This design comes from an exercise in tuning for small area and a short achievable clock period on the open sky130 flow, not from production work.
In this exercise RTL edits were held to simulation tests only and were not proved equivalent to the original.
Some runs may be left out. An edit can pass the tests and still lose a function that they never use.

run_1/final_all.png
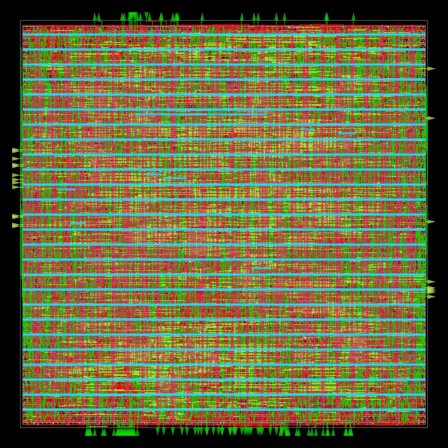
run_1/met1.png
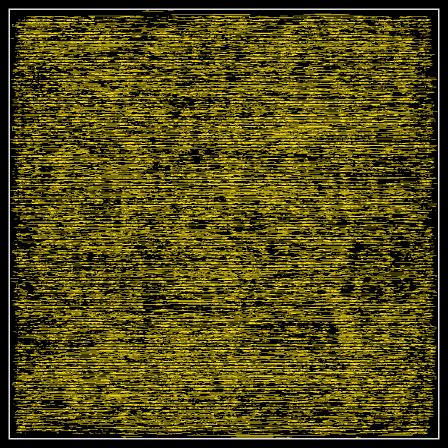
run_1/final_congestion.png
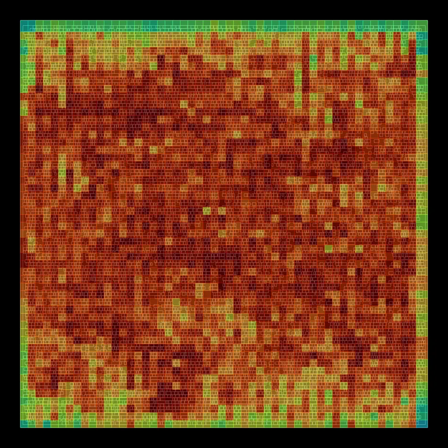
==> design.v <==
module div_top
(
    input             clk,
    input      [31:0] x,
    input      [31:0] y,
    output reg [31:0] q,
    output reg [31:0] r
);
reg  [31:0] x_r;
reg  [31:0] y_r;
wire [31:0] q_w;
wire [31:0] r_w;
nrda_div #(.WIDTH(32)) u_div (
    .x(x_r),
    .y(y_r),
    .r(r_w),
    .q(q_w)
);
always @(posedge clk) begin
    x_r <= x;
    y_r <= y;
    q   <= q_w;
    r   <= r_w;
end
endmodule

module nrda_div
#(
    parameter WIDTH=32
)
(
    input [WIDTH-1:0] x,
    input [WIDTH-1:0] y,
    output reg [WIDTH-1:0] r,
    output reg [WIDTH-1:0] q
);
reg [2*WIDTH:0] A; 
reg [2*WIDTH-1:0] D;
integer i;
always @(x or y) begin
    A = x[WIDTH-1] ? {{(WIDTH+1){1'b0}},~x+1'b1} : {{(WIDTH+1){1'b0}},x};
    D = y[WIDTH-1] ? {~y+1'b1,{WIDTH{1'b0}}} : {y,{WIDTH{1'b0}}};
    for(i = 0; i < WIDTH; i = i + 1) begin
        if(A[2*WIDTH]==1'b1) begin
            A = A << 1;
            A = A + D;
        end
        else begin
            A = A << 1;
            A = A - D;
        end
        if(A[2*WIDTH]==1'b1) begin
            A[0] = 1'b0;
        end
        else begin
            A[0] = 1'b1;
        end
    end
    r = A[2*WIDTH-1:WIDTH];
    q = A[WIDTH-1:0];
    if(r[WIDTH-1]==1'b1) begin
        r = y[WIDTH-1] ? (r+(~y+1'b1)) : (r+y);
    end
    r = x[WIDTH-1] ? (~r+1'b1) : r;
    q = x[WIDTH-1]^y[WIDTH-1] ? (~q+1'b1) : q;
end
endmodule
==> run.sh <==
#!/bin/bash
# synth_recipe.tcl (not shown) runs the flow's synth.tcl, then flattens the netlist and writes it again
# the make line also repeats each setting of config.mk as NAME=value (left out here)
make -C /OpenROAD-flow-scripts/flow DESIGN_CONFIG=/design/flow/config.mk WORK_HOME=/design/flow/orfs CLKGATE_MAP_FILE= SYNTH_SCRIPT=/design/flow/synth_recipe.tcl finish
==> config.mk <==
export PLATFORM = sky130hd
export DESIGN_NAME = div_top
export DESIGN_NICKNAME = div_top
export VERILOG_FILES = /design/flow/design.v
export SDC_FILE = /design/flow/constraint.sdc
export NUM_CORES = 4
export LEC_CHECK = 0
export CAP_MARGIN = 20
export CORE_MARGIN = 2
export CORE_UTILIZATION = 50
export CTS_CLUSTER_DIAMETER = 50
export CTS_CLUSTER_SIZE = 15
export SLEW_MARGIN = 20
==> constraint.sdc <==
create_clock -name core_clock -period 110.0 [get_ports {clk}]
set_input_delay 22.0000 -clock core_clock [delete_from_list [all_inputs] [get_ports {clk}]]
set_output_delay 22.0000 -clock core_clock [all_outputs]
set_load 0.01 [all_outputs]
==> results.txt, run 1 <==
In the final routing, the length of wire on met1 measures 120000 microns. The root buffer selected by CTS is sky130_fd_sc_hd__clkbuf_16. The path class of the tightest hold or removal check is flop to flop. Mux cell area share after synthesis: 0.0151. Hold timing on the final database bottoms out at a slack of 829 ps.

In this run the worst setup path begins at x_r[5]$_DFF_P_. Counting flops and latches in the post-synthesis netlist gives 128. The run gives 100 as the count of distinct cell types in the synthesized netlist. The most common cell after layout, fill and taps aside is sky130_fd_sc_hd__buf_4.

The run gives 0.00930 GHz as the achievable clock frequency. The non-clock inverter instance count of the final layout was 334; the HPWL after detailed placement was 271000 microns. The startpoint identified for the worst register-to-register timing path is x_r[5]$_DFF_P_. The tools report the count of placed standard cells in the final layout, fillers left out as 14500. At the end of the flow, the number of nets in the layout was 13900. The run finished with no timing, DRC or antenna violations. The area share of xor/xnor cells in the synthesized design was 0.256.

On the critical path the largest part of the delay comes from compound AO/OA/AOI/OAI gates. The post-synthesis async set-or-reset flop share was 0; the worst clock skew was 45.4 ps. The area after detailed placement came out at 0.0959 sq mm.

The global placer's final weighted congestion was 1.09. The area growth from synthesis to layout is 48.7%. The portion of the post-synthesis area used by sequential elements came out at 0.0384. After synthesis, the most frequently instantiated cells are sky130_fd_sc_hd__xnor2_1, sky130_fd_sc_hd__ha_1, sky130_fd_sc_hd__nor2_1. Among the stages of the critical path, the cell type that occurs most often is sky130_fd_sc_hd__buf_4.
Notes on final_all.png above:
number of I/O pins: 129
Final Cell Area: 0.0991 sq mm
Total Wirelength: 356000 microns

Notes on met1.png above:
13220 nets have wire on it. The longest straight run is 119 microns. The layer holds 34% of the routed length. The layer carries 120 mm of wire. The wires run mostly horizontal.
met1 usage in global routing: 0.520
Vias: 87500

Notes on final_congestion.png above:
global routing met2 resource utilization: 0.781
mean routed wirelength per cell: 24.5 microns
most used routing layer in global routing: met2
met3 capacity usage during global routing: 0.136
fraction of the core area covered by cells at the end of the flow: 0.751

run_1/port_nets.png
Bar = 100 microns.
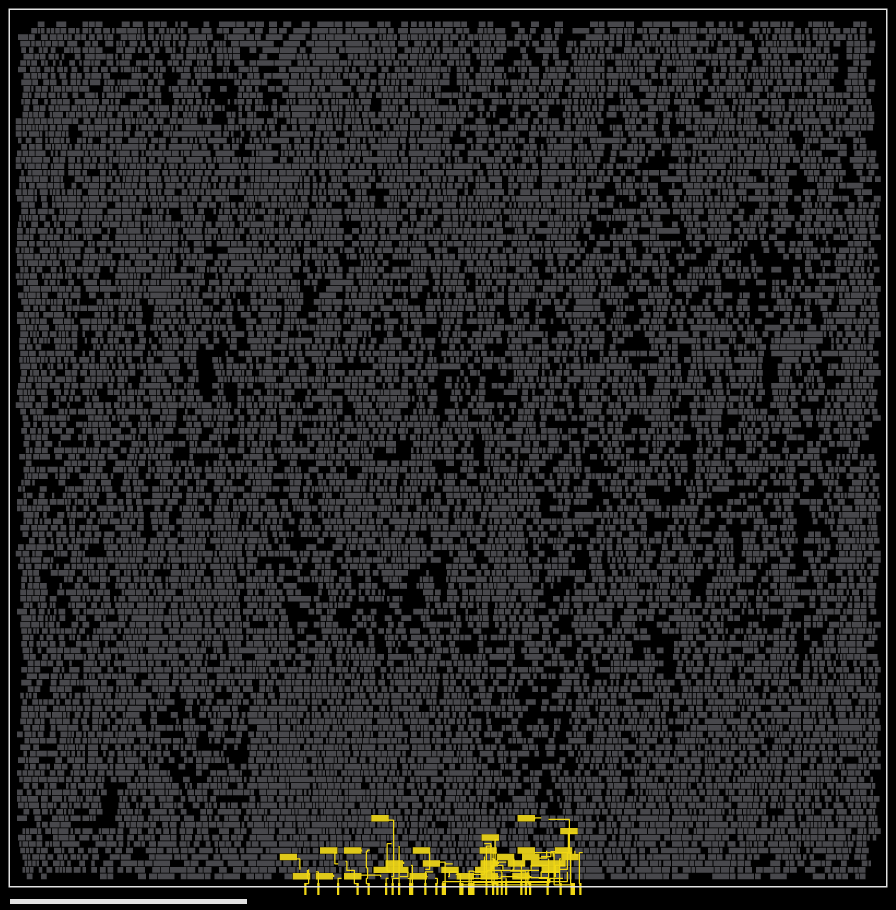

==> run 2: a larger rewrite; changed files in full <==
removed: run.sh
==> design.v <==
module div_top
(
    input             clk,
    input      [31:0] x,
    input      [31:0] y,
    output reg [31:0] q,
    output reg [31:0] r
);
reg  [31:0] x_r;
reg  [31:0] y_r;
wire [31:0] q_w;
wire [31:0] r_w;
nrda_div #(.WIDTH(32)) u_div (
    .x(x_r),
    .y(y_r),
    .r(r_w),
    .q(q_w)
);
always @(posedge clk) begin
    x_r <= x;
    y_r <= y;
    q   <= q_w;
    r   <= r_w;
end
endmodule

module nrda_div
#(
    parameter WIDTH=32
)
(
    input [WIDTH-1:0] x,
    input [WIDTH-1:0] y,
    output reg [WIDTH-1:0] r,
    output reg [WIDTH-1:0] q
);
localparam W  = WIDTH;
localparam NS = WIDTH/2;      
localparam RW = WIDTH+1;      
localparam AW = WIDTH+3;      
localparam SW = clog2(WIDTH);
function integer clog2;
    input integer v;
    integer u;
    begin
        clog2 = 0;
        for (u = v - 1; u > 0; u = u >> 1)
            clog2 = clog2 + 1;
    end
endfunction
function [3:0] sel;           
    input [6:0] e;
    input [2:0] di;
    integer m2, m1, m0, mm1, es;
    begin
        case (di)
        3'd0: begin m2 = 12; m1 = 4; m0 = -4;  mm1 = -13; end
        3'd1: begin m2 = 14; m1 = 4; m0 = -6;  mm1 = -15; end
        3'd2: begin m2 = 15; m1 = 4; m0 = -6;  mm1 = -16; end
        3'd3: begin m2 = 16; m1 = 4; m0 = -6;  mm1 = -18; end
        3'd4: begin m2 = 18; m1 = 6; m0 = -8;  mm1 = -20; end
        3'd5: begin m2 = 20; m1 = 6; m0 = -8;  mm1 = -20; end
        3'd6: begin m2 = 20; m1 = 8; m0 = -8;  mm1 = -22; end
        default: begin m2 = 24; m1 = 8; m0 = -8;  mm1 = -24; end
        endcase
        es = e[6] ? {25'h1ffffff, e} : {25'h0, e};
        if (es >= m2)       sel = 4'b1000;
        else if (es >= m1)  sel = 4'b0100;
        else if (es >= m0)  sel = 4'b0000;
        else if (es >= mm1) sel = 4'b0010;
        else                sel = 4'b0001;
    end
endfunction
wire xs = x[W-1];
wire ys = y[W-1];
wire yz = ~|y;
reg  [W-1:0]   yv_ [0:SW];
reg  [2*W-1:0] xv [0:SW];
reg  [SW-1:0]  s;
integer k;
always @(*) begin
    yv_[0] = y;
    xv[0] = {{W{xs}}, x};
    for (k = 0; k < SW; k = k + 1) begin
        s[SW-1-k] = ~|((yv_[k] ^ {W{ys}}) >> (W - (1 << (SW-1-k)))) & ~yz;
        yv_[k+1] = s[SW-1-k] ? yv_[k] << (1 << (SW-1-k)) : yv_[k];
        xv[k+1] = s[SW-1-k] ? xv[k] << (1 << (SW-1-k)) : xv[k];
    end
end
wire [RW-1:0]  yv = {ys, yv_[SW]};        
wire [2*W-1:0] xn = xv[SW];               
wire [RW-1:0]  ya = ys ? ~yv : yv;        
wire [2:0] di = ya[W-1] ? ya[W-2:W-4] : 3'b000;
wire signed [2:0] w0t = xn[2*W-1:2*W-3];   
wire q0p = di[2] ? (w0t >= 3'sd3) : (w0t >= 3'sd2);
wire q0n = di[2] ? (w0t == -3'sd4) : (w0t <= -3'sd3);
wire q0i = ys ? q0n : q0p;                
wire [AW-1:0] D1 = {{(AW-RW){yv[RW-1]}}, yv};
wire [AW-1:0] D2 = {{(AW-RW-1){yv[RW-1]}}, yv, 1'b0};
reg [RW-1:0] S [0:NS];
reg [RW-1:0] C [0:NS];
reg [NS-1:0] dp1, dp2, dn1, dn2;
reg [AW-1:0] A, B, M;
reg [6:0] est;
reg [3:0] qd;
reg inv, one, two;
integer j;
always @(*) begin
    S[0] = {xn[2*W-1], xn[2*W-1:W]};
    C[0] = (q0p | q0n) ? (q0i ? ~yv : yv) : {RW{1'b0}};
    for (j = 1; j <= NS; j = j + 1) begin
        A = {S[j-1], xn[W-2*j+1 -: 2]};
        B = {C[j-1], (j == 1) ? {q0i, q0i} : 2'b00};
        est = A[AW-1:AW-7] + B[AW-1:AW-7];
        qd = sel(est, di);
        inv = ys ? (qd[1] | qd[0]) : (qd[3] | qd[2]);
        one = qd[2] | qd[1];
        two = qd[3] | qd[0];
        dp2[NS-j] = two & inv;  dp1[NS-j] = one & inv;
        dn2[NS-j] = two & ~inv; dn1[NS-j] = one & ~inv;
        M = ({AW{two}} & D2 | {AW{one}} & D1) ^ {AW{inv}};
        S[j] = A ^ B ^ M;
        C[j] = {((A & B) | (A & M) | (B & M)), (inv | ((j == 1) & q0i))};
    end
end
wire [RW-1:0] rf = S[NS] + C[NS];
wire rneg = rf[RW-1];
wire rnz = |rf;
wire corr = xs ? (~rneg & rnz) : rneg;
wire sub = xs ^ ys;                       
wire [RW-1:0] rc = S[NS] + C[NS] + (sub ? ~yv : yv) + sub;
wire [RW-1:0] rr = corr ? rc : rf;
wire [RW-1:0] rs = (rr >> s) | (rr[RW-1] ? ~({RW{1'b1}} >> s) : {RW{1'b0}});
wire [2:0] e0 = {dp2[0], dp1[0]} - {dn2[0], dn1[0]} +
                (corr ? (sub ? 3'd1 : 3'd7) : 3'd0);
reg [W-1:0] P, N;
integer t;
always @(*) begin
    for (t = 1; t < NS; t = t + 1) begin
        P[2*t+1] = dp2[t]; P[2*t] = dp1[t];
        N[2*t+1] = dn2[t]; N[2*t] = dn1[t];
    end
    P[1:0] = e0[2] ? 2'b00 : e0[1:0];
    N[1:0] = e0[2] ? -e0[1:0] : 2'b00;
    if (yz) begin
        P = {{(W-1){1'b0}}, xs};
        N = {{(W-1){1'b0}}, ~xs};
    end
end
always @(*) begin
    r = rs[W-1:0];
    q = P - N;
end
endmodule
==> flow/run.sh <==
#!/bin/bash
set -euo pipefail
bash standard.sh SETUP_SLACK_MARGIN=40 finish > standard_flow.log 2>&1
==> standard.sh <==
#!/bin/bash
# synth_recipe.tcl (not shown) runs the flow's synth.tcl, then flattens the netlist and writes it again
# the make line also repeats each setting of config.mk as NAME=value (left out here)
make -C /OpenROAD-flow-scripts/flow DESIGN_CONFIG=/design/flow/config.mk WORK_HOME=/design/flow/orfs CLKGATE_MAP_FILE= SYNTH_SCRIPT=/design/flow/synth_recipe.tcl "${@:-finish}"
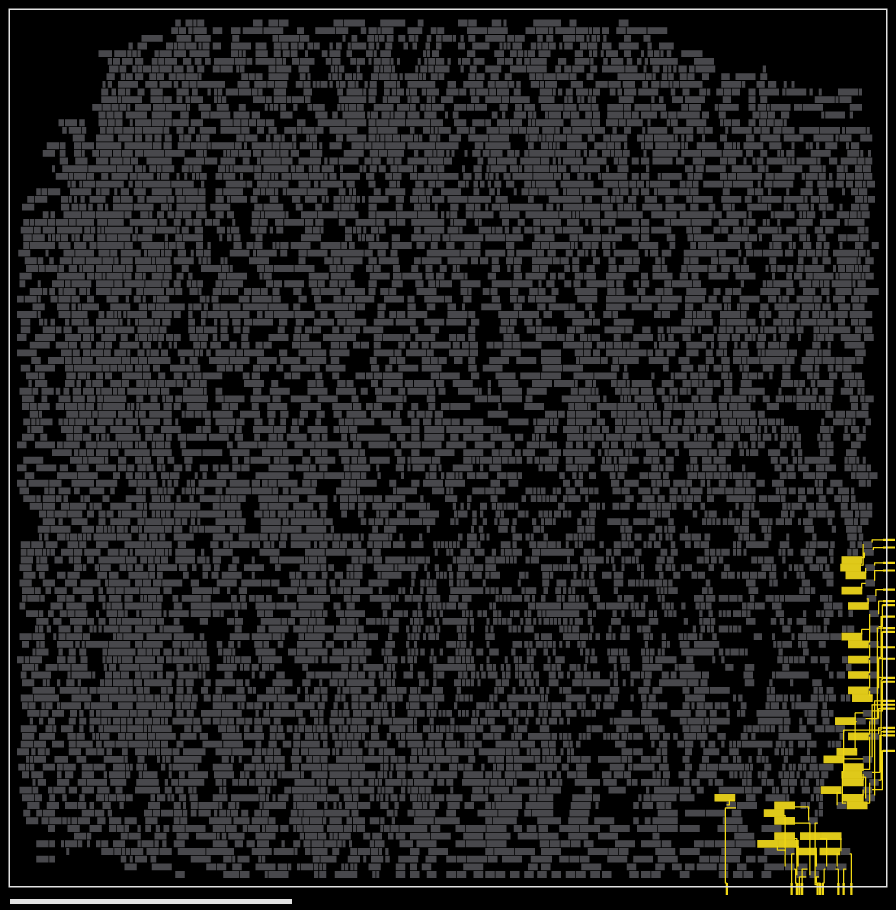
run_2/port_nets.png
Bar = 100 microns.
Yellow is r, bits 32, direction output, edge 21 right, 11 bottom, end cells 32, buffers 32, wire 685 microns.
Port-buffer cells: 128

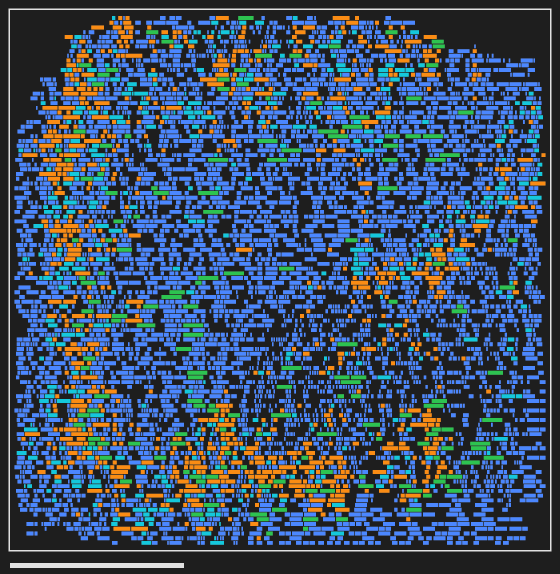
run_2/drive_strength.png
Bar = 100 microns.
Green is drive 6 and up, cells 166, share 2.7%. Cyan is drive 2, cells 429, share 6.9%. Orange is drive 3 to 4, cells 770, share 12%. Blue is drive 1 or less, cells 4861, share 78%.
Buffers excl. clock: 753
Final Cell Area: 0.0600 sq mm

==> run 2 against run 1 <==
Effect of this change: via count down 44%; still clean; largest cell class unchanged; worst setup slack improved by 39000 ps; global-route usage down 7.6 points; core utilization down 11 points; final cell count shrank 48%; synthesized cell count down 38%.
==> results.txt, run 2 <==
The run finished with no timing, DRC or antenna violations. The slowest cell on the critical path was sky130_fd_sc_hd__fa_2. The tree is rooted in a sky130_fd_sc_hd__clkbuf_16.

Cell repeated most along the worst path: sky130_fd_sc_hd__inv_1. The tools report the count of distinct cell types in the synthesized netlist as 118 (+18%).

Leaving out fill and tap cells, the most frequent cell in the layout is sky130_fd_sc_hd__xnor2_1. The number of failing hold endpoints at the final stage was 0; the routed via count divided by cell count was 6.52. The initial antenna violation count is 11. After layout, the clock buffer instance count stands at 17. Counting instances in the post-synthesis netlist gives the leading cell types as sky130_fd_sc_hd__xnor2_1, sky130_fd_sc_hd__fa_1, sky130_fd_sc_hd__inv_1. Compared with the post-synthesis result, the final layout area differs by 27.6%.

Following the worst setup path forward leads to its endpoint at q[24]$_DFF_P_. The met2 layer wire length in the routed design was 91100 microns. The busiest layer in global routing is met2. The area share of fa/ha/maj cells after synthesis was 0.327. The met3 track demand over resource in global routing is 0.113 (-0.0234). The run gives 142000 microns (-48%) as the HPWL after detailed placement. The non-clock inverter instance count of the final layout is 489 (+46%). The largest incremental delay on the critical path came out at 590 ps.

The number of top-level pins was 129 (unchanged). Achievable clock frequency: 0.0146 GHz (+57%). Flip-flop and latch count after synthesis: 128 (unchanged). Among cell families on the critical path, the largest total delay comes from compound AO/OA/AOI/OAI gates. For the total routing resource utilization after global routing, the log shows 0.419. The synthesized area divided by synthesized cell count is 8.08 sq um, and the number of iterations in the first detailed-routing pass is 8. For the worst flop-to-flop path, the logic depth is 348.

Post-synthesis async set-or-reset flop share: 0 (unchanged). The first global-routing pass estimated 305000 microns of wire. Clock-pin slew was measured on the worst setup and hold paths at 110 ps. The tools report the beginning of the critical path as y_r[31]$_DFF_P_. The area share of xor/xnor cells in the synthesized design came out at 0.136 (-0.120).

The met2 usage came out at 0.630 (-0.151). For the worst clock skew, the log shows 44.7 ps (-0.669 ps).

Number of placement rows: 112. Setup violations remaining at the end of the flow were counted as 0. The global placer's final weighted congestion was 1.01 (-7.0%). The area after detailed placement was 0.0502 sq mm (-48%). The mux cell area share after synthesis works out to 0.0446 (+0.0296).

The logs give 80300 microns (-33%) for the wire length the detailed router placed on met1 and 0.0470 sq mm for the post-synthesis instance area. The detail-routed net length per standard cell was 28.6 microns (+17%). The tools report the final worst hold slack as 990 ps (+161 ps).

In this run the number of cells on the critical path is 348. For the count of placed standard cells in the final layout, fillers left out, the log shows 7487 (-48%).

The tools report the beginning of the worst register-to-register path as y_r[31]$_DFF_P_. The kind of path behind the tightest hold check is flop to flop. The portion of the post-synthesis area used by sequential elements was 0.0545 (+0.0161); the post-route core utilization was 0.644 (-0.107). The tools report the number of nets in the final layout as 7208 (-48%).
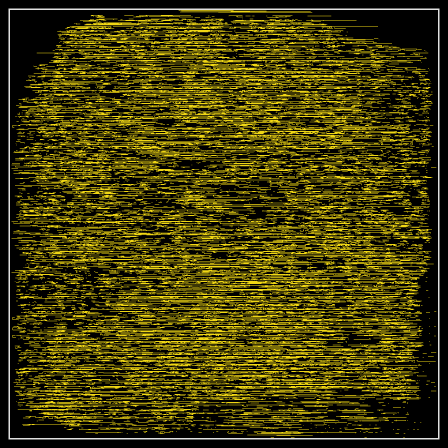
run_2/met1.png
The longest straight run is 74.1 microns. The layer carries 80.3 mm of wire. 6825 nets have wire on it. The layer holds 38% of the routed length. The wires run mostly horizontal.
Total Wirelength: 214000 microns
Vias: 48800
met1 usage in global routing: 0.537

run_2/final_all.png
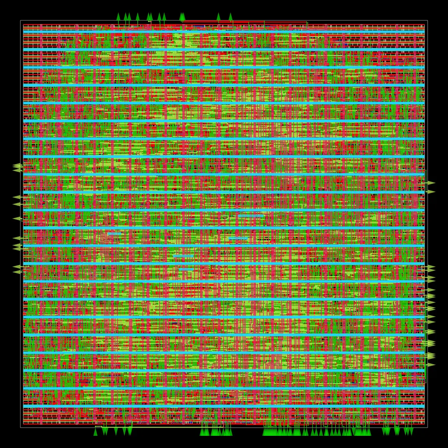

--- run 3 (diff from run 2) ---
==> flow/run.sh (replaced) <==
#!/bin/bash
set -euo pipefail
bash standard.sh SETUP_SLACK_MARGIN=50 finish > standard_flow.log 2>&1
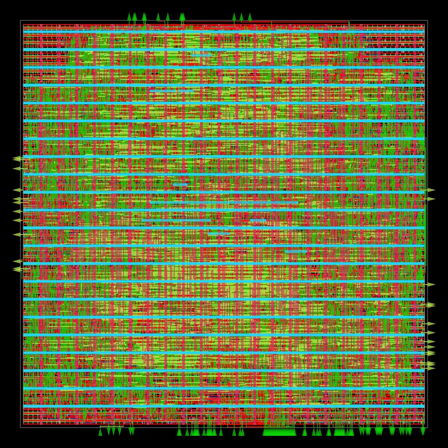
run_3/final_all.png
# rows: 112
Final Cell Area: 0.0636 sq mm
final cell count without fillers: 7685
Total Die Area: 0.0965 sq mm
fraction of the core area covered by cells at the end of the flow: 0.683

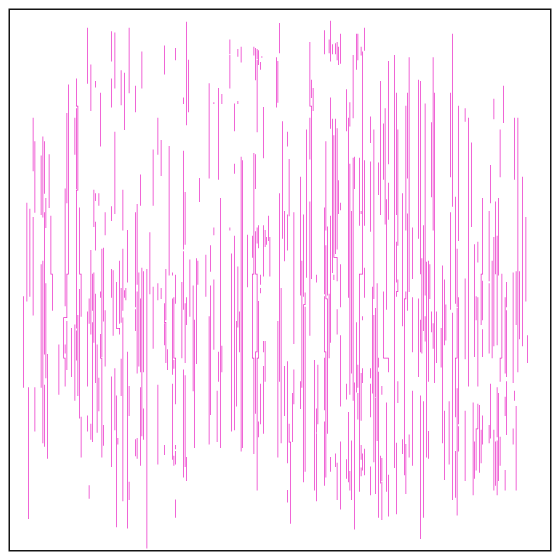
run_3/met4.png
332 nets have wire on it. The layer holds 8.2% of the routed length. The longest straight run is 237 microns.
Total Wirelength: 223000 microns
Vias: 50100

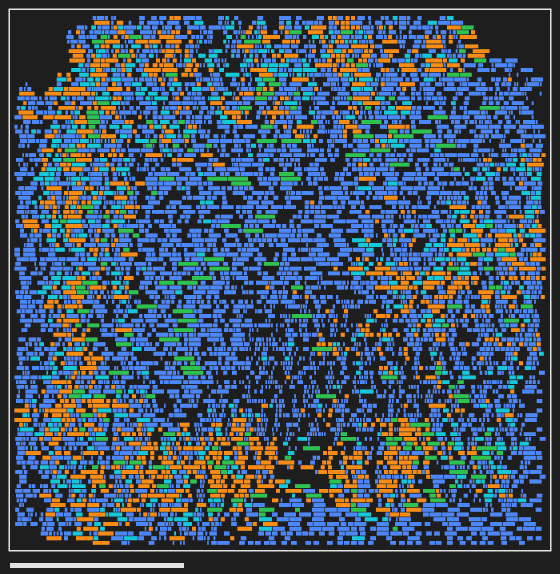
run_3/drive_strength.png
Bar = 100 microns.
Orange is drive 3 to 4, cells 1046, share 16%. Green is drive 6 and up, cells 200, share 3.1%. Cyan is drive 2, cells 596, share 9.3%. Blue is drive 1 or less, cells 4583, share 71%.
Buffers excl. clock: 955
worst path setup slack after routing: 42680 ps
relative area change from synthesis to final layout: 35.4%

==> run 3 against run 2 <==
Effect of this change: critical endpoint is now q[23]$_DFF_P_; hold slack improved by 9.7 ps; first-iteration DRC count increased by 3.0%; global-route usage increased by 2.5 points; still clean on timing, DRC and antenna; final cell count increased by 2.6%.
==> results.txt, run 3 <==
The run gives 144000 microns (+1.3%) as the HPWL after detailed placement. The post-synthesis async set-or-reset flop share is 0 (unchanged). The most critical setup path has its endpoint at q[23]$_DFF_P_. Leaving out fill and tap cells, the most frequent cell in the layout is sky130_fd_sc_hd__buf_4. Synthesized area divided by synthesized cell count: 8.08 sq um (unchanged). The commonest cells after synthesis are sky130_fd_sc_hd__xnor2_1, sky130_fd_sc_hd__fa_1, sky130_fd_sc_hd__inv_1. The mux cell area share after synthesis was 0.0446 (unchanged); the non-clock inverter instance count of the final layout was 488 (-0.20%).

The largest incremental delay on the critical path is 640 ps (+50 ps), and the detail-routed net length per standard cell is 29.0 microns (+1.5%). The worst register-to-register path begins at y_r[31]$_DFF_P_. Initial antenna violation count: 15 (+4). The number of buffers added on ports was 128 (unchanged). The met2 layer wire length in the routed design is 95300 microns (+4.6%).

The post-CTS clock slew at the launch and capture registers of the worst setup and hold paths works out to 120 ps (about the same). The achievable clock frequency came out at 0.0149 GHz (+1.5%). Tracing the worst setup path back leads to its startpoint at y_r[31]$_DFF_P_. The area share of xor/xnor cells in the synthesized design works out to 0.136 (unchanged).

The layer flagged by global routing as most heavily used is met2. The logs give 7407 (+2.8%) for the number of nets in the final layout and 0 (unchanged) for the final count of negative-setup-slack endpoints. The met3 track demand over resource in global routing came out at 0.143 (+0.0297). In this design, the largest share of critical-path delay is due to adder cells. For the post-synthesis instance area, the log shows 0.0470 sq mm (unchanged).

Flip-flop and latch count after synthesis: 128 (unchanged). The worst clock skew is 48.6 ps (+3.96 ps). The root buffer cell chosen for the clock tree is sky130_fd_sc_hd__clkbuf_16. The area share of fa/ha/maj cells after synthesis is 0.327 (unchanged). Number of iterations in the first detailed-routing pass: 9 (+1).

The run finished with no timing, DRC or antenna violations. The met2 usage is 0.666 (+0.0361). The final worst hold slack was 999 ps (+9.67 ps). The number of failing hold endpoints at the final stage came out at 0 (unchanged). The largest family of logic cells by synthesized area is adder cells. The depth of the worst register-to-register path is 354 (+1.7%). The tools report the global placer's final weighted congestion as 1.00 (-0.58%). The area after detailed placement was 0.0511 sq mm (+1.9%). The critical path depth in cells came out at 354 (+1.7%). The tools report the met1 demand-to-capacity share in global routing as 0.549 (+0.0121). Total routing resource utilization after global routing: 0.444 (+0.0245).

The wire length the detailed router placed on met1 is 80600 microns (+0.31%), and the first-pass GRT wire length is 322000 microns (+5.4%).
run_3/final_congestion.png
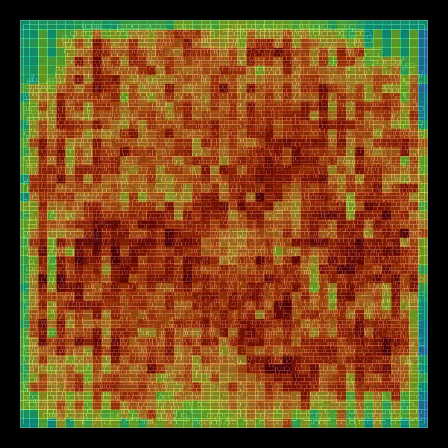

--- run 4 (diff from run 3) ---
==> run.sh (new file) <==
#!/bin/bash
# synth_recipe.tcl (not shown) runs the flow's synth.tcl, then flattens the netlist and writes it again
# the make line also repeats each setting of config.mk as NAME=value (left out here)
make -C /OpenROAD-flow-scripts/flow DESIGN_CONFIG=/design/flow/config.mk WORK_HOME=/design/flow/orfs CLKGATE_MAP_FILE= SYNTH_SCRIPT=/design/flow/synth_recipe.tcl finish
removed: flow/run.sh
removed: standard.sh
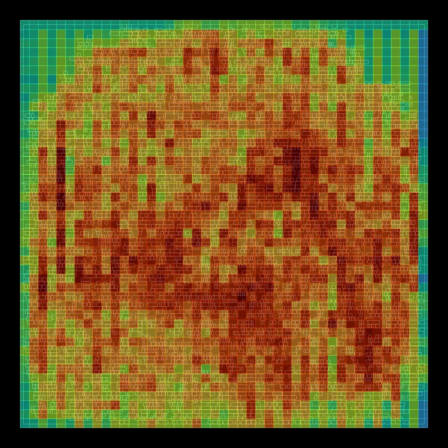
run_4/final_congestion.png
fraction of the core area covered by cells at the end of the flow: 0.542
global routing met2 resource utilization: 0.598
met1 usage in global routing: 0.496
Total Routing Usage GR: 0.389
mean routed wirelength per cell: 27.3 microns

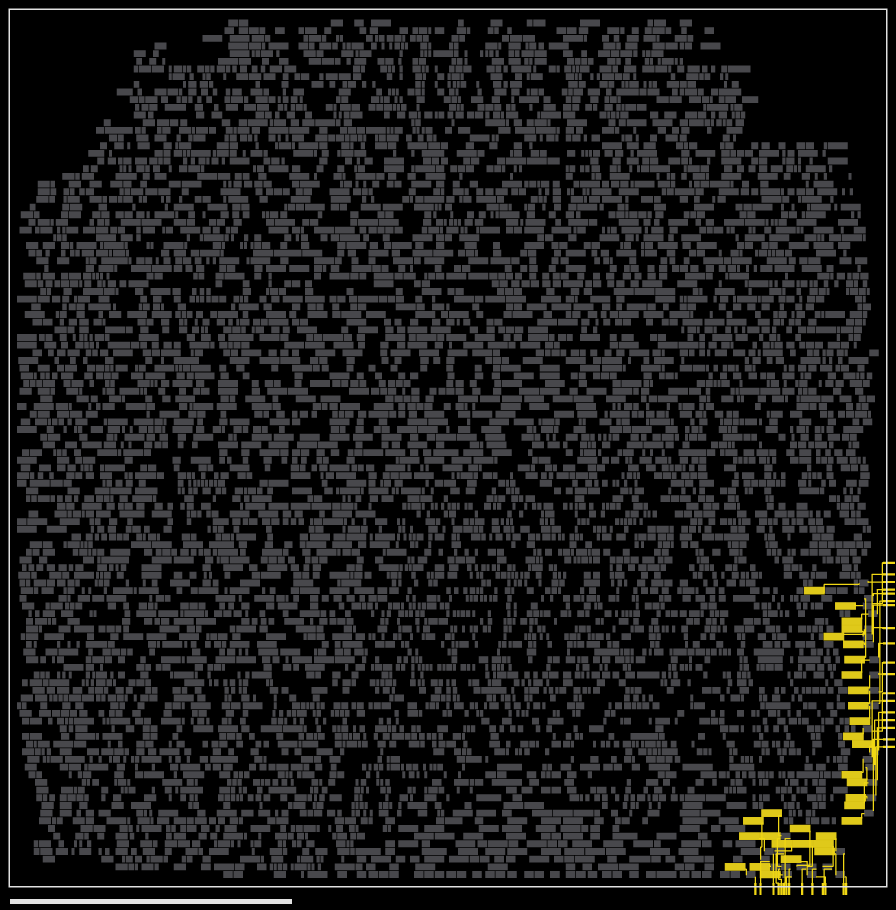
run_4/port_nets.png
Bar = 100 microns.
Yellow is r, bits 32, direction output, edge 18 right, 14 bottom, end cells 32, buffers 32, wire 635 microns.

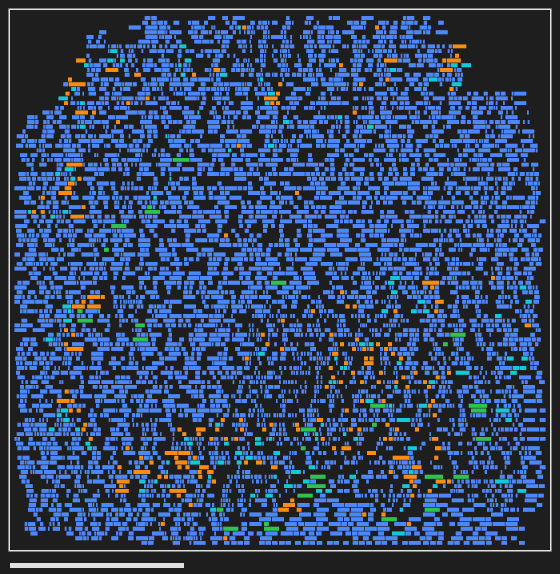
run_4/drive_strength.png
Bar = 100 microns.
Green is drive 6 and up, cells 30, share 0.53%. Orange is drive 3 to 4, cells 193, share 3.4%. Cyan is drive 2, cells 130, share 2.3%. Blue is drive 1 or less, cells 5360, share 94%.
relative area change from synthesis to final layout: 7.44%
worst path setup slack after routing: 23030 ps
Buffers excl. clock: 271
Final Cell Area: 0.0505 sq mm

==> run 4 against run 3 <==
Effect of this change: count of clock-buffer cells in the layout unchanged; first-iteration DRC count decreased by 24%; fmax decreased by 23%; die area unchanged; critical path depth decreased by 13; largest cell class unchanged; area after synthesis unchanged; still clean on timing, DRC and antenna; core utilization decreased by 14 points; synthesized cell count unchanged.
==> results.txt, run 4 <==
Leaving out fill and tap cells, the most frequent cell in the layout is sky130_fd_sc_hd__xnor2_1. For the wire length the detailed router placed on met1, the log shows 74900 microns (-7.1%). The core area is 0.0932 sq mm. The critical path is of the flop to flop type. The critical path depth in cells is 341 (-3.7%), and the non-clock inverter instance count of the final layout is 487 (-0.20%). The area after detailed placement was 0.0498 sq mm (-2.5%); the met3 track demand over resource in global routing was 0.0984 (-0.0443).

The biggest area contributor in the post-synthesis netlist is sky130_fd_sc_hd__fa_1. The mux cell area share after synthesis is 0.0446 (unchanged), and the number of placement rows is 112 (unchanged). The number of iterations in the first detailed-routing pass is 10 (+1).

By count the netlist is led by sky130_fd_sc_hd__xnor2_1, sky130_fd_sc_hd__fa_1, sky130_fd_sc_hd__inv_1. The logs give 0.00256 sq mm for the combined flip-flop and latch cell area and 1.02 (+1.3%) for the global placer's final weighted congestion. The final worst hold slack is 958 ps (-41.2 ps). The number of failing hold endpoints at the final stage came out at 0 (unchanged). The post-CTS clock slew at the launch and capture registers of the worst setup and hold paths works out to 110 ps (about the same).

For the initial antenna violation count, the log shows 6 (-9). The busiest layer in global routing is met2.

The depth of the worst register-to-register path works out to 341 (-3.7%). The total via count after detailed routing came out at 44500 (-11%). The synthesized area divided by synthesized cell count was 8.08 sq um (unchanged); the instance count after placement with tap cells included was 6935.

Grouping stages by cell kind, the critical path spends the most delay in compound AO/OA/AOI/OAI gates. The data arrival time of the critical path came out at 87330 ps. The worst register-to-register path begins at y_r[31]$_DFF_P_. The tools report the HPWL after detailed placement as 143000 microns (-0.41%). The post-synthesis async set-or-reset flop share is 0 (unchanged). For the overall routed net length, the log shows 190000 microns (-15%). Largest family of logic cells by synthesized area: adder cells.

The number of buffers added on ports was 128 (unchanged). Leaving out fill and tap cells, the most frequent cells in the layout are sky130_fd_sc_hd__xnor2_1, sky130_fd_sc_hd__fa_1, sky130_fd_sc_hd__inv_1. The first-pass GRT wire length was 284000 microns (-12%); the achievable clock frequency was 0.0115 GHz (-23%). The destination of the critical timing path was q[28]$_DFF_P_. The run finished with no timing, DRC or antenna violations. The tree is rooted in a sky130_fd_sc_hd__clkbuf_16.

Worst path required time: 110360 ps. Post-synthesis instance area: 0.0470 sq mm (unchanged). The flip-flop and latch count after synthesis was 128 (unchanged). The largest incremental delay on the critical path was 920 ps (+280 ps). TritonCTS built the clock tree. For the count of placed standard cells in the final layout, fillers left out, the log shows 6968 (-9.3%). The tools report the final count of negative-setup-slack endpoints as 0 (unchanged). The area share of fa/ha/maj cells after synthesis came out at 0.327 (unchanged).

In this run the worst setup path begins at y_r[31]$_DFF_P_. The number of nets in the final layout came out at 6696 (-9.6%). Met2 layer wire length in the routed design: 83200 microns (-13%). Area share of xor/xnor cells in the synthesized design: 0.136 (unchanged).

The worst clock skew was 49.3 ps (+0.629 ps). The run gives 5814 as the gate count after technology mapping. The full die area is 0.0965 sq mm (unchanged).
run_4/met4.png
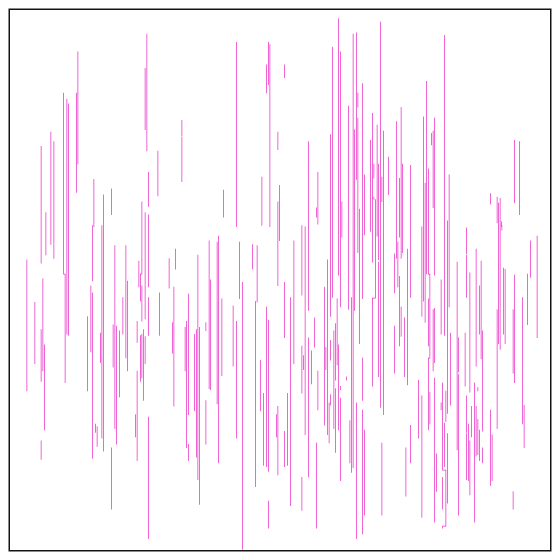

--- run 5 (diff from run 4) ---
--- a/config.mk
+++ b/config.mk
@@ -9,5 +9,6 @@
 export CORE_MARGIN = 2
-export CORE_UTILIZATION = 50
+export CORE_UTILIZATION = 70
 export CTS_CLUSTER_DIAMETER = 50
 export CTS_CLUSTER_SIZE = 15
+export PLACE_DENSITY = 0.8
 export SLEW_MARGIN = 20
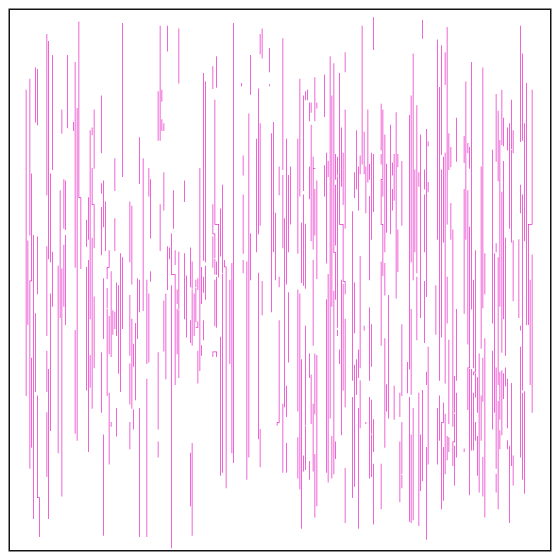
run_5/met4.png
The wires run mostly vertical. 271 nets have wire on it. The longest straight run is 214 microns.
Vias: 46200
Total Wirelength: 178000 microns

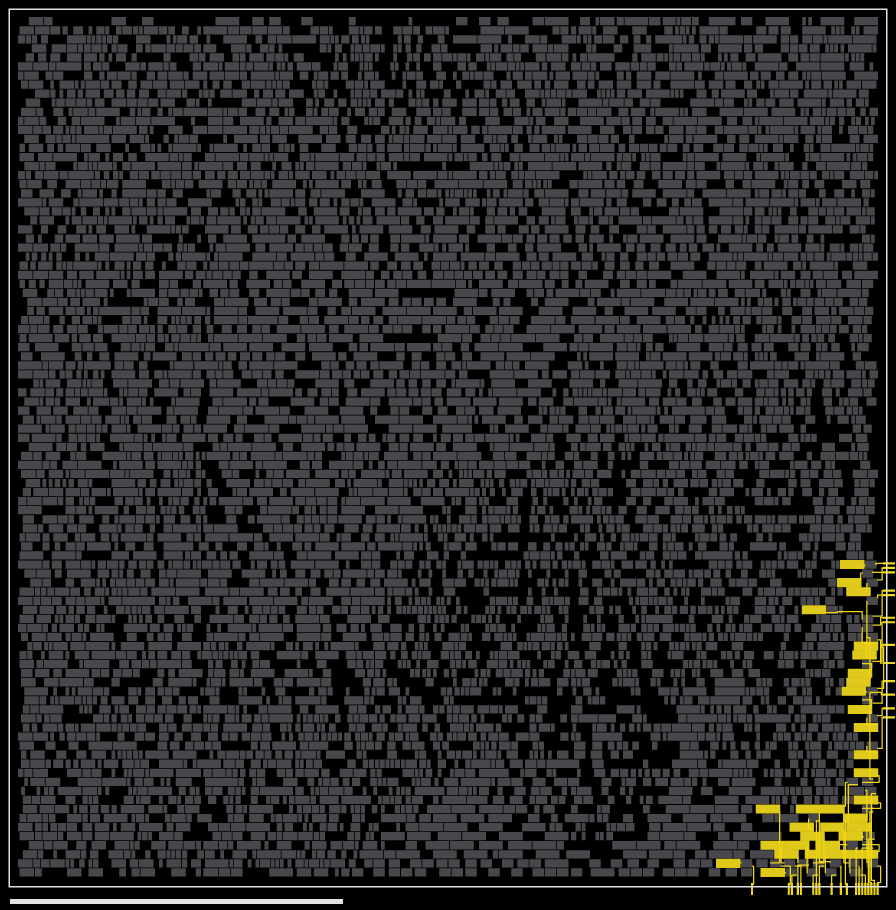
run_5/port_nets.png
Bar = 100 microns.
Yellow is r, bits 32, direction output, edge 19 bottom, 13 right, end cells 32, buffers 32, wire 586 microns.

==> run 5 against run 4 <==
Effect of this change: cell area shrank 1.0%; worst setup slack gained 240 ps; routed wire length shrank 6.3%; critical endpoint unchanged; highest routed layer unchanged.
==> results.txt, run 5 <==
The detail-routed net length per standard cell came out at 27.1 microns (-0.99%). The tools report the number of failing hold endpoints at the final stage as 0 (unchanged). The flow ran to the end and the layout has no timing, DRC or antenna violations.

The final count of negative-setup-slack endpoints is 0 (unchanged), and the non-clock inverter instance count of the final layout is 487 (unchanged). The data arrival time of the critical path was 87070 ps (-260 ps); the worst-case setup margin in the final layout was 23270 ps (+240 ps). The worst clock skew is 61.4 ps (+12.2 ps). The met3 track demand over resource in global routing is 0.186 (+0.0878).

After global routing, the most crowded layer is met2. Signed area change from the synthesized netlist to the final layout: 6.31%. The run gives 134000 microns (-6.4%) as the HPWL after detailed placement. TritonCTS built the clock tree. The instance count after placement with tap cells included is 6555 (-5.5%). The area after detailed placement was 0.0493 sq mm (-1.1%).

In the layout the commonest cells are sky130_fd_sc_hd__xnor2_1, sky130_fd_sc_hd__fa_1, sky130_fd_sc_hd__inv_1. The number of buffers added on ports works out to 128 (unchanged). The startpoint identified for the worst register-to-register timing path is y_r[31]$_DFF_P_. The number of nets in the final layout is 6698 (+0.030%), and the synthesized area divided by synthesized cell count is 8.08 sq um (unchanged). Total of plain and repair buffers excluding clock buffers: 273 (+0.74%).

The critical path depth in cells works out to 335 (-1.8%). The cell sitting at the root of the clock tree is a sky130_fd_sc_hd__clkbuf_16. For the wire length the detailed router placed on met1, the log shows 61800 microns (-17%). The library cell used most frequently in the layout, excluding fill and tap cells, is sky130_fd_sc_hd__xnor2_1. The depth of the worst register-to-register path is 335 (-1.8%). Core area: 0.0668 sq mm (-28%).

Mux cell area share after synthesis: 0.0446 (unchanged). The tools report the combined flip-flop and latch cell area as 0.00256 sq mm (unchanged). The run gives 72800 microns (-13%) as the met2 layer wire length in the routed design. In this run the worst setup path terminates at q[28]$_DFF_P_.
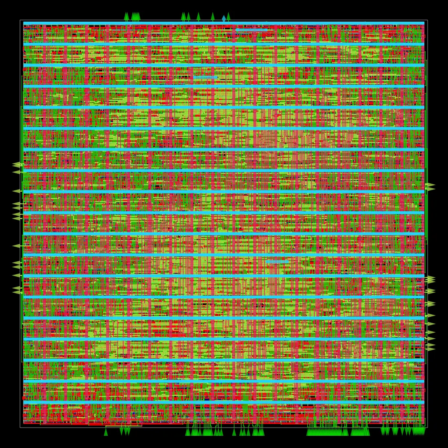
run_5/final_all.png
fraction of the core area covered by cells at the end of the flow: 0.748
Chip Width: 263 microns
Total Die Area: 0.0692 sq mm
final cell count without fillers: 6592
Final Cell Area: 0.0500 sq mm

run_5/met1.png
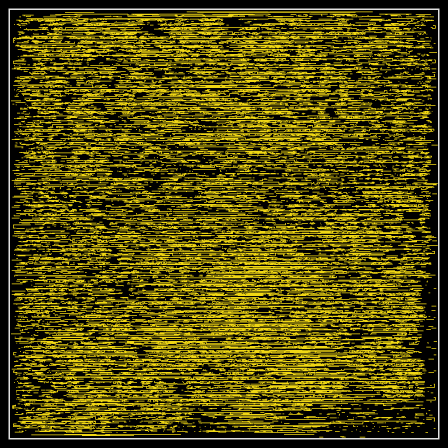

--- run 6 (diff from run 5) ---
==> flow/run.sh (new file) <==
#!/bin/bash
set -euo pipefail
bash standard.sh SETUP_SLACK_MARGIN=30 finish > standard_flow.log 2>&1
==> standard.sh (new file) <==
#!/bin/bash
# synth_recipe.tcl (not shown) runs the flow's synth.tcl, then flattens the netlist and writes it again
# the make line also repeats each setting of config.mk as NAME=value (left out here)
make -C /OpenROAD-flow-scripts/flow DESIGN_CONFIG=/design/flow/config.mk WORK_HOME=/design/flow/orfs CLKGATE_MAP_FILE= SYNTH_SCRIPT=/design/flow/synth_recipe.tcl "${@:-finish}"
--- a/config.mk
+++ b/config.mk
@@ -9,6 +9,5 @@
 export CORE_MARGIN = 2
-export CORE_UTILIZATION = 70
+export CORE_UTILIZATION = 50
 export CTS_CLUSTER_DIAMETER = 50
 export CTS_CLUSTER_SIZE = 15
-export PLACE_DENSITY = 0.8
 export SLEW_MARGIN = 20
removed: run.sh
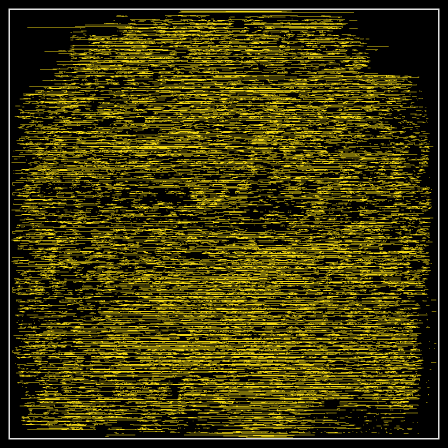
run_6/met1.png
The wires run mostly horizontal. The longest straight run is 127 microns.
Vias: 45600
Total Wirelength: 198000 microns
met1 usage in global routing: 0.503

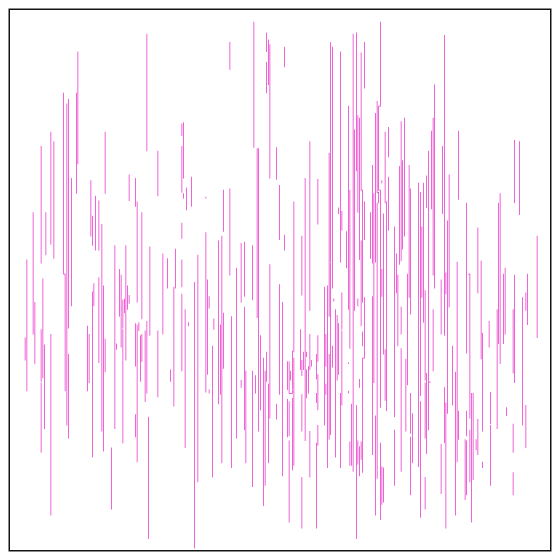
run_6/met4.png
The layer holds 7.5% of the routed length. The layer carries 14800 microns of wire. 200 nets have wire on it. The wires run mostly vertical. The longest straight run is 252 microns.

==> run 6 against run 5 <==
Effect of this change: die area grew 39%; core utilization fell by 19 points; sequential cell count unchanged; final cell count rose by 6.9%; via count fell by 1.3%; critical path depth rose by 3; count of clock-buffer cells in the layout is the same; hold slack worse by 26 ps; clock skew shrank 10 ps; register-to-register slack better by 11000 ps; fmax increased by 15%; sequential share of layout area down 0.22 points.
==> results.txt, run 6 <==
The run finished with no timing, DRC or antenna violations. The count of placed standard cells in the final layout, fillers left out was 7048 (+6.9%). The top cell types in the final layout, fill and taps aside, are sky130_fd_sc_hd__xnor2_1, sky130_fd_sc_hd__fa_1, sky130_fd_sc_hd__inv_1.

The critical path depth in cells was 338 (+0.90%); the number of buffers added on ports was 128 (unchanged). The number of nets in the final layout was 6774 (+1.1%). The HPWL after detailed placement was 143000 microns (+6.8%); the met2 layer wire length in the routed design was 85000 microns (+17%). The non-clock inverter instance count of the final layout was 487 (unchanged).

The data arrival time of the critical path is 75800 ps (-11270 ps). The library cell used most frequently in the layout, excluding fill and tap cells, is sky130_fd_sc_hd__xnor2_1. For the post-route core utilization, the log shows 0.561 (-0.187).

The combined flip-flop and latch cell area was 0.00256 sq mm (unchanged). The run gives 0.0965 sq mm (+39%) as the full die area. The die width came out at 311 microns (+18%). The global routing stage identified its most utilized layer as met2. Core area: 0.0932 sq mm (+40%). TritonCTS built the clock tree.

The depth of the worst register-to-register path was 338 (+0.90%). The worst register-to-register path begins at y_r[4]$_DFF_P_.

The tools report the instance count after placement with tap cells included as 6935 (+5.8%). The detail-routed net length per standard cell is 28.1 microns (+3.7%). The wire length the detailed router placed on met1 came out at 75400 microns (+22%). The met3 track demand over resource in global routing came out at 0.107 (-0.0793). The tools report the final count of negative-setup-slack endpoints as 0 (unchanged).
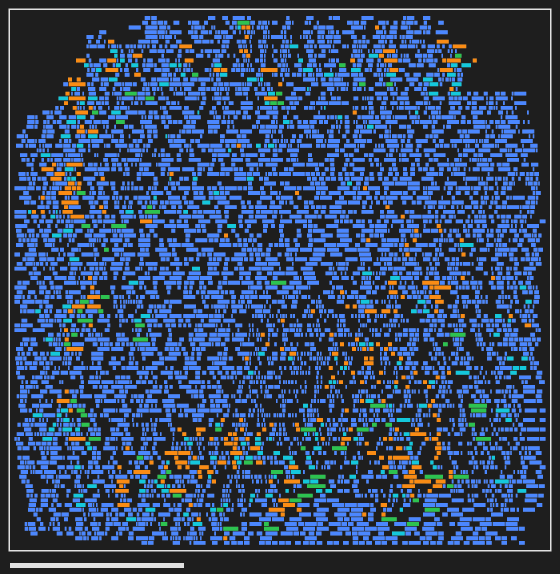
run_6/drive_strength.png
Bar = 100 microns.
Buffers excl. clock: 332
worst path setup slack after routing: 34570 ps
Final Cell Area: 0.0522 sq mm
relative area change from synthesis to final layout: 11.1%

run_6/port_nets.png
Bar = 100 microns.
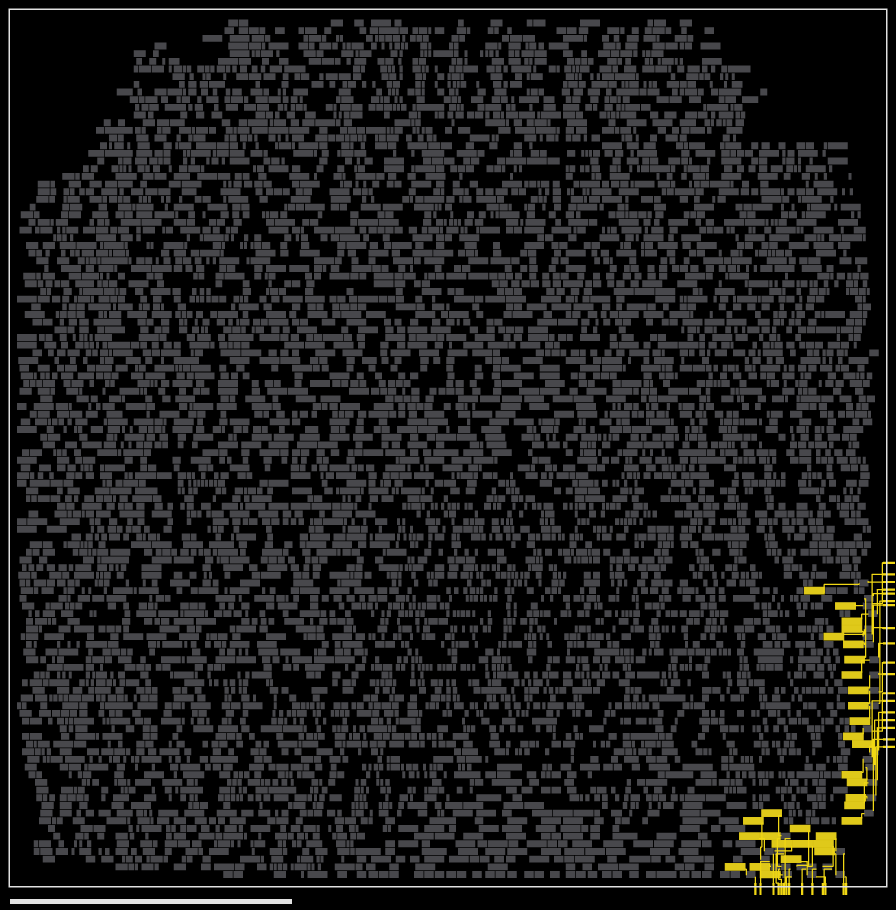

--- run 7 (diff from run 6) ---
--- a/design.v
+++ b/design.v
@@ -33,4 +33,4 @@
     input [WIDTH-1:0] y,
-    output reg [WIDTH-1:0] r,
-    output reg [WIDTH-1:0] q
+    output [WIDTH-1:0] r,
+    output [WIDTH-1:0] q
 );
@@ -125,8 +125,24 @@
 end
-wire [RW-1:0] rf = S[NS] + C[NS];
+nrda_div_tail #(.W(W), .NS(NS), .RW(RW), .SW(SW)) u_tail (
+    .xs(xs), .ys(ys), .yz(yz), .S(S[NS]), .C(C[NS]), .yv(yv), .s(s),
+    .dp1(dp1), .dp2(dp2), .dn1(dn1), .dn2(dn2), .r(r), .q(q));
+endmodule
+module nrda_div_tail #(parameter W=32, NS=16, RW=33, SW=5) (
+    input xs,
+    input ys,
+    input yz,
+    input [RW-1:0] S,
+    input [RW-1:0] C,
+    input [RW-1:0] yv,
+    input [SW-1:0] s,
+    input [NS-1:0] dp1, dp2, dn1, dn2,
+    output [W-1:0] r,
+    output [W-1:0] q
+);
+wire [RW-1:0] rf = S + C;
 wire rneg = rf[RW-1];
-wire rnz = |rf;
-wire corr = xs ? (~rneg & rnz) : rneg;
+wire rz = ~|((S ^ C) ^ {S[RW-2:0] | C[RW-2:0], 1'b0});
+wire corr = xs ? ~(rneg | rz) : rneg;
 wire sub = xs ^ ys;                       
-wire [RW-1:0] rc = S[NS] + C[NS] + (sub ? ~yv : yv) + sub;
+wire [RW-1:0] rc = S + C + (sub ? ~yv : yv) + sub;
 wire [RW-1:0] rr = corr ? rc : rf;
@@ -149,6 +165,4 @@
 end
-always @(*) begin
-    r = rs[W-1:0];
-    q = P - N;
-end
+assign r = rs[W-1:0];
+assign q = P - N;
 endmodule
==> run.sh (new file) <==
#!/bin/bash
# synth_recipe.tcl (not shown) runs the flow's synth.tcl, then flattens the netlist and writes it again
# the make line also repeats each setting of config.mk as NAME=value (left out here)
make -C /OpenROAD-flow-scripts/flow DESIGN_CONFIG=/design/flow/config.mk WORK_HOME=/design/flow/orfs CLKGATE_MAP_FILE= SYNTH_SCRIPT=/design/flow/synth_recipe.tcl finish
--- a/config.mk
+++ b/config.mk
@@ -7,2 +7,3 @@
 export LEC_CHECK = 0
+export ABC_AREA = 1
 export CAP_MARGIN = 20
@@ -13 +14,2 @@
 export SLEW_MARGIN = 20
+export SYNTH_HIERARCHICAL = 1
removed: flow/run.sh
removed: standard.sh
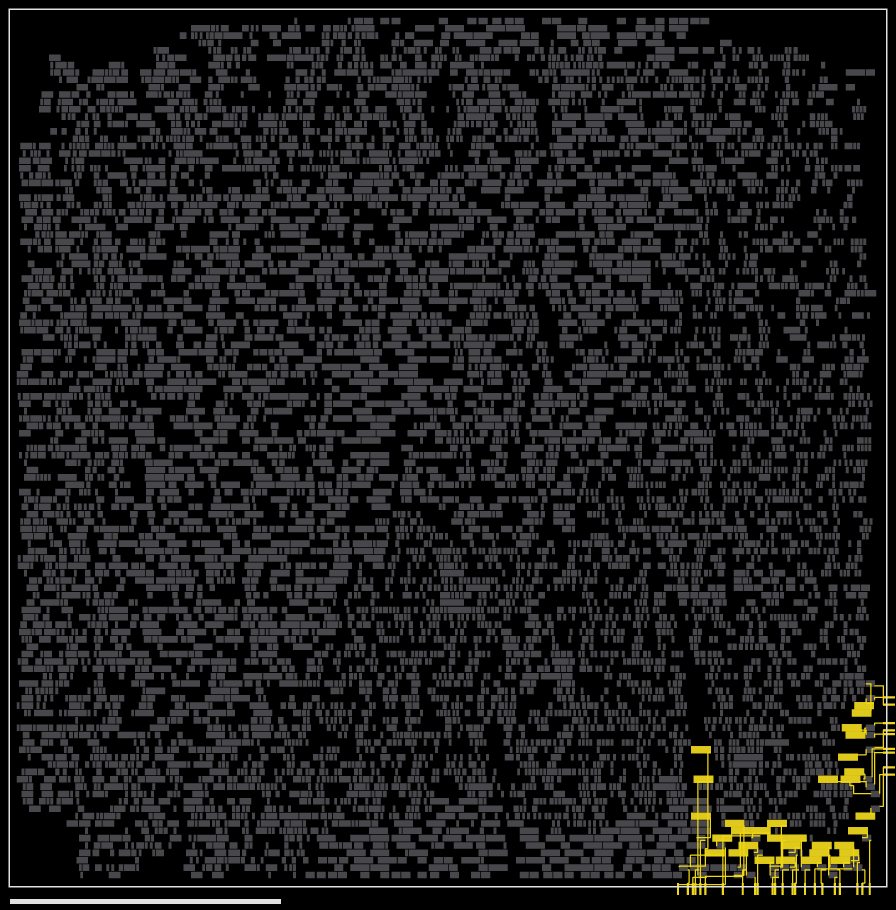
run_7/port_nets.png
Bar = 100 microns.
Yellow is r, bits 32, direction output, edge 23 bottom, 9 right, end cells 32, buffers 32, wire 698 microns.

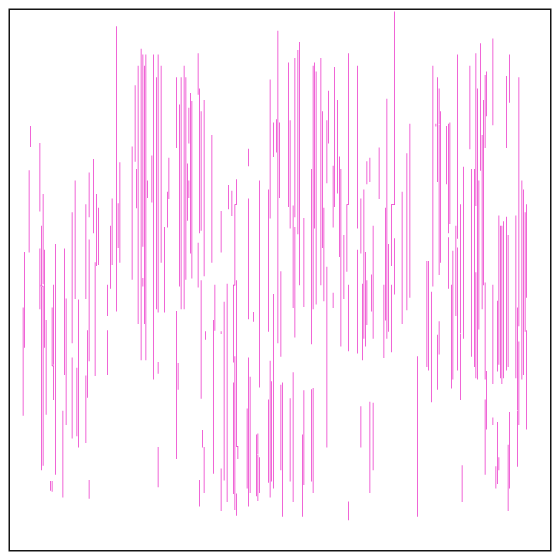
run_7/met4.png
The layer holds 8.3% of the routed length. 183 nets have wire on it.
Total Wirelength: 196000 microns
Vias: 49500

==> run 7 against run 6 <==
Effect of this change: still clean; first-iteration DRC count down 14%; routed wire length down 1.0%; cell area up 3.0%; core utilization down 3.1 points.
==> results.txt, run 7 <==
TritonCTS built the clock tree. The number of buffers added on ports works out to 128 (unchanged). The final count of negative-setup-slack endpoints is 0 (unchanged). Critical path depth in cells: 333 (-1.5%). The top cell types in the final layout, fill and taps aside, are sky130_fd_sc_hd__nand2_1, sky130_fd_sc_hd__inv_1, sky130_fd_sc_hd__xor2_1. The detail-routed net length per standard cell works out to 22.5 microns (-20%). Final standard cell area without fillers: 0.0538 sq mm (+3.0%).

The total of plain and repair buffers excluding clock buffers works out to 229 (-31%). The non-clock inverter instance count of the final layout was 1261 (+160%). The run gives 8371 (+24%) as the number of nets in the final layout. The die width was 324 microns (+4.2%); the non-clock buffer contribution to total cell area was 0.0379. The tools report the met2 layer wire length in the routed design as 89800 microns (+5.6%). The most common cell in the netlist was sky130_fd_sc_hd__nand2_1. At the later pin of the worst-skew pair, clock insertion delay measures 490 ps.

For the core area, the log shows 0.102 sq mm (+9.0%). In the final timing run, aggregate negative setup slack is 0 ps. The worst setup path is of the flop to flop kind. For this run, the detailed router's first-pass iteration total came to 8. The worst-case setup margin in the final layout is 33150 ps (-1420 ps), and the depth of the worst register-to-register path is 333 (-1.5%). The most common cell after layout, fill and taps aside is sky130_fd_sc_hd__nand2_1. The HPWL after detailed placement came out at 156000 microns (+8.8%). From synthesis to final layout, the design area changed by 5.35%. The run gives 13300 microns as the met3 layer wire length in the routed design. The count of placed standard cells in the final layout, fillers left out is 8698 (+23%).

The logs give 2 for the initial antenna violation count and 92 for the pin count of the biggest net entering global routing. Beginning of the worst register-to-register path: y_r[31]$_DFF_P_. The tools report the data arrival time of the critical path as 77200 ps (+1400 ps). The run gives 0.530 (-0.0308) as the post-route core utilization. The full die area was 0.105 sq mm (+8.6%); the slew of the pin with the lowest slew margin was 1220 ps. After global routing, the most crowded layer is met2.

The logs give 76500 microns (+1.5%) for the wire length the detailed router placed on met1 and 0.00257 sq mm (about the same) for the combined flip-flop and latch cell area. The run finished with no timing, DRC or antenna violations. The clock-cell share of area is 0.0116, and the count of instances resized after the clock tree is built is 0. In this run the register-to-register setup slack is 33150 ps. The share of synthesized cell area in and, or, nand and nor gates is 0.238.
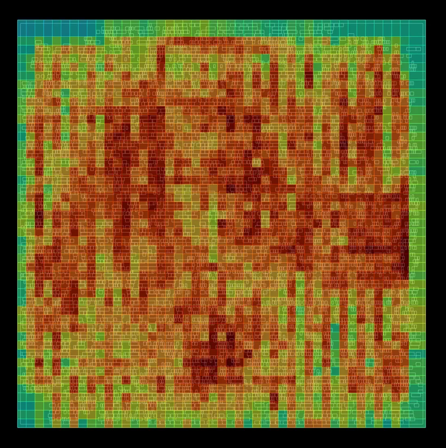
run_7/final_congestion.png
met1 usage in global routing: 0.449
Total Routing Usage GR: 0.373
global routing met2 resource utilization: 0.615
met3 capacity usage during global routing: 0.0507

run_7/drive_strength.png
Bar = 100 microns.
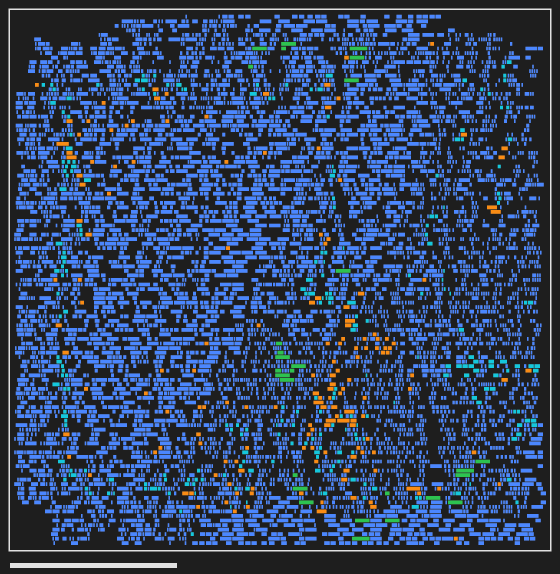

--- run 8 (diff from run 7) ---
==> flow/run.sh (new file) <==
#!/bin/bash
set -euo pipefail
bash standard.sh SETUP_SLACK_MARGIN=46 finish > standard_flow.log 2>&1
==> standard.sh (new file) <==
#!/bin/bash
# synth_recipe.tcl (not shown) runs the flow's synth.tcl, then flattens the netlist and writes it again
# the make line also repeats each setting of config.mk as NAME=value (left out here)
make -C /OpenROAD-flow-scripts/flow DESIGN_CONFIG=/design/flow/config.mk WORK_HOME=/design/flow/orfs CLKGATE_MAP_FILE= SYNTH_SCRIPT=/design/flow/synth_recipe.tcl "${@:-finish}"
removed: run.sh
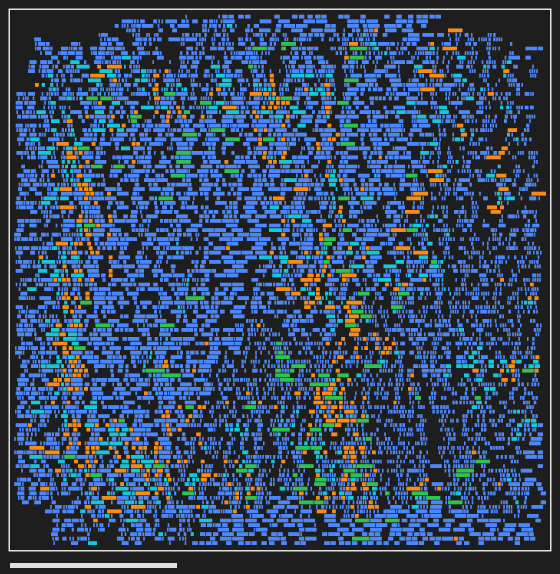
run_8/drive_strength.png
Bar = 100 microns.
Cyan is drive 2, cells 448, share 5.9%. Blue is drive 1 or less, cells 6604, share 87%. Green is drive 6 and up, cells 107, share 1.4%. Orange is drive 3 to 4, cells 471, share 6.2%.
worst path setup slack after routing: 48910 ps
Buffers excl. clock: 484
relative area change from synthesis to final layout: 15.1%
Final Cell Area: 0.0588 sq mm

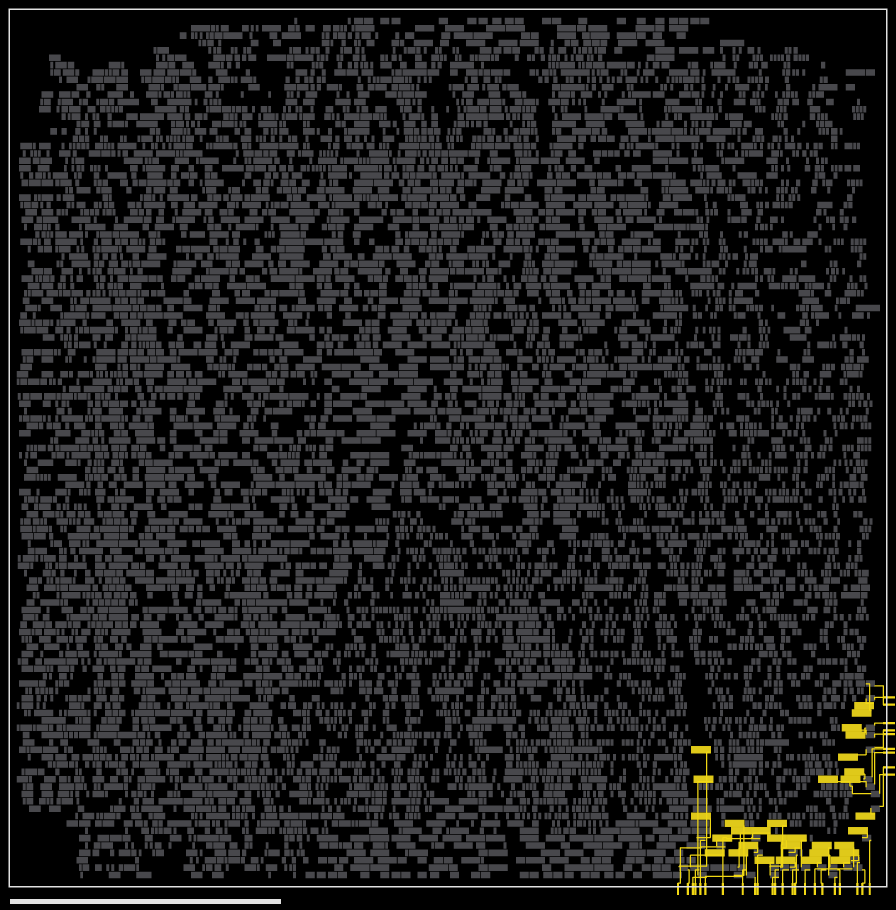
run_8/port_nets.png
Bar = 100 microns.

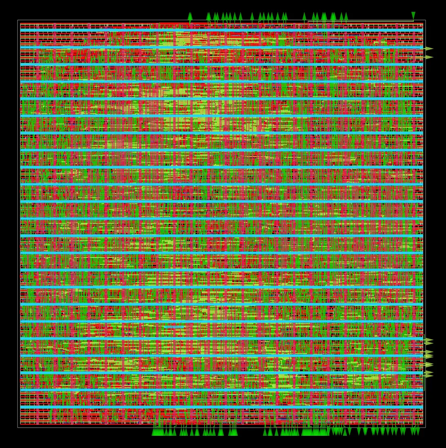
run_8/final_all.png
Total Die Area: 0.105 sq mm
Die H: 324 microns

==> run 8 against run 7 <==
Effect of this change: non-clock buffer count grew 255; die area is the same; global-route usage grew 1.4 points; synthesized cell count is the same; sequential share of layout area shrank 0.40 points; sequential cell count is the same; critical path depth shrank 2; via count grew 5.4%.
==> results.txt, run 8 <==
The run gives 66 (-28%) as the pin count of the biggest net entering global routing. In the layout the commonest cells are sky130_fd_sc_hd__nand2_1, sky130_fd_sc_hd__inv_1, sky130_fd_sc_hd__xor2_1. Busiest layer in global routing: met2.

The met2 layer wire length in the routed design is 95200 microns (+6.1%). The flow ran to the end and the layout has no timing, DRC or antenna violations.

The logs give 0.102 sq mm (unchanged) for the core area and 8671 (+3.6%) for the number of nets in the final layout. Met3 track demand over resource in global routing: 0.0613 (+0.0106). For the total routing resource utilization after global routing, the log shows 0.387 (+0.0140). The worst clock skew was 52.1 ps; the overall routed net length was 210000 microns (+7.2%). The met1 demand-to-capacity share in global routing was 0.461 (+0.0117).

For the data arrival time of the critical path, the log shows 61470 ps (-15730 ps). Most common cell in the netlist: sky130_fd_sc_hd__nand2_1. The slew of the pin with the lowest slew margin came out at 1210 ps (-9.39 ps). The run gives 510 ps (+20 ps) as the clock latency of the later-clocked register in the worst-skew pair. The number of buffers added on ports is 128 (unchanged), and the count of placed standard cells in the final layout, fillers left out is 9001 (+3.5%).

The tools report the instance count after placement with tap cells included as 8666. The run gives 0 (unchanged) as the final count of negative-setup-slack endpoints. The wire length the detailed router placed on met1 is 78800 microns (+3.0%), and the detail-routed net length per standard cell is 23.3 microns (+3.6%).

The critical path depth in cells was 331 (-0.60%). The met3 layer wire length in the routed design is 17400 microns (+31%). The worst reg-to-reg setup slack is 48910 ps (+15750 ps), and the clock-cell share of area is 0.0106 (-0.000978). The worst register-to-register path begins at y_r[31]$_DFF_P_. Post-route core utilization: 0.579 (+0.0489). The logs give 173 (+173) for the count of instances resized after the clock tree is built and 0.00257 sq mm (unchanged) for the combined flip-flop and latch cell area. The category of the most critical setup path was flop to flop.

Most common cell after layout, fill and taps aside: sky130_fd_sc_hd__nand2_1. For the met2 usage, the log shows 0.631 (+0.0155).
run_8/final_congestion.png
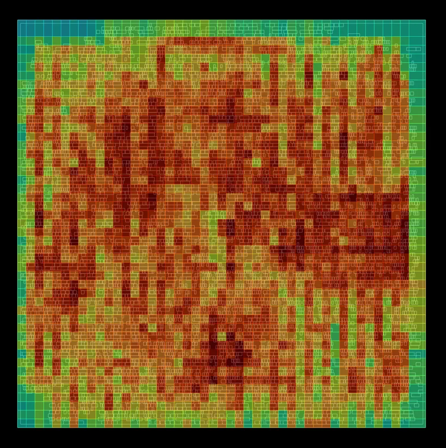

--- run 9 (diff from run 8) ---
--- a/design.v
+++ b/design.v
@@ -126,3 +126,3 @@
 nrda_div_tail #(.W(W), .NS(NS), .RW(RW), .SW(SW)) u_tail (
-    .xs(xs), .ys(ys), .yz(yz), .S(S[NS]), .C(C[NS]), .yv(yv), .s(s),
+    .xs(xs), .ys(ys), .yz(yz), .S(S[NS]), .C(C[NS]), .y(y), .s(s),
     .dp1(dp1), .dp2(dp2), .dn1(dn1), .dn2(dn2), .r(r), .q(q));
@@ -135,3 +135,3 @@
     input [RW-1:0] C,
-    input [RW-1:0] yv,
+    input [W-1:0] y,
     input [SW-1:0] s,
@@ -143,8 +143,8 @@
 wire rneg = rf[RW-1];
-wire rz = ~|((S ^ C) ^ {S[RW-2:0] | C[RW-2:0], 1'b0});
+wire rz = ~|rf;
 wire corr = xs ? ~(rneg | rz) : rneg;
 wire sub = xs ^ ys;                       
-wire [RW-1:0] rc = S + C + (sub ? ~yv : yv) + sub;
-wire [RW-1:0] rr = corr ? rc : rf;
-wire [RW-1:0] rs = (rr >> s) | (rr[RW-1] ? ~({RW{1'b1}} >> s) : {RW{1'b0}});
+wire [RW-1:0] rs = (rf >> s) | (rneg ? ~({RW{1'b1}} >> s) : {RW{1'b0}});
+wire [W-1:0] ry = corr ? (sub ? ~y : y) : {W{1'b0}};
+wire [W-1:0] rr = rs[W-1:0] + ry + (corr & sub);
 wire [2:0] e0 = {dp2[0], dp1[0]} - {dn2[0], dn1[0]} +
@@ -165,3 +165,3 @@
 end
-assign r = rs[W-1:0];
+assign r = rr;
 assign q = P - N;
==> run.sh (new file) <==
#!/bin/bash
# synth_recipe.tcl (not shown) runs the flow's synth.tcl, then flattens the netlist and writes it again
# the make line also repeats each setting of config.mk as NAME=value (left out here)
make -C /OpenROAD-flow-scripts/flow DESIGN_CONFIG=/design/flow/config.mk WORK_HOME=/design/flow/orfs CLKGATE_MAP_FILE= SYNTH_SCRIPT=/design/flow/synth_recipe.tcl finish
--- a/config.mk
+++ b/config.mk
@@ -7,3 +7,2 @@
 export LEC_CHECK = 0
-export ABC_AREA = 1
 export CAP_MARGIN = 20
@@ -14,2 +13 @@
 export SLEW_MARGIN = 20
-export SYNTH_HIERARCHICAL = 1
removed: flow/run.sh
removed: standard.sh
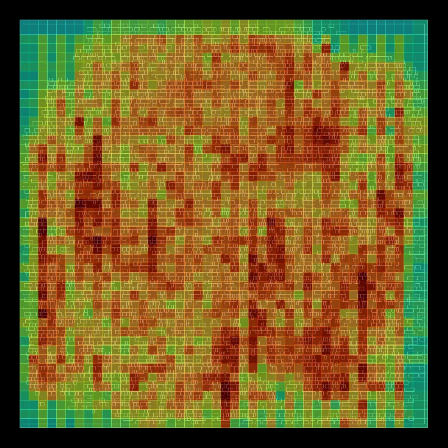
run_9/final_congestion.png
mean routed wirelength per cell: 25.5 microns
Total Routing Usage GR: 0.367
global routing met2 resource utilization: 0.565
met3 capacity usage during global routing: 0.0663

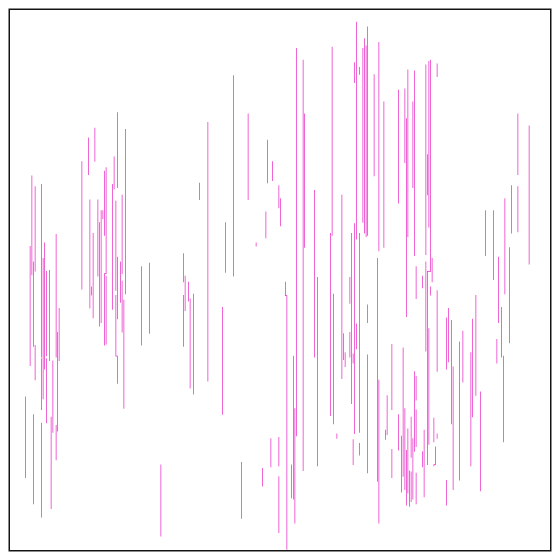
run_9/met4.png
The layer carries 8820 microns of wire. The layer holds 5.0% of the routed length. The longest straight run is 234 microns. 121 nets have wire on it. The wires run mostly vertical.
Vias: 43500
Total Wirelength: 175000 microns

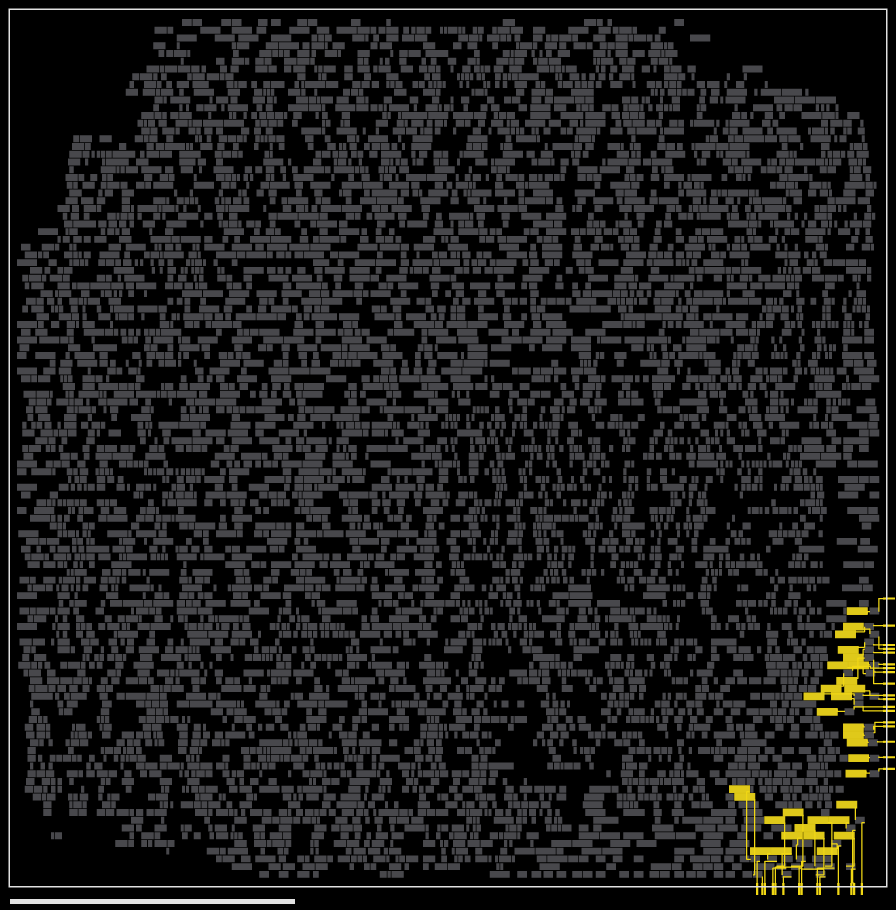
run_9/port_nets.png
Bar = 100 microns.
Yellow is r, bits 32, direction output, edge 18 right, 14 bottom, end cells 32, buffers 32, wire 528 microns.

==> run 9 against run 8 <==
Effect of this change: core utilization down 3.8 points; global-route usage shrank 1.9 points; critical path depth increased by 15; still clean on timing, DRC and antenna; sequential cell count did not move.
==> results.txt, run 9 <==
The flow ran to the end and the layout has no timing, DRC or antenna violations. The total number of sequential cells came out at 128. Clock latency of the later-clocked register in the worst-skew pair: 530 ps (+20 ps). On the worst path, the slowest cell contributes a delay of 990 ps.

The sum of buffers and inverters on the critical path was 62. The path with the worst hold slack has its endpoint at r[25]$_DFF_P_. The final standard cell area without fillers is 0.0495 sq mm (-16%). The combined flip-flop and latch cell area is 0.00256 sq mm (about the same), and the wire length the detailed router placed on met1 is 72900 microns (-7.5%). The number of failing hold endpoints at the final stage was 0.

For the count of placed standard cells in the final layout, fillers left out, the log shows 6855 (-24%). The tools report the first-pass GRT wire length as 264000 microns. The library cell used most frequently in the layout, excluding fill and tap cells, is sky130_fd_sc_hd__xnor2_1.

The top cell types in the final layout, fill and taps aside, are sky130_fd_sc_hd__xnor2_1, sky130_fd_sc_hd__o22ai_1, sky130_fd_sc_hd__fa_1. The total of plain and repair buffers excluding clock buffers is 256 (-47%). The slew of the pin with the lowest slew margin is 1080 ps (-131 ps). The worst reg-to-reg setup slack came out at 23340 ps (-25560 ps). The non-clock inverter instance count of the final layout came out at 514.

In this run the critical register-to-register path is launched from y_r[31]$_DFF_P_. The tools report the met2 layer wire length in the routed design as 76100 microns (-20%). The worst-case setup margin in the final layout is 23340 ps (-25560 ps). The busiest layer in global routing is met2. The run gives 6818 (-21%) as the instance count after placement with tap cells included. The worst setup path is of the flop to flop kind.

The most common cell in the netlist was sky130_fd_sc_hd__xnor2_1. The number of buffers added on ports came out at 128 (unchanged). The tools report the full die area as 0.0947 sq mm (-9.6%). The critical path depth in cells works out to 346 (+4.5%). Number of nets in the final layout: 6647 (-23%).

The data arrival time of the critical path is 87050 ps (+25580 ps). Signed area change from the synthesized netlist to the final layout: 7.34%. The number of H-tree levels was 4; the count of instances resized after the clock tree is built was 0 (-100%).

The number of cells on the worst reg-to-reg path is 346. The tools report the final count of negative-setup-slack endpoints as 0 (unchanged). The run gives 75 (+14%) as the pin count of the biggest net entering global routing. The count of nets left with antenna violations once routing finished came out at 0.

For the core area, the log shows 0.0915 sq mm (-9.9%). The met3 layer wire length in the routed design came out at 17100 microns (-1.4%). Cell repeated most along the worst path: sky130_fd_sc_hd__a21oi_1. The run gives 0.500 (+0.0393) as the met1 demand-to-capacity share in global routing.

The path class of the tightest hold or removal check is flop to flop. Prior to clock tree synthesis, the placed netlist has a worst setup slack of 23800 ps. The run gives 0.263 as the tightest slew margin relative to the limit. The critical path starts at y_r[31]$_DFF_P_.
run_9/met1.png
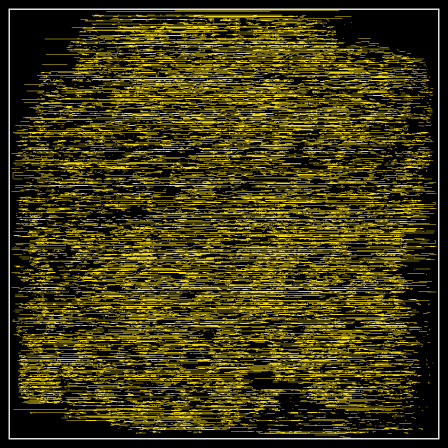

--- run 10 (diff from run 9) ---
==> flow/run.sh (new file) <==
#!/bin/bash
set -euo pipefail
bash standard.sh SETUP_SLACK_MARGIN=40 finish > standard_flow.log 2>&1
==> standard.sh (new file) <==
#!/bin/bash
# synth_recipe.tcl (not shown) runs the flow's synth.tcl, then flattens the netlist and writes it again
# the make line also repeats each setting of config.mk as NAME=value (left out here)
make -C /OpenROAD-flow-scripts/flow DESIGN_CONFIG=/design/flow/config.mk WORK_HOME=/design/flow/orfs CLKGATE_MAP_FILE= SYNTH_SCRIPT=/design/flow/synth_recipe.tcl "${@:-finish}"
--- a/config.mk
+++ b/config.mk
@@ -7,2 +7,3 @@
 export LEC_CHECK = 0
+export ABC_AREA = 1
 export CAP_MARGIN = 20
@@ -13 +14,2 @@
 export SLEW_MARGIN = 20
+export SYNTH_HIERARCHICAL = 1
removed: run.sh
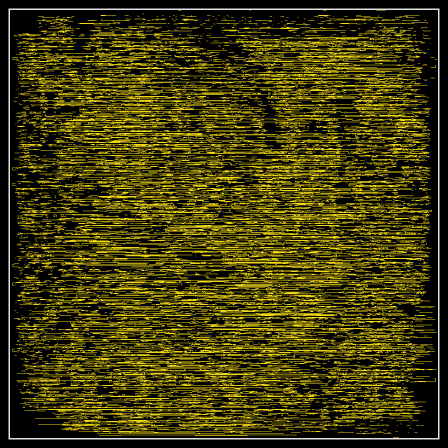
run_10/met1.png
The layer carries 79.5 mm of wire. The wires run mostly horizontal. The layer holds 41% of the routed length. The longest straight run is 130 microns. 7605 nets have wire on it.
met1 usage in global routing: 0.504
Vias: 48200
Total Wirelength: 196000 microns

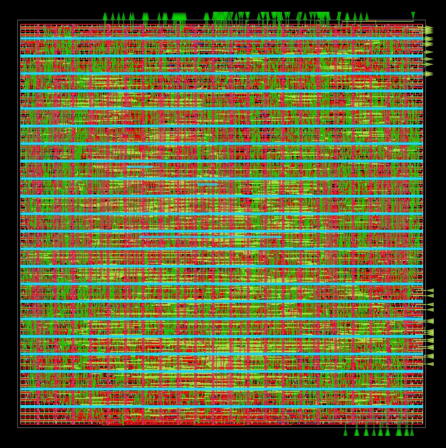
run_10/final_all.png
fraction of the core area covered by cells at the end of the flow: 0.548
Chip Width: 316 microns

==> run 10 against run 9 <==
Effect of this change: final cell count rose by 21%; still clean on timing, DRC and antenna; via count is 11% higher; worst setup slack improved by 21000 ps; largest cell class unchanged; critical path type unchanged; cell area rose by 7.1%; critical endpoint is now q[18]$_DFF_P_; clock skew is 12 ps lower; area after synthesis grew 5.7%; hold slack got worse by 56 ps; fmax is 32% higher; count of clock-buffer cells in the layout up 1; die area rose by 5.6%; sequential share of layout area shrank 0.34 points.
==> results.txt, run 10 <==
The run finished with no timing, DRC or antenna violations. The met3 layer wire length in the routed design came out at 18100 microns (+5.8%). The pin count of the biggest net entering global routing was 92 (+23%). Count of instances resized after the clock tree is built: 26 (+26). The worst-case setup margin in the final layout was 44470 ps (+21120 ps). The logs give 0 (unchanged) for the post-route antenna net violation count and 8311 (+21%) for the count of placed standard cells in the final layout, fillers left out. Number of buffers added on ports: 128 (unchanged). The number of failing hold endpoints at the final stage is 0 (unchanged). The tightest slew margin relative to the limit is 0.0842 (-0.179), and the total of plain and repair buffers excluding clock buffers is 310 (+21%). The first-pass GRT wire length was 285000 microns (+7.9%); the final count of negative-setup-slack endpoints was 0 (unchanged). Leaving out fill and tap cells, the most frequent cells in the layout are sky130_fd_sc_hd__nand2_1, sky130_fd_sc_hd__inv_1, sky130_fd_sc_hd__xor2_1. The largest incremental delay on the critical path is 570 ps (-420 ps), and the worst reg-to-reg setup slack is 44470 ps (+21120 ps).

For hold timing, the worst endpoint is r[0]$_DFF_P_. The final standard cell area without fillers was 0.0530 sq mm (+7.1%); the total routing resource utilization after global routing was 0.381 (+0.0141). The category of the most critical setup path is flop to flop.

The critical path depth in cells was 358 (+3.5%). The met2 usage was 0.583 (+0.0184).

The detail-routed net length per standard cell is 23.5 microns (-7.8%), and the met3 track demand over resource in global routing is 0.0710 (+0.00469). The tightest min-delay check is of the flop to flop type. The instance count after placement with tap cells included was 8174 (+20%); the combined flip-flop and latch cell area was 0.00257 sq mm (about the same).

The worst register-to-register path begins at y_r[31]$_DFF_P_. The busiest layer in global routing was met2. From synthesis to final layout, the design area changed by 8.80%. Met2 layer wire length in the routed design: 83900 microns (+10%).
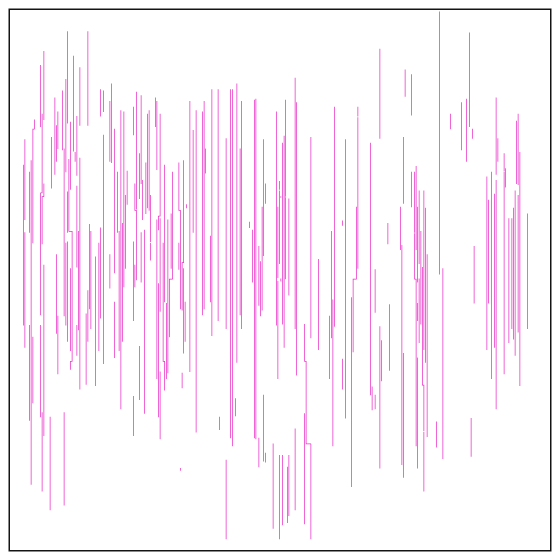
run_10/met4.png

run_10/port_nets.png
Bar = 100 microns.
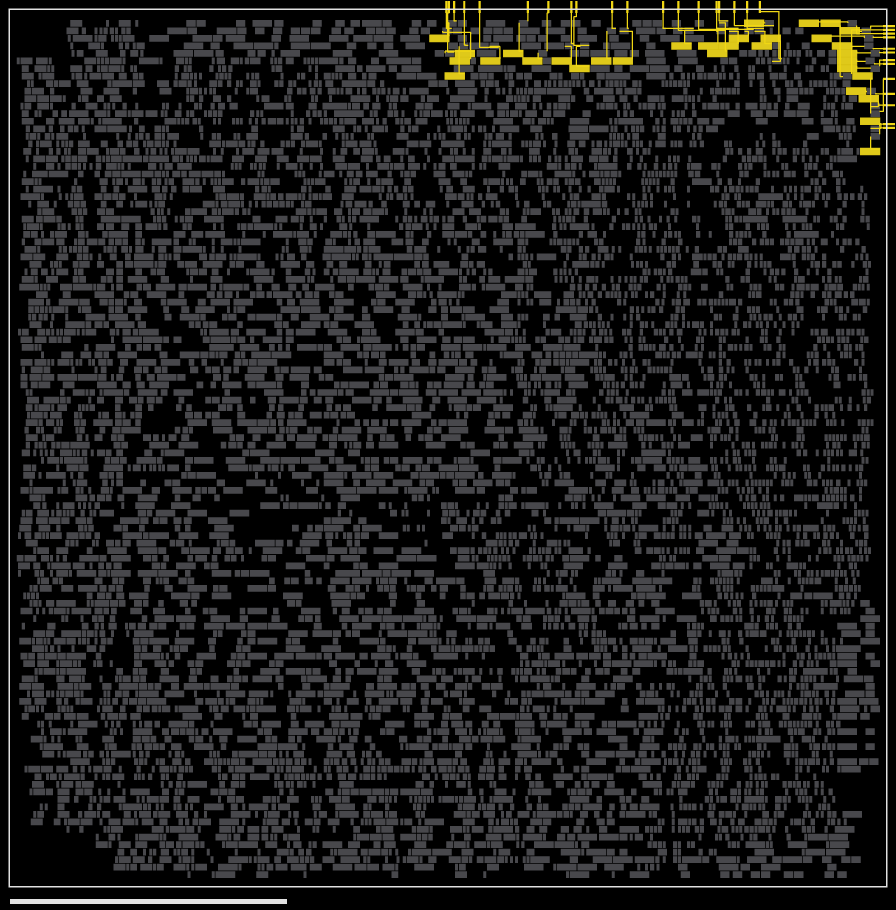

--- run 11 (diff from run 10) ---
==> flow/run.sh (replaced) <==
#!/bin/bash
set -euo pipefail
bash standard.sh SETUP_SLACK_MARGIN=46 finish > standard_flow.log 2>&1
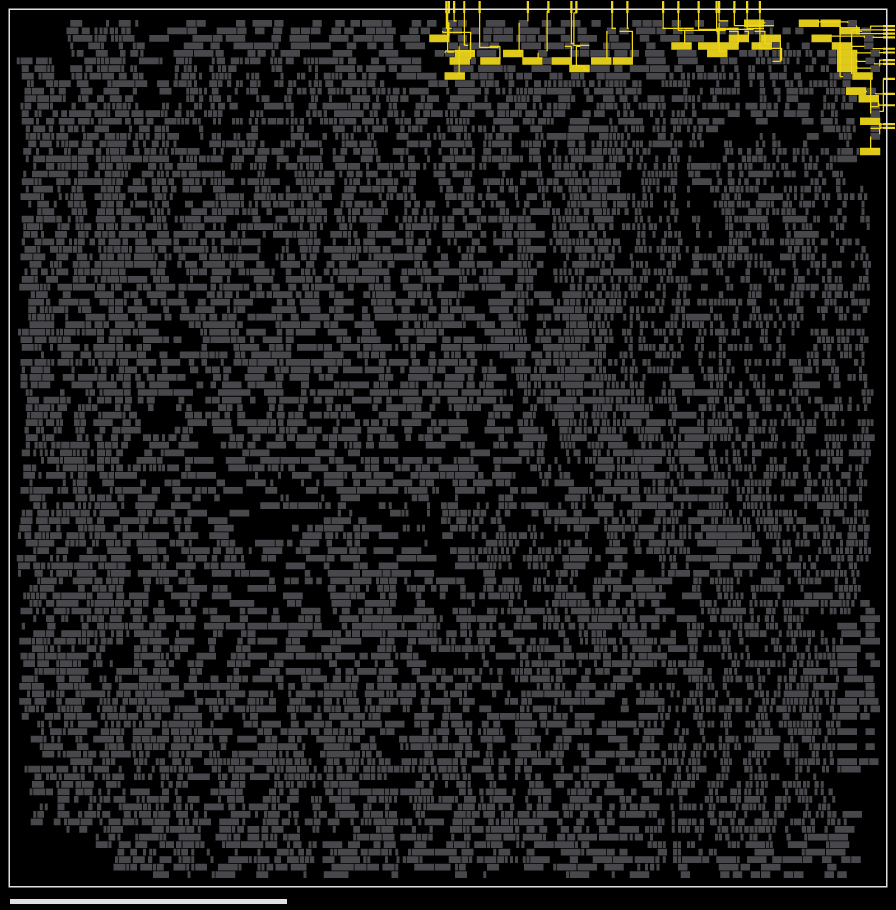
run_11/port_nets.png
Bar = 100 microns.

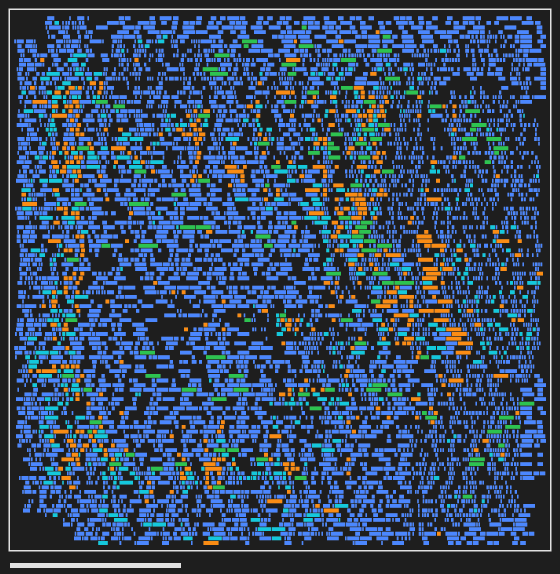
run_11/drive_strength.png
Bar = 100 microns.
Green is drive 6 and up, cells 115, share 1.6%. Cyan is drive 2, cells 484, share 6.7%. Blue is drive 1 or less, cells 6150, share 85%. Orange is drive 3 to 4, cells 453, share 6.3%.
worst path setup slack after routing: 49180 ps
Buffers excl. clock: 471

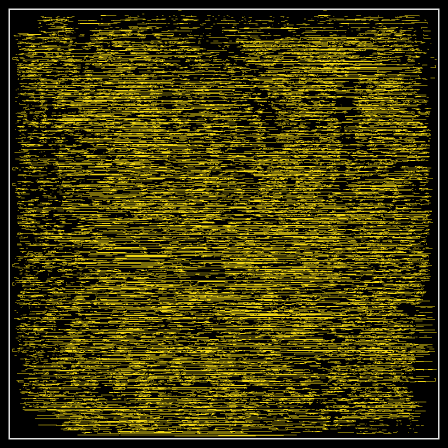
run_11/met1.png
The layer carries 79.9 mm of wire. The longest straight run is 130 microns. 7775 nets have wire on it.
met1 usage in global routing: 0.514
Total Wirelength: 203000 microns

==> run 11 against run 10 <==
Effect of this change: final cell count is 2.0% higher; worst setup slack improved by 4700 ps; clock skew fell by 1.5 ps; register-to-register slack improved by 4700 ps; count of clock-buffer cells in the layout unchanged; sequential cell count unchanged; die area stayed put; non-clock buffer count up 161; sequential share of layout area decreased by 0.30 points; fmax increased by 7.7%.
==> results.txt, run 11 <==
The run finished with no timing, DRC or antenna violations. The number of clock sinks came out at 128. The met3 track demand over resource in global routing came out at 0.0742 (+0.00320). The area growth from synthesis to layout is 16.2%. The met2 usage was 0.601 (+0.0183).

The most common cell after layout, fill and taps aside was sky130_fd_sc_hd__nand2_1. The tightest slew margin relative to the limit is 0.113 (+0.0288), and the worst-case clock buffer depth is 2. The biggest area contributor in the post-synthesis netlist is sky130_fd_sc_hd__fa_1. The count of instances resized after the clock tree is built came out at 173 (+570%).

The area share of fa/ha/maj cells after synthesis was 0.323. The total routing resource utilization after global routing is 0.392 (+0.0107), and the number of synthesized flops with an enable pin is 0. Met3 layer wire length in the routed design: 20300 microns (+12%). The number of buffers added on ports works out to 128 (unchanged). The final standard cell area without fillers is 0.0566 sq mm (+6.8%). The logs give 92 (unchanged) for the pin count of the biggest net entering global routing and 0 (unchanged) for the post-route antenna net violation count. The final count of negative-setup-slack endpoints was 0 (unchanged). During synthesis, Yosys emitted a total of 17 warnings. The share of layout cells above drive strength 1 is 0.146, and the number of iterations in the first detailed-routing pass is 8. The post-route core utilization was 0.586 (+0.0372); the fraction of standard cell area that is sequential was 0.0454. In this design, the largest share of critical-path delay is due to adder cells. The number of failing hold endpoints at the final stage came out at 0 (unchanged).

The tools report the beginning of the worst register-to-register path as y_r[13]$_DFF_P_. The core region is 0.0967 sq mm. The count of placed standard cells in the final layout, fillers left out is 8481 (+2.0%). The largest incremental delay on the critical path was 610 ps (+40 ps). The initial antenna violation count was 3.

The detail-routed net length per standard cell came out at 23.9 microns (+1.8%). Beginning of the critical path: y_r[13]$_DFF_P_. Measured along the y axis, the die boundary spans 316 microns. Leaving out fill and tap cells, the most frequent cells in the layout are sky130_fd_sc_hd__nand2_1, sky130_fd_sc_hd__inv_1, sky130_fd_sc_hd__xor2_1. Met2 layer wire length in the routed design: 86700 microns (+3.3%). The run gives 49180 ps (+4710 ps) as the worst reg-to-reg setup slack. Among all stages on the critical path, the largest delay is contributed by sky130_fd_sc_hd__fa_2.

For the first-pass GRT wire length, the log shows 293000 microns (+2.5%). The die width is 316 microns (unchanged). The critical path in this run is classified as flop to flop. After layout, the clock buffer instance count stands at 18. For the area used by multi-input combinational logic, the log shows 0.0425 sq mm. The tools report the combined flip-flop and latch cell area as 0.00257 sq mm (+0.15%). The global routing stage identified its most utilized layer as met2.

TritonCTS built the clock tree. The clock-cell share of area is 0.0104. The slew of the pin with the lowest slew margin works out to 1320 ps. 5406 cells are multi-input combinational gates. Kind of path behind the tightest hold check: flop to flop.

For hold timing, the worst endpoint is r[0]$_DFF_P_. For the total via count after detailed routing, the log shows 49400 (+2.6%). The instance count after placement with tap cells included is 8174 (unchanged), and the critical path depth in cells is 356 (-0.56%).
run_11/final_congestion.png
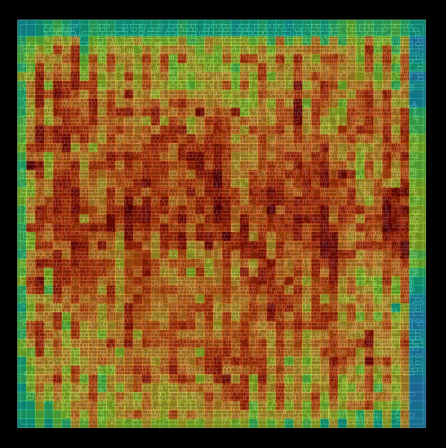

--- run 12 (diff from run 11) ---
==> flow/run.sh (replaced) <==
#!/bin/bash
set -euo pipefail
bash standard.sh SETUP_SLACK_MARGIN=43 finish > standard_flow.log 2>&1
--- a/config.mk
+++ b/config.mk
@@ -7,3 +7,2 @@
 export LEC_CHECK = 0
-export ABC_AREA = 1
 export CAP_MARGIN = 20
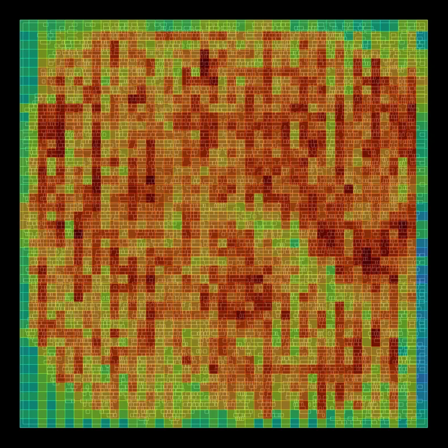
run_12/final_congestion.png
mean routed wirelength per cell: 26.6 microns
Total Routing Usage GR: 0.380
met3 capacity usage during global routing: 0.0915
global routing met2 resource utilization: 0.593

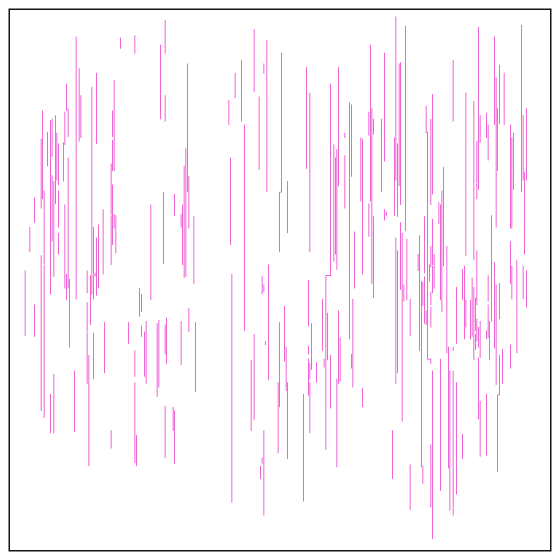
run_12/met4.png
198 nets have wire on it. The longest straight run is 152 microns. The wires run mostly vertical. The layer carries 10200 microns of wire. The layer holds 5.3% of the routed length.
Vias: 46900
Total Wirelength: 194000 microns

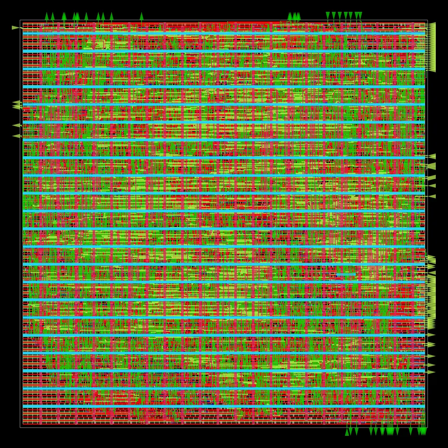
run_12/final_all.png
Total Die Area: 0.0975 sq mm
fraction of the core area covered by cells at the end of the flow: 0.612
Final Cell Area: 0.0579 sq mm
Chip Width: 312 microns

==> run 12 against run 11 <==
Effect of this change: cell area grew 2.2%; non-clock buffer count up 84; fmax down 6.8%; core utilization increased by 2.6 points; clock skew increased by 8.3 ps; area after synthesis decreased by 2.6%; still clean; routed wire length shrank 4.5%; critical path depth fell by 58; hold slack better by 13 ps; final cell count down 14%.
==> results.txt, run 12 <==
The post-route antenna net violation count is 0 (unchanged), and the number of multi-input combinational cells in the layout is 4810 (-11%). The number of failing hold endpoints at the final stage came out at 0 (unchanged). The library cells used most frequently in the layout, excluding fill and tap cells, are sky130_fd_sc_hd__xnor2_1, sky130_fd_sc_hd__o22ai_1, sky130_fd_sc_hd__fa_1. Count of instances resized after the clock tree is built: 383 (+120%). The gate family responsible for the most delay along the worst path was adder cells. Summed over all instances, the cell type with the most area after synthesis is sky130_fd_sc_hd__fa_1.

The final count of negative-setup-slack endpoints came out at 0 (unchanged). For the met3 layer wire length in the routed design, the log shows 20600 microns (+1.6%). The fraction of standard cell area that is sequential is 0.0447 (-0.000721).

The number of warnings issued by yosys came out at 17 (unchanged). TritonCTS built the clock tree. The pin count of the biggest net entering global routing is 68 (-26%), and the clock-cell share of area is 0.00984 (-0.000522). The layer flagged by global routing as most heavily used is met2.

By startpoint and endpoint, the worst setup path is classified as flop to flop. Most common cell after layout, fill and taps aside: sky130_fd_sc_hd__xnor2_1. The number of clock sinks is 128 (unchanged). The run finished with no timing, DRC or antenna violations. The run gives 3 (unchanged) as the initial antenna violation count. Beginning of the worst register-to-register path: y_r[27]$_DFF_P_. The count of clock-net buffers in the final layout was 17 (-1).

Number of buffers added on ports: 128 (unchanged). The tools report the core area as 0.0946 sq mm (-2.2%). The tightest slew margin relative to the limit is 0.224 (+0.111), and the total of plain and repair buffers excluding clock buffers is 555 (+18%). The most critical setup path has its startpoint at y_r[27]$_DFF_P_. The largest incremental delay on the critical path came out at 610 ps (about the same). The logs give 284000 microns (-2.9%) for the first-pass GRT wire length and 7285 (-14%) for the count of placed standard cells in the final layout, fillers left out. The tools report the worst reg-to-reg setup slack as 44780 ps (-4400 ps). For the combined flip-flop and latch cell area, the log shows 0.00258 sq mm (+0.54%).
run_12/port_nets.png
Bar = 100 microns.
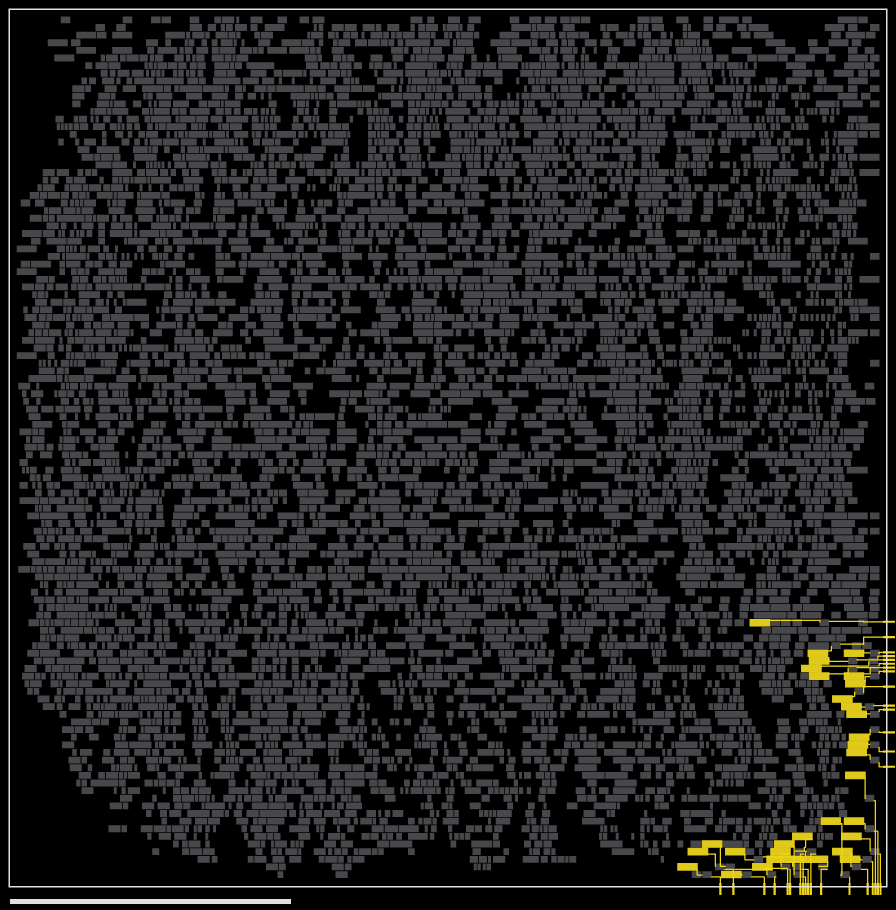

--- run 13 (diff from run 12) ---
--- a/config.mk
+++ b/config.mk
@@ -7,2 +7,3 @@
 export LEC_CHECK = 0
+export ABC_AREA = 1
 export CAP_MARGIN = 20
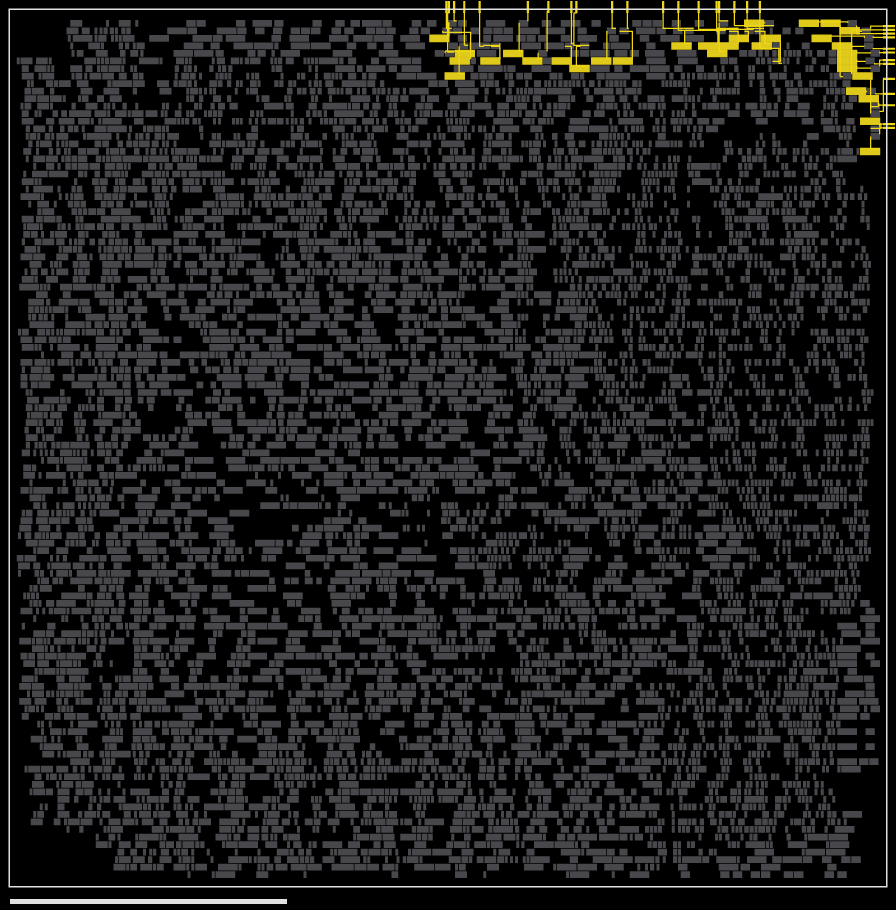
run_13/port_nets.png
Bar = 100 microns.
Yellow is r, bits 32, direction output, edge 19 top, 13 right, end cells 32, buffers 32, wire 642 microns.

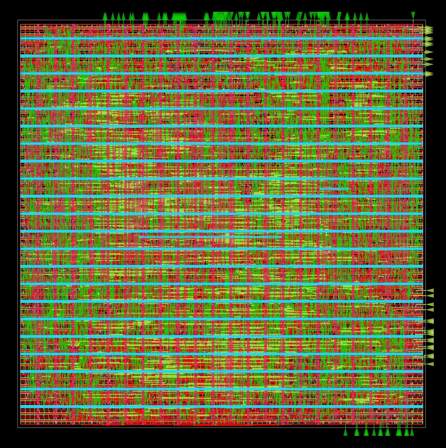
run_13/final_all.png
Die H: 316 microns
Final Cell Area: 0.0541 sq mm
Total Die Area: 0.100 sq mm
# rows: 114

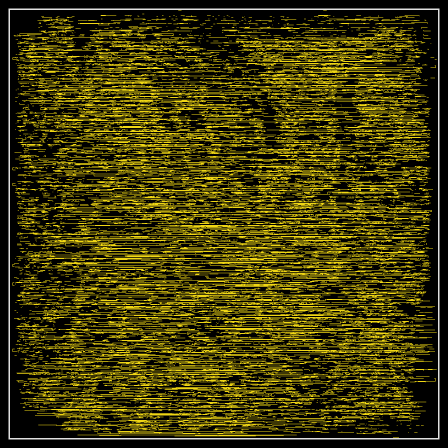
run_13/met1.png
The layer holds 40% of the routed length. 7651 nets have wire on it. The wires run mostly horizontal.
Vias: 48700
met1 usage in global routing: 0.508

==> run 13 against run 12 <==
Effect of this change: still clean on timing, DRC and antenna; critical path depth is 48 higher; first-iteration DRC count is 11% lower; sequential share of layout area is 0.28 points higher; non-clock buffer count is 194 lower; critical path type unchanged; critical endpoint is now q[18]$_DFF_P_.
==> results.txt, run 13 <==
The library cells used most frequently in the layout, excluding fill and tap cells, are sky130_fd_sc_hd__nand2_1, sky130_fd_sc_hd__inv_1, sky130_fd_sc_hd__xor2_1. The count of instances resized after the clock tree is built is 78 (-80%), and the count of clock-net buffers in the final layout is 18 (+1). For the initial antenna violation count, the log shows 3 (unchanged). The tools report the first-pass GRT wire length as 288000 microns (+1.4%). The logs give 17 (unchanged) for the number of warnings issued by yosys and 0.385 (+0.00537) for the total routing resource utilization after global routing.

The tools report the number of failing hold endpoints at the final stage as 0 (unchanged). After global routing, the most crowded layer is met2. Die width: 316 microns (+1.3%). After synthesis, the cell types taking the most area are sky130_fd_sc_hd__fa_1, sky130_fd_sc_hd__ha_1, sky130_fd_sc_hd__nand2_1. The fraction of standard cell area that is sequential was 0.0475 (+0.00282).

The logs give 0.0967 sq mm (+2.2%) for the core area and 8364 (+15%) for the count of placed standard cells in the final layout, fillers left out. The final count of negative-setup-slack endpoints came out at 0 (unchanged). The cell family contributing the most delay on the critical path is adder cells. TritonCTS built the clock tree.

The tools report the pin count of the biggest net entering global routing as 92 (+35%). The run gives 18300 microns (-11%) as the met3 layer wire length in the routed design.

The overall routed net length was 198000 microns (+1.9%); the top-area cell type share of the netlist area was 0.206. The tools report the met3 track demand over resource in global routing as 0.0718 (-0.0197). The worst setup path is of the flop to flop kind. The beginning of the critical path is y_r[31]$_DFF_P_. Most area-hungry cell type in the Yosys netlist: sky130_fd_sc_hd__fa_1.

The flow ran to the end and the layout has no timing, DRC or antenna violations. The library cell used most frequently in the layout, excluding fill and tap cells, is sky130_fd_sc_hd__nand2_1. The met2 usage was 0.591 (-0.00142). The post-route antenna net violation count was 0 (unchanged); the total of plain and repair buffers excluding clock buffers was 361 (-35%).

The clock-cell share of area is 0.0108 (+0.00101), and the number of multi-input combinational cells in the layout is 5400 (+12%). The tools report the number of clock sinks as 128 (unchanged). In this run the critical register-to-register path is launched from y_r[31]$_DFF_P_.

The detail-routed net length per standard cell works out to 23.6 microns (-11%). The tools report the post-route core utilization as 0.559 (-0.0523). Worst clock skew: 25.6 ps.
run_13/final_congestion.png
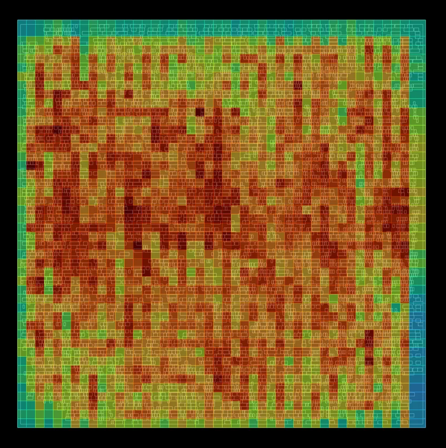

--- run 14 (diff from run 13) ---
==> flow/run.sh (replaced) <==
#!/bin/bash
set -euo pipefail
bash standard.sh SETUP_SLACK_MARGIN=43 SKIP_GATE_CLONING=1 SKIP_PIN_SWAP=1 finish > standard_flow.log 2>&1
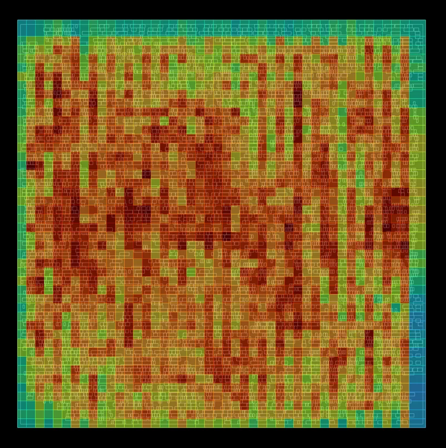
run_14/final_congestion.png
global routing met2 resource utilization: 0.585
mean routed wirelength per cell: 23.3 microns

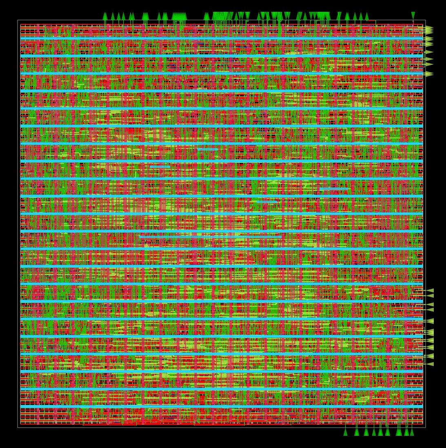
run_14/final_all.png
final cell count without fillers: 8349
Chip Width: 316 microns
fraction of the core area covered by cells at the end of the flow: 0.558
Total Wirelength: 194000 microns

==> run 14 against run 13 <==
Effect of this change: global-route usage down 0.35 points; worst setup slack worse by 140 ps; final cell count down 0.18%; count of clock-buffer cells in the layout unchanged; critical path depth up 4.
==> results.txt, run 14 <==
The tools report the hold buffer count at CTS as 0. The number of multi-input combinational cells in the layout was 5386 (-0.26%). The worst clock skew was 25.8 ps (+0.288 ps); the slew of the pin with the lowest slew margin was 1270 ps.

The clock-cell share of area was 0.0109 (+0.0000360). For the core area, the log shows 0.0967 sq mm (unchanged). In the post-synthesis netlist, the biggest area contributors are sky130_fd_sc_hd__fa_1, sky130_fd_sc_hd__ha_1, sky130_fd_sc_hd__nand2_1. The beginning of the worst register-to-register path was y_r[31]$_DFF_P_.

The number of placement rows was 114 (unchanged); the met3 track demand over resource in global routing was 0.0736 (+0.00177). The critical path is of the flop to flop type. The final count of negative-setup-slack endpoints was 0 (unchanged); the pin count of the biggest net entering global routing was 92 (unchanged). The top-area cell type share of the netlist area is 0.206 (unchanged), and the number of failing hold endpoints at the final stage is 0 (unchanged). Fraction of standard cell area that is sequential: 0.0477 (+0.000181).

The synthesized design spends more area on one cell type than any other, namely sky130_fd_sc_hd__fa_1. For the post-route antenna net violation count, the log shows 0 (unchanged). The count of distinct cell types in the synthesized netlist is 65. The worst hold path passes through 2 cells. The total of plain and repair buffers excluding clock buffers works out to 374 (+3.6%). The first-pass GRT wire length is 286000 microns (-0.79%).

TritonCTS built the clock tree. Kind of path behind the tightest hold check: flop to flop. Leaving out fill and tap cells, the most frequent cell in the layout is sky130_fd_sc_hd__nand2_1. Count of clock-net buffers in the final layout: 18 (unchanged).

The met1 demand-to-capacity share in global routing came out at 0.503 (-0.00538). Area share of xor/xnor cells in the synthesized design: 0.115.

The logs give 0 for the number of pins with negative max-slew slack in the final report and 128 (unchanged) for the number of clock sinks. The clock latency of the later-clocked register in the worst-skew pair came out at 490 ps. The total via count after detailed routing was 48300 (-0.86%).

The flow ran to the end and the layout has no timing, DRC or antenna violations. Among the stages of the critical path, the cell type that occurs most often is sky130_fd_sc_hd__inv_1. The post-synthesis instance area was 0.0487 sq mm. The tools report the total routing resource utilization after global routing as 0.382 (-0.00348). Final standard cell area without fillers: 0.0539 sq mm (-0.33%). The met3 layer wire length in the routed design is 17800 microns (-2.3%). The total number of sequential cells is 128. The full die area is 0.100 sq mm (unchanged). The most critical setup path has its startpoint at y_r[31]$_DFF_P_. The initial antenna violation count is 4 (+1), and the number of warnings issued by yosys is 17 (unchanged).

On the critical path the largest part of the delay comes from adder cells.
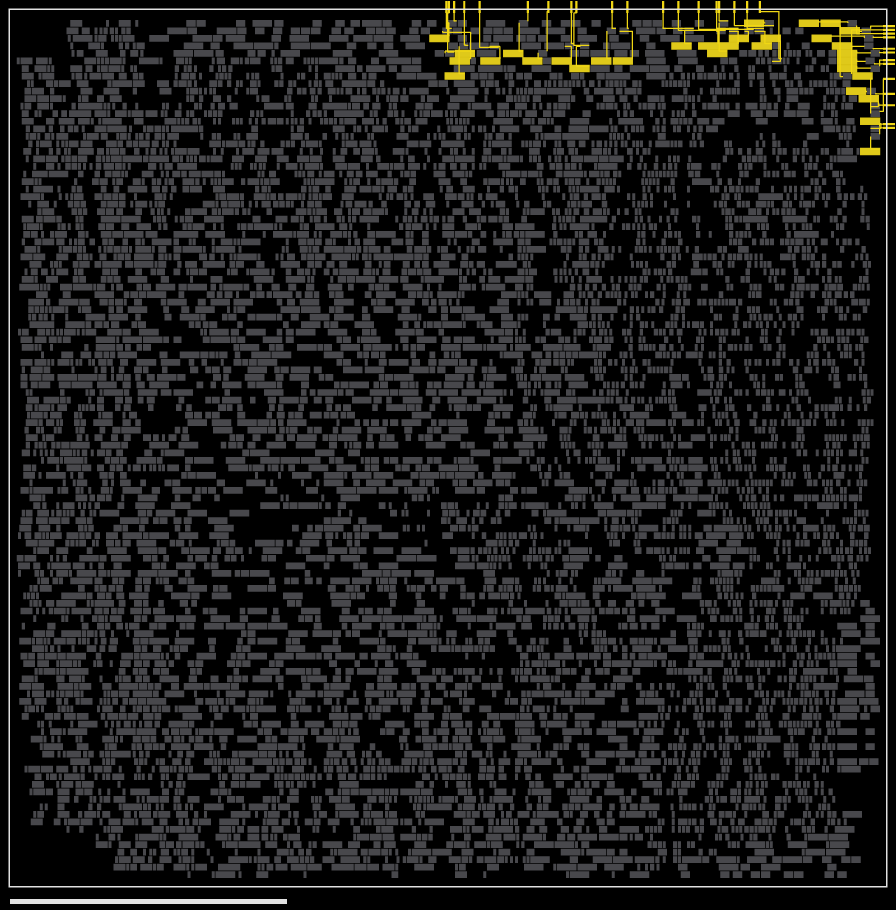
run_14/port_nets.png
Bar = 100 microns.

## port drivers added, routing unchanged
How much do the figures lean on ideal ports? The routed layouts below were timed once more, with nothing changed but the port constraints.
Step 1, drivers: a clkbuf_16 drives clk and a buf_2 each remaining input, both assumed.
Step 2 times the ports against the registers' clock, not the clock port: input delays grow and output delays shrink by t, the midpoint of the rising clock arrivals with the driver on.
Slacks: no drivers / after step 1 / after step 2; pairs: no drivers / after step 1.
| run | t (ns) | slack for setup (ns) | clock arrival spread, ns | worst slew at a driven data input, ns | cell pins on the clock port's net |
|---|---|---|---|---|---|
| run 1 | 0.665 | 2.437 / 2.437 / 2.437 | 0.046 / 0.047 | 0.14 | 1 |
| run 2 | 0.573 | 41.702 / 41.702 / 41.702 | 0.048 / 0.048 | 0.06 | 1 |
| run 3 | 0.588 | 42.681 / 42.681 / 42.681 | 0.052 / 0.052 | 0.07 | 1 |
| run 4 | 0.580 | 23.033 / 23.033 / 23.033 | 0.049 / 0.049 | 0.07 | 1 |
| run 5 | 0.554 | 23.274 / 23.274 / 23.274 | 0.064 / 0.063 | 0.09 | 1 |
| run 6 | 0.582 | 34.570 / 34.570 / 34.570 | 0.051 / 0.051 | 0.07 | 1 |
| run 7 | 0.540 | 33.154 / 33.154 / 33.154 | 0.040 / 0.039 | 0.05 | 1 |
| run 8 | 0.551 | 48.907 / 48.907 / 48.907 | 0.053 / 0.053 | 0.05 | 1 |
| run 9 | 0.574 | 23.344 / 23.344 / 23.344 | 0.037 / 0.038 | 0.09 | 1 |
| run 10 | 0.554 | 44.468 / 44.468 / 44.468 | 0.026 / 0.027 | 0.04 | 1 |
| run 11 | 0.556 | 49.181 / 49.181 / 49.181 | 0.026 / 0.026 | 0.04 | 1 |
| run 12 | 0.585 | 44.778 / 44.778 / 44.778 | 0.034 / 0.034 | 0.10 | 1 |
| run 13 | 0.557 | 46.983 / 46.983 / 46.983 | 0.026 / 0.026 | 0.04 | 1 |
| run 14 | 0.551 | 46.840 / 46.840 / 46.840 | 0.027 / 0.027 | 0.04 | 1 |
After both steps setup and hold are still met in every run listed.
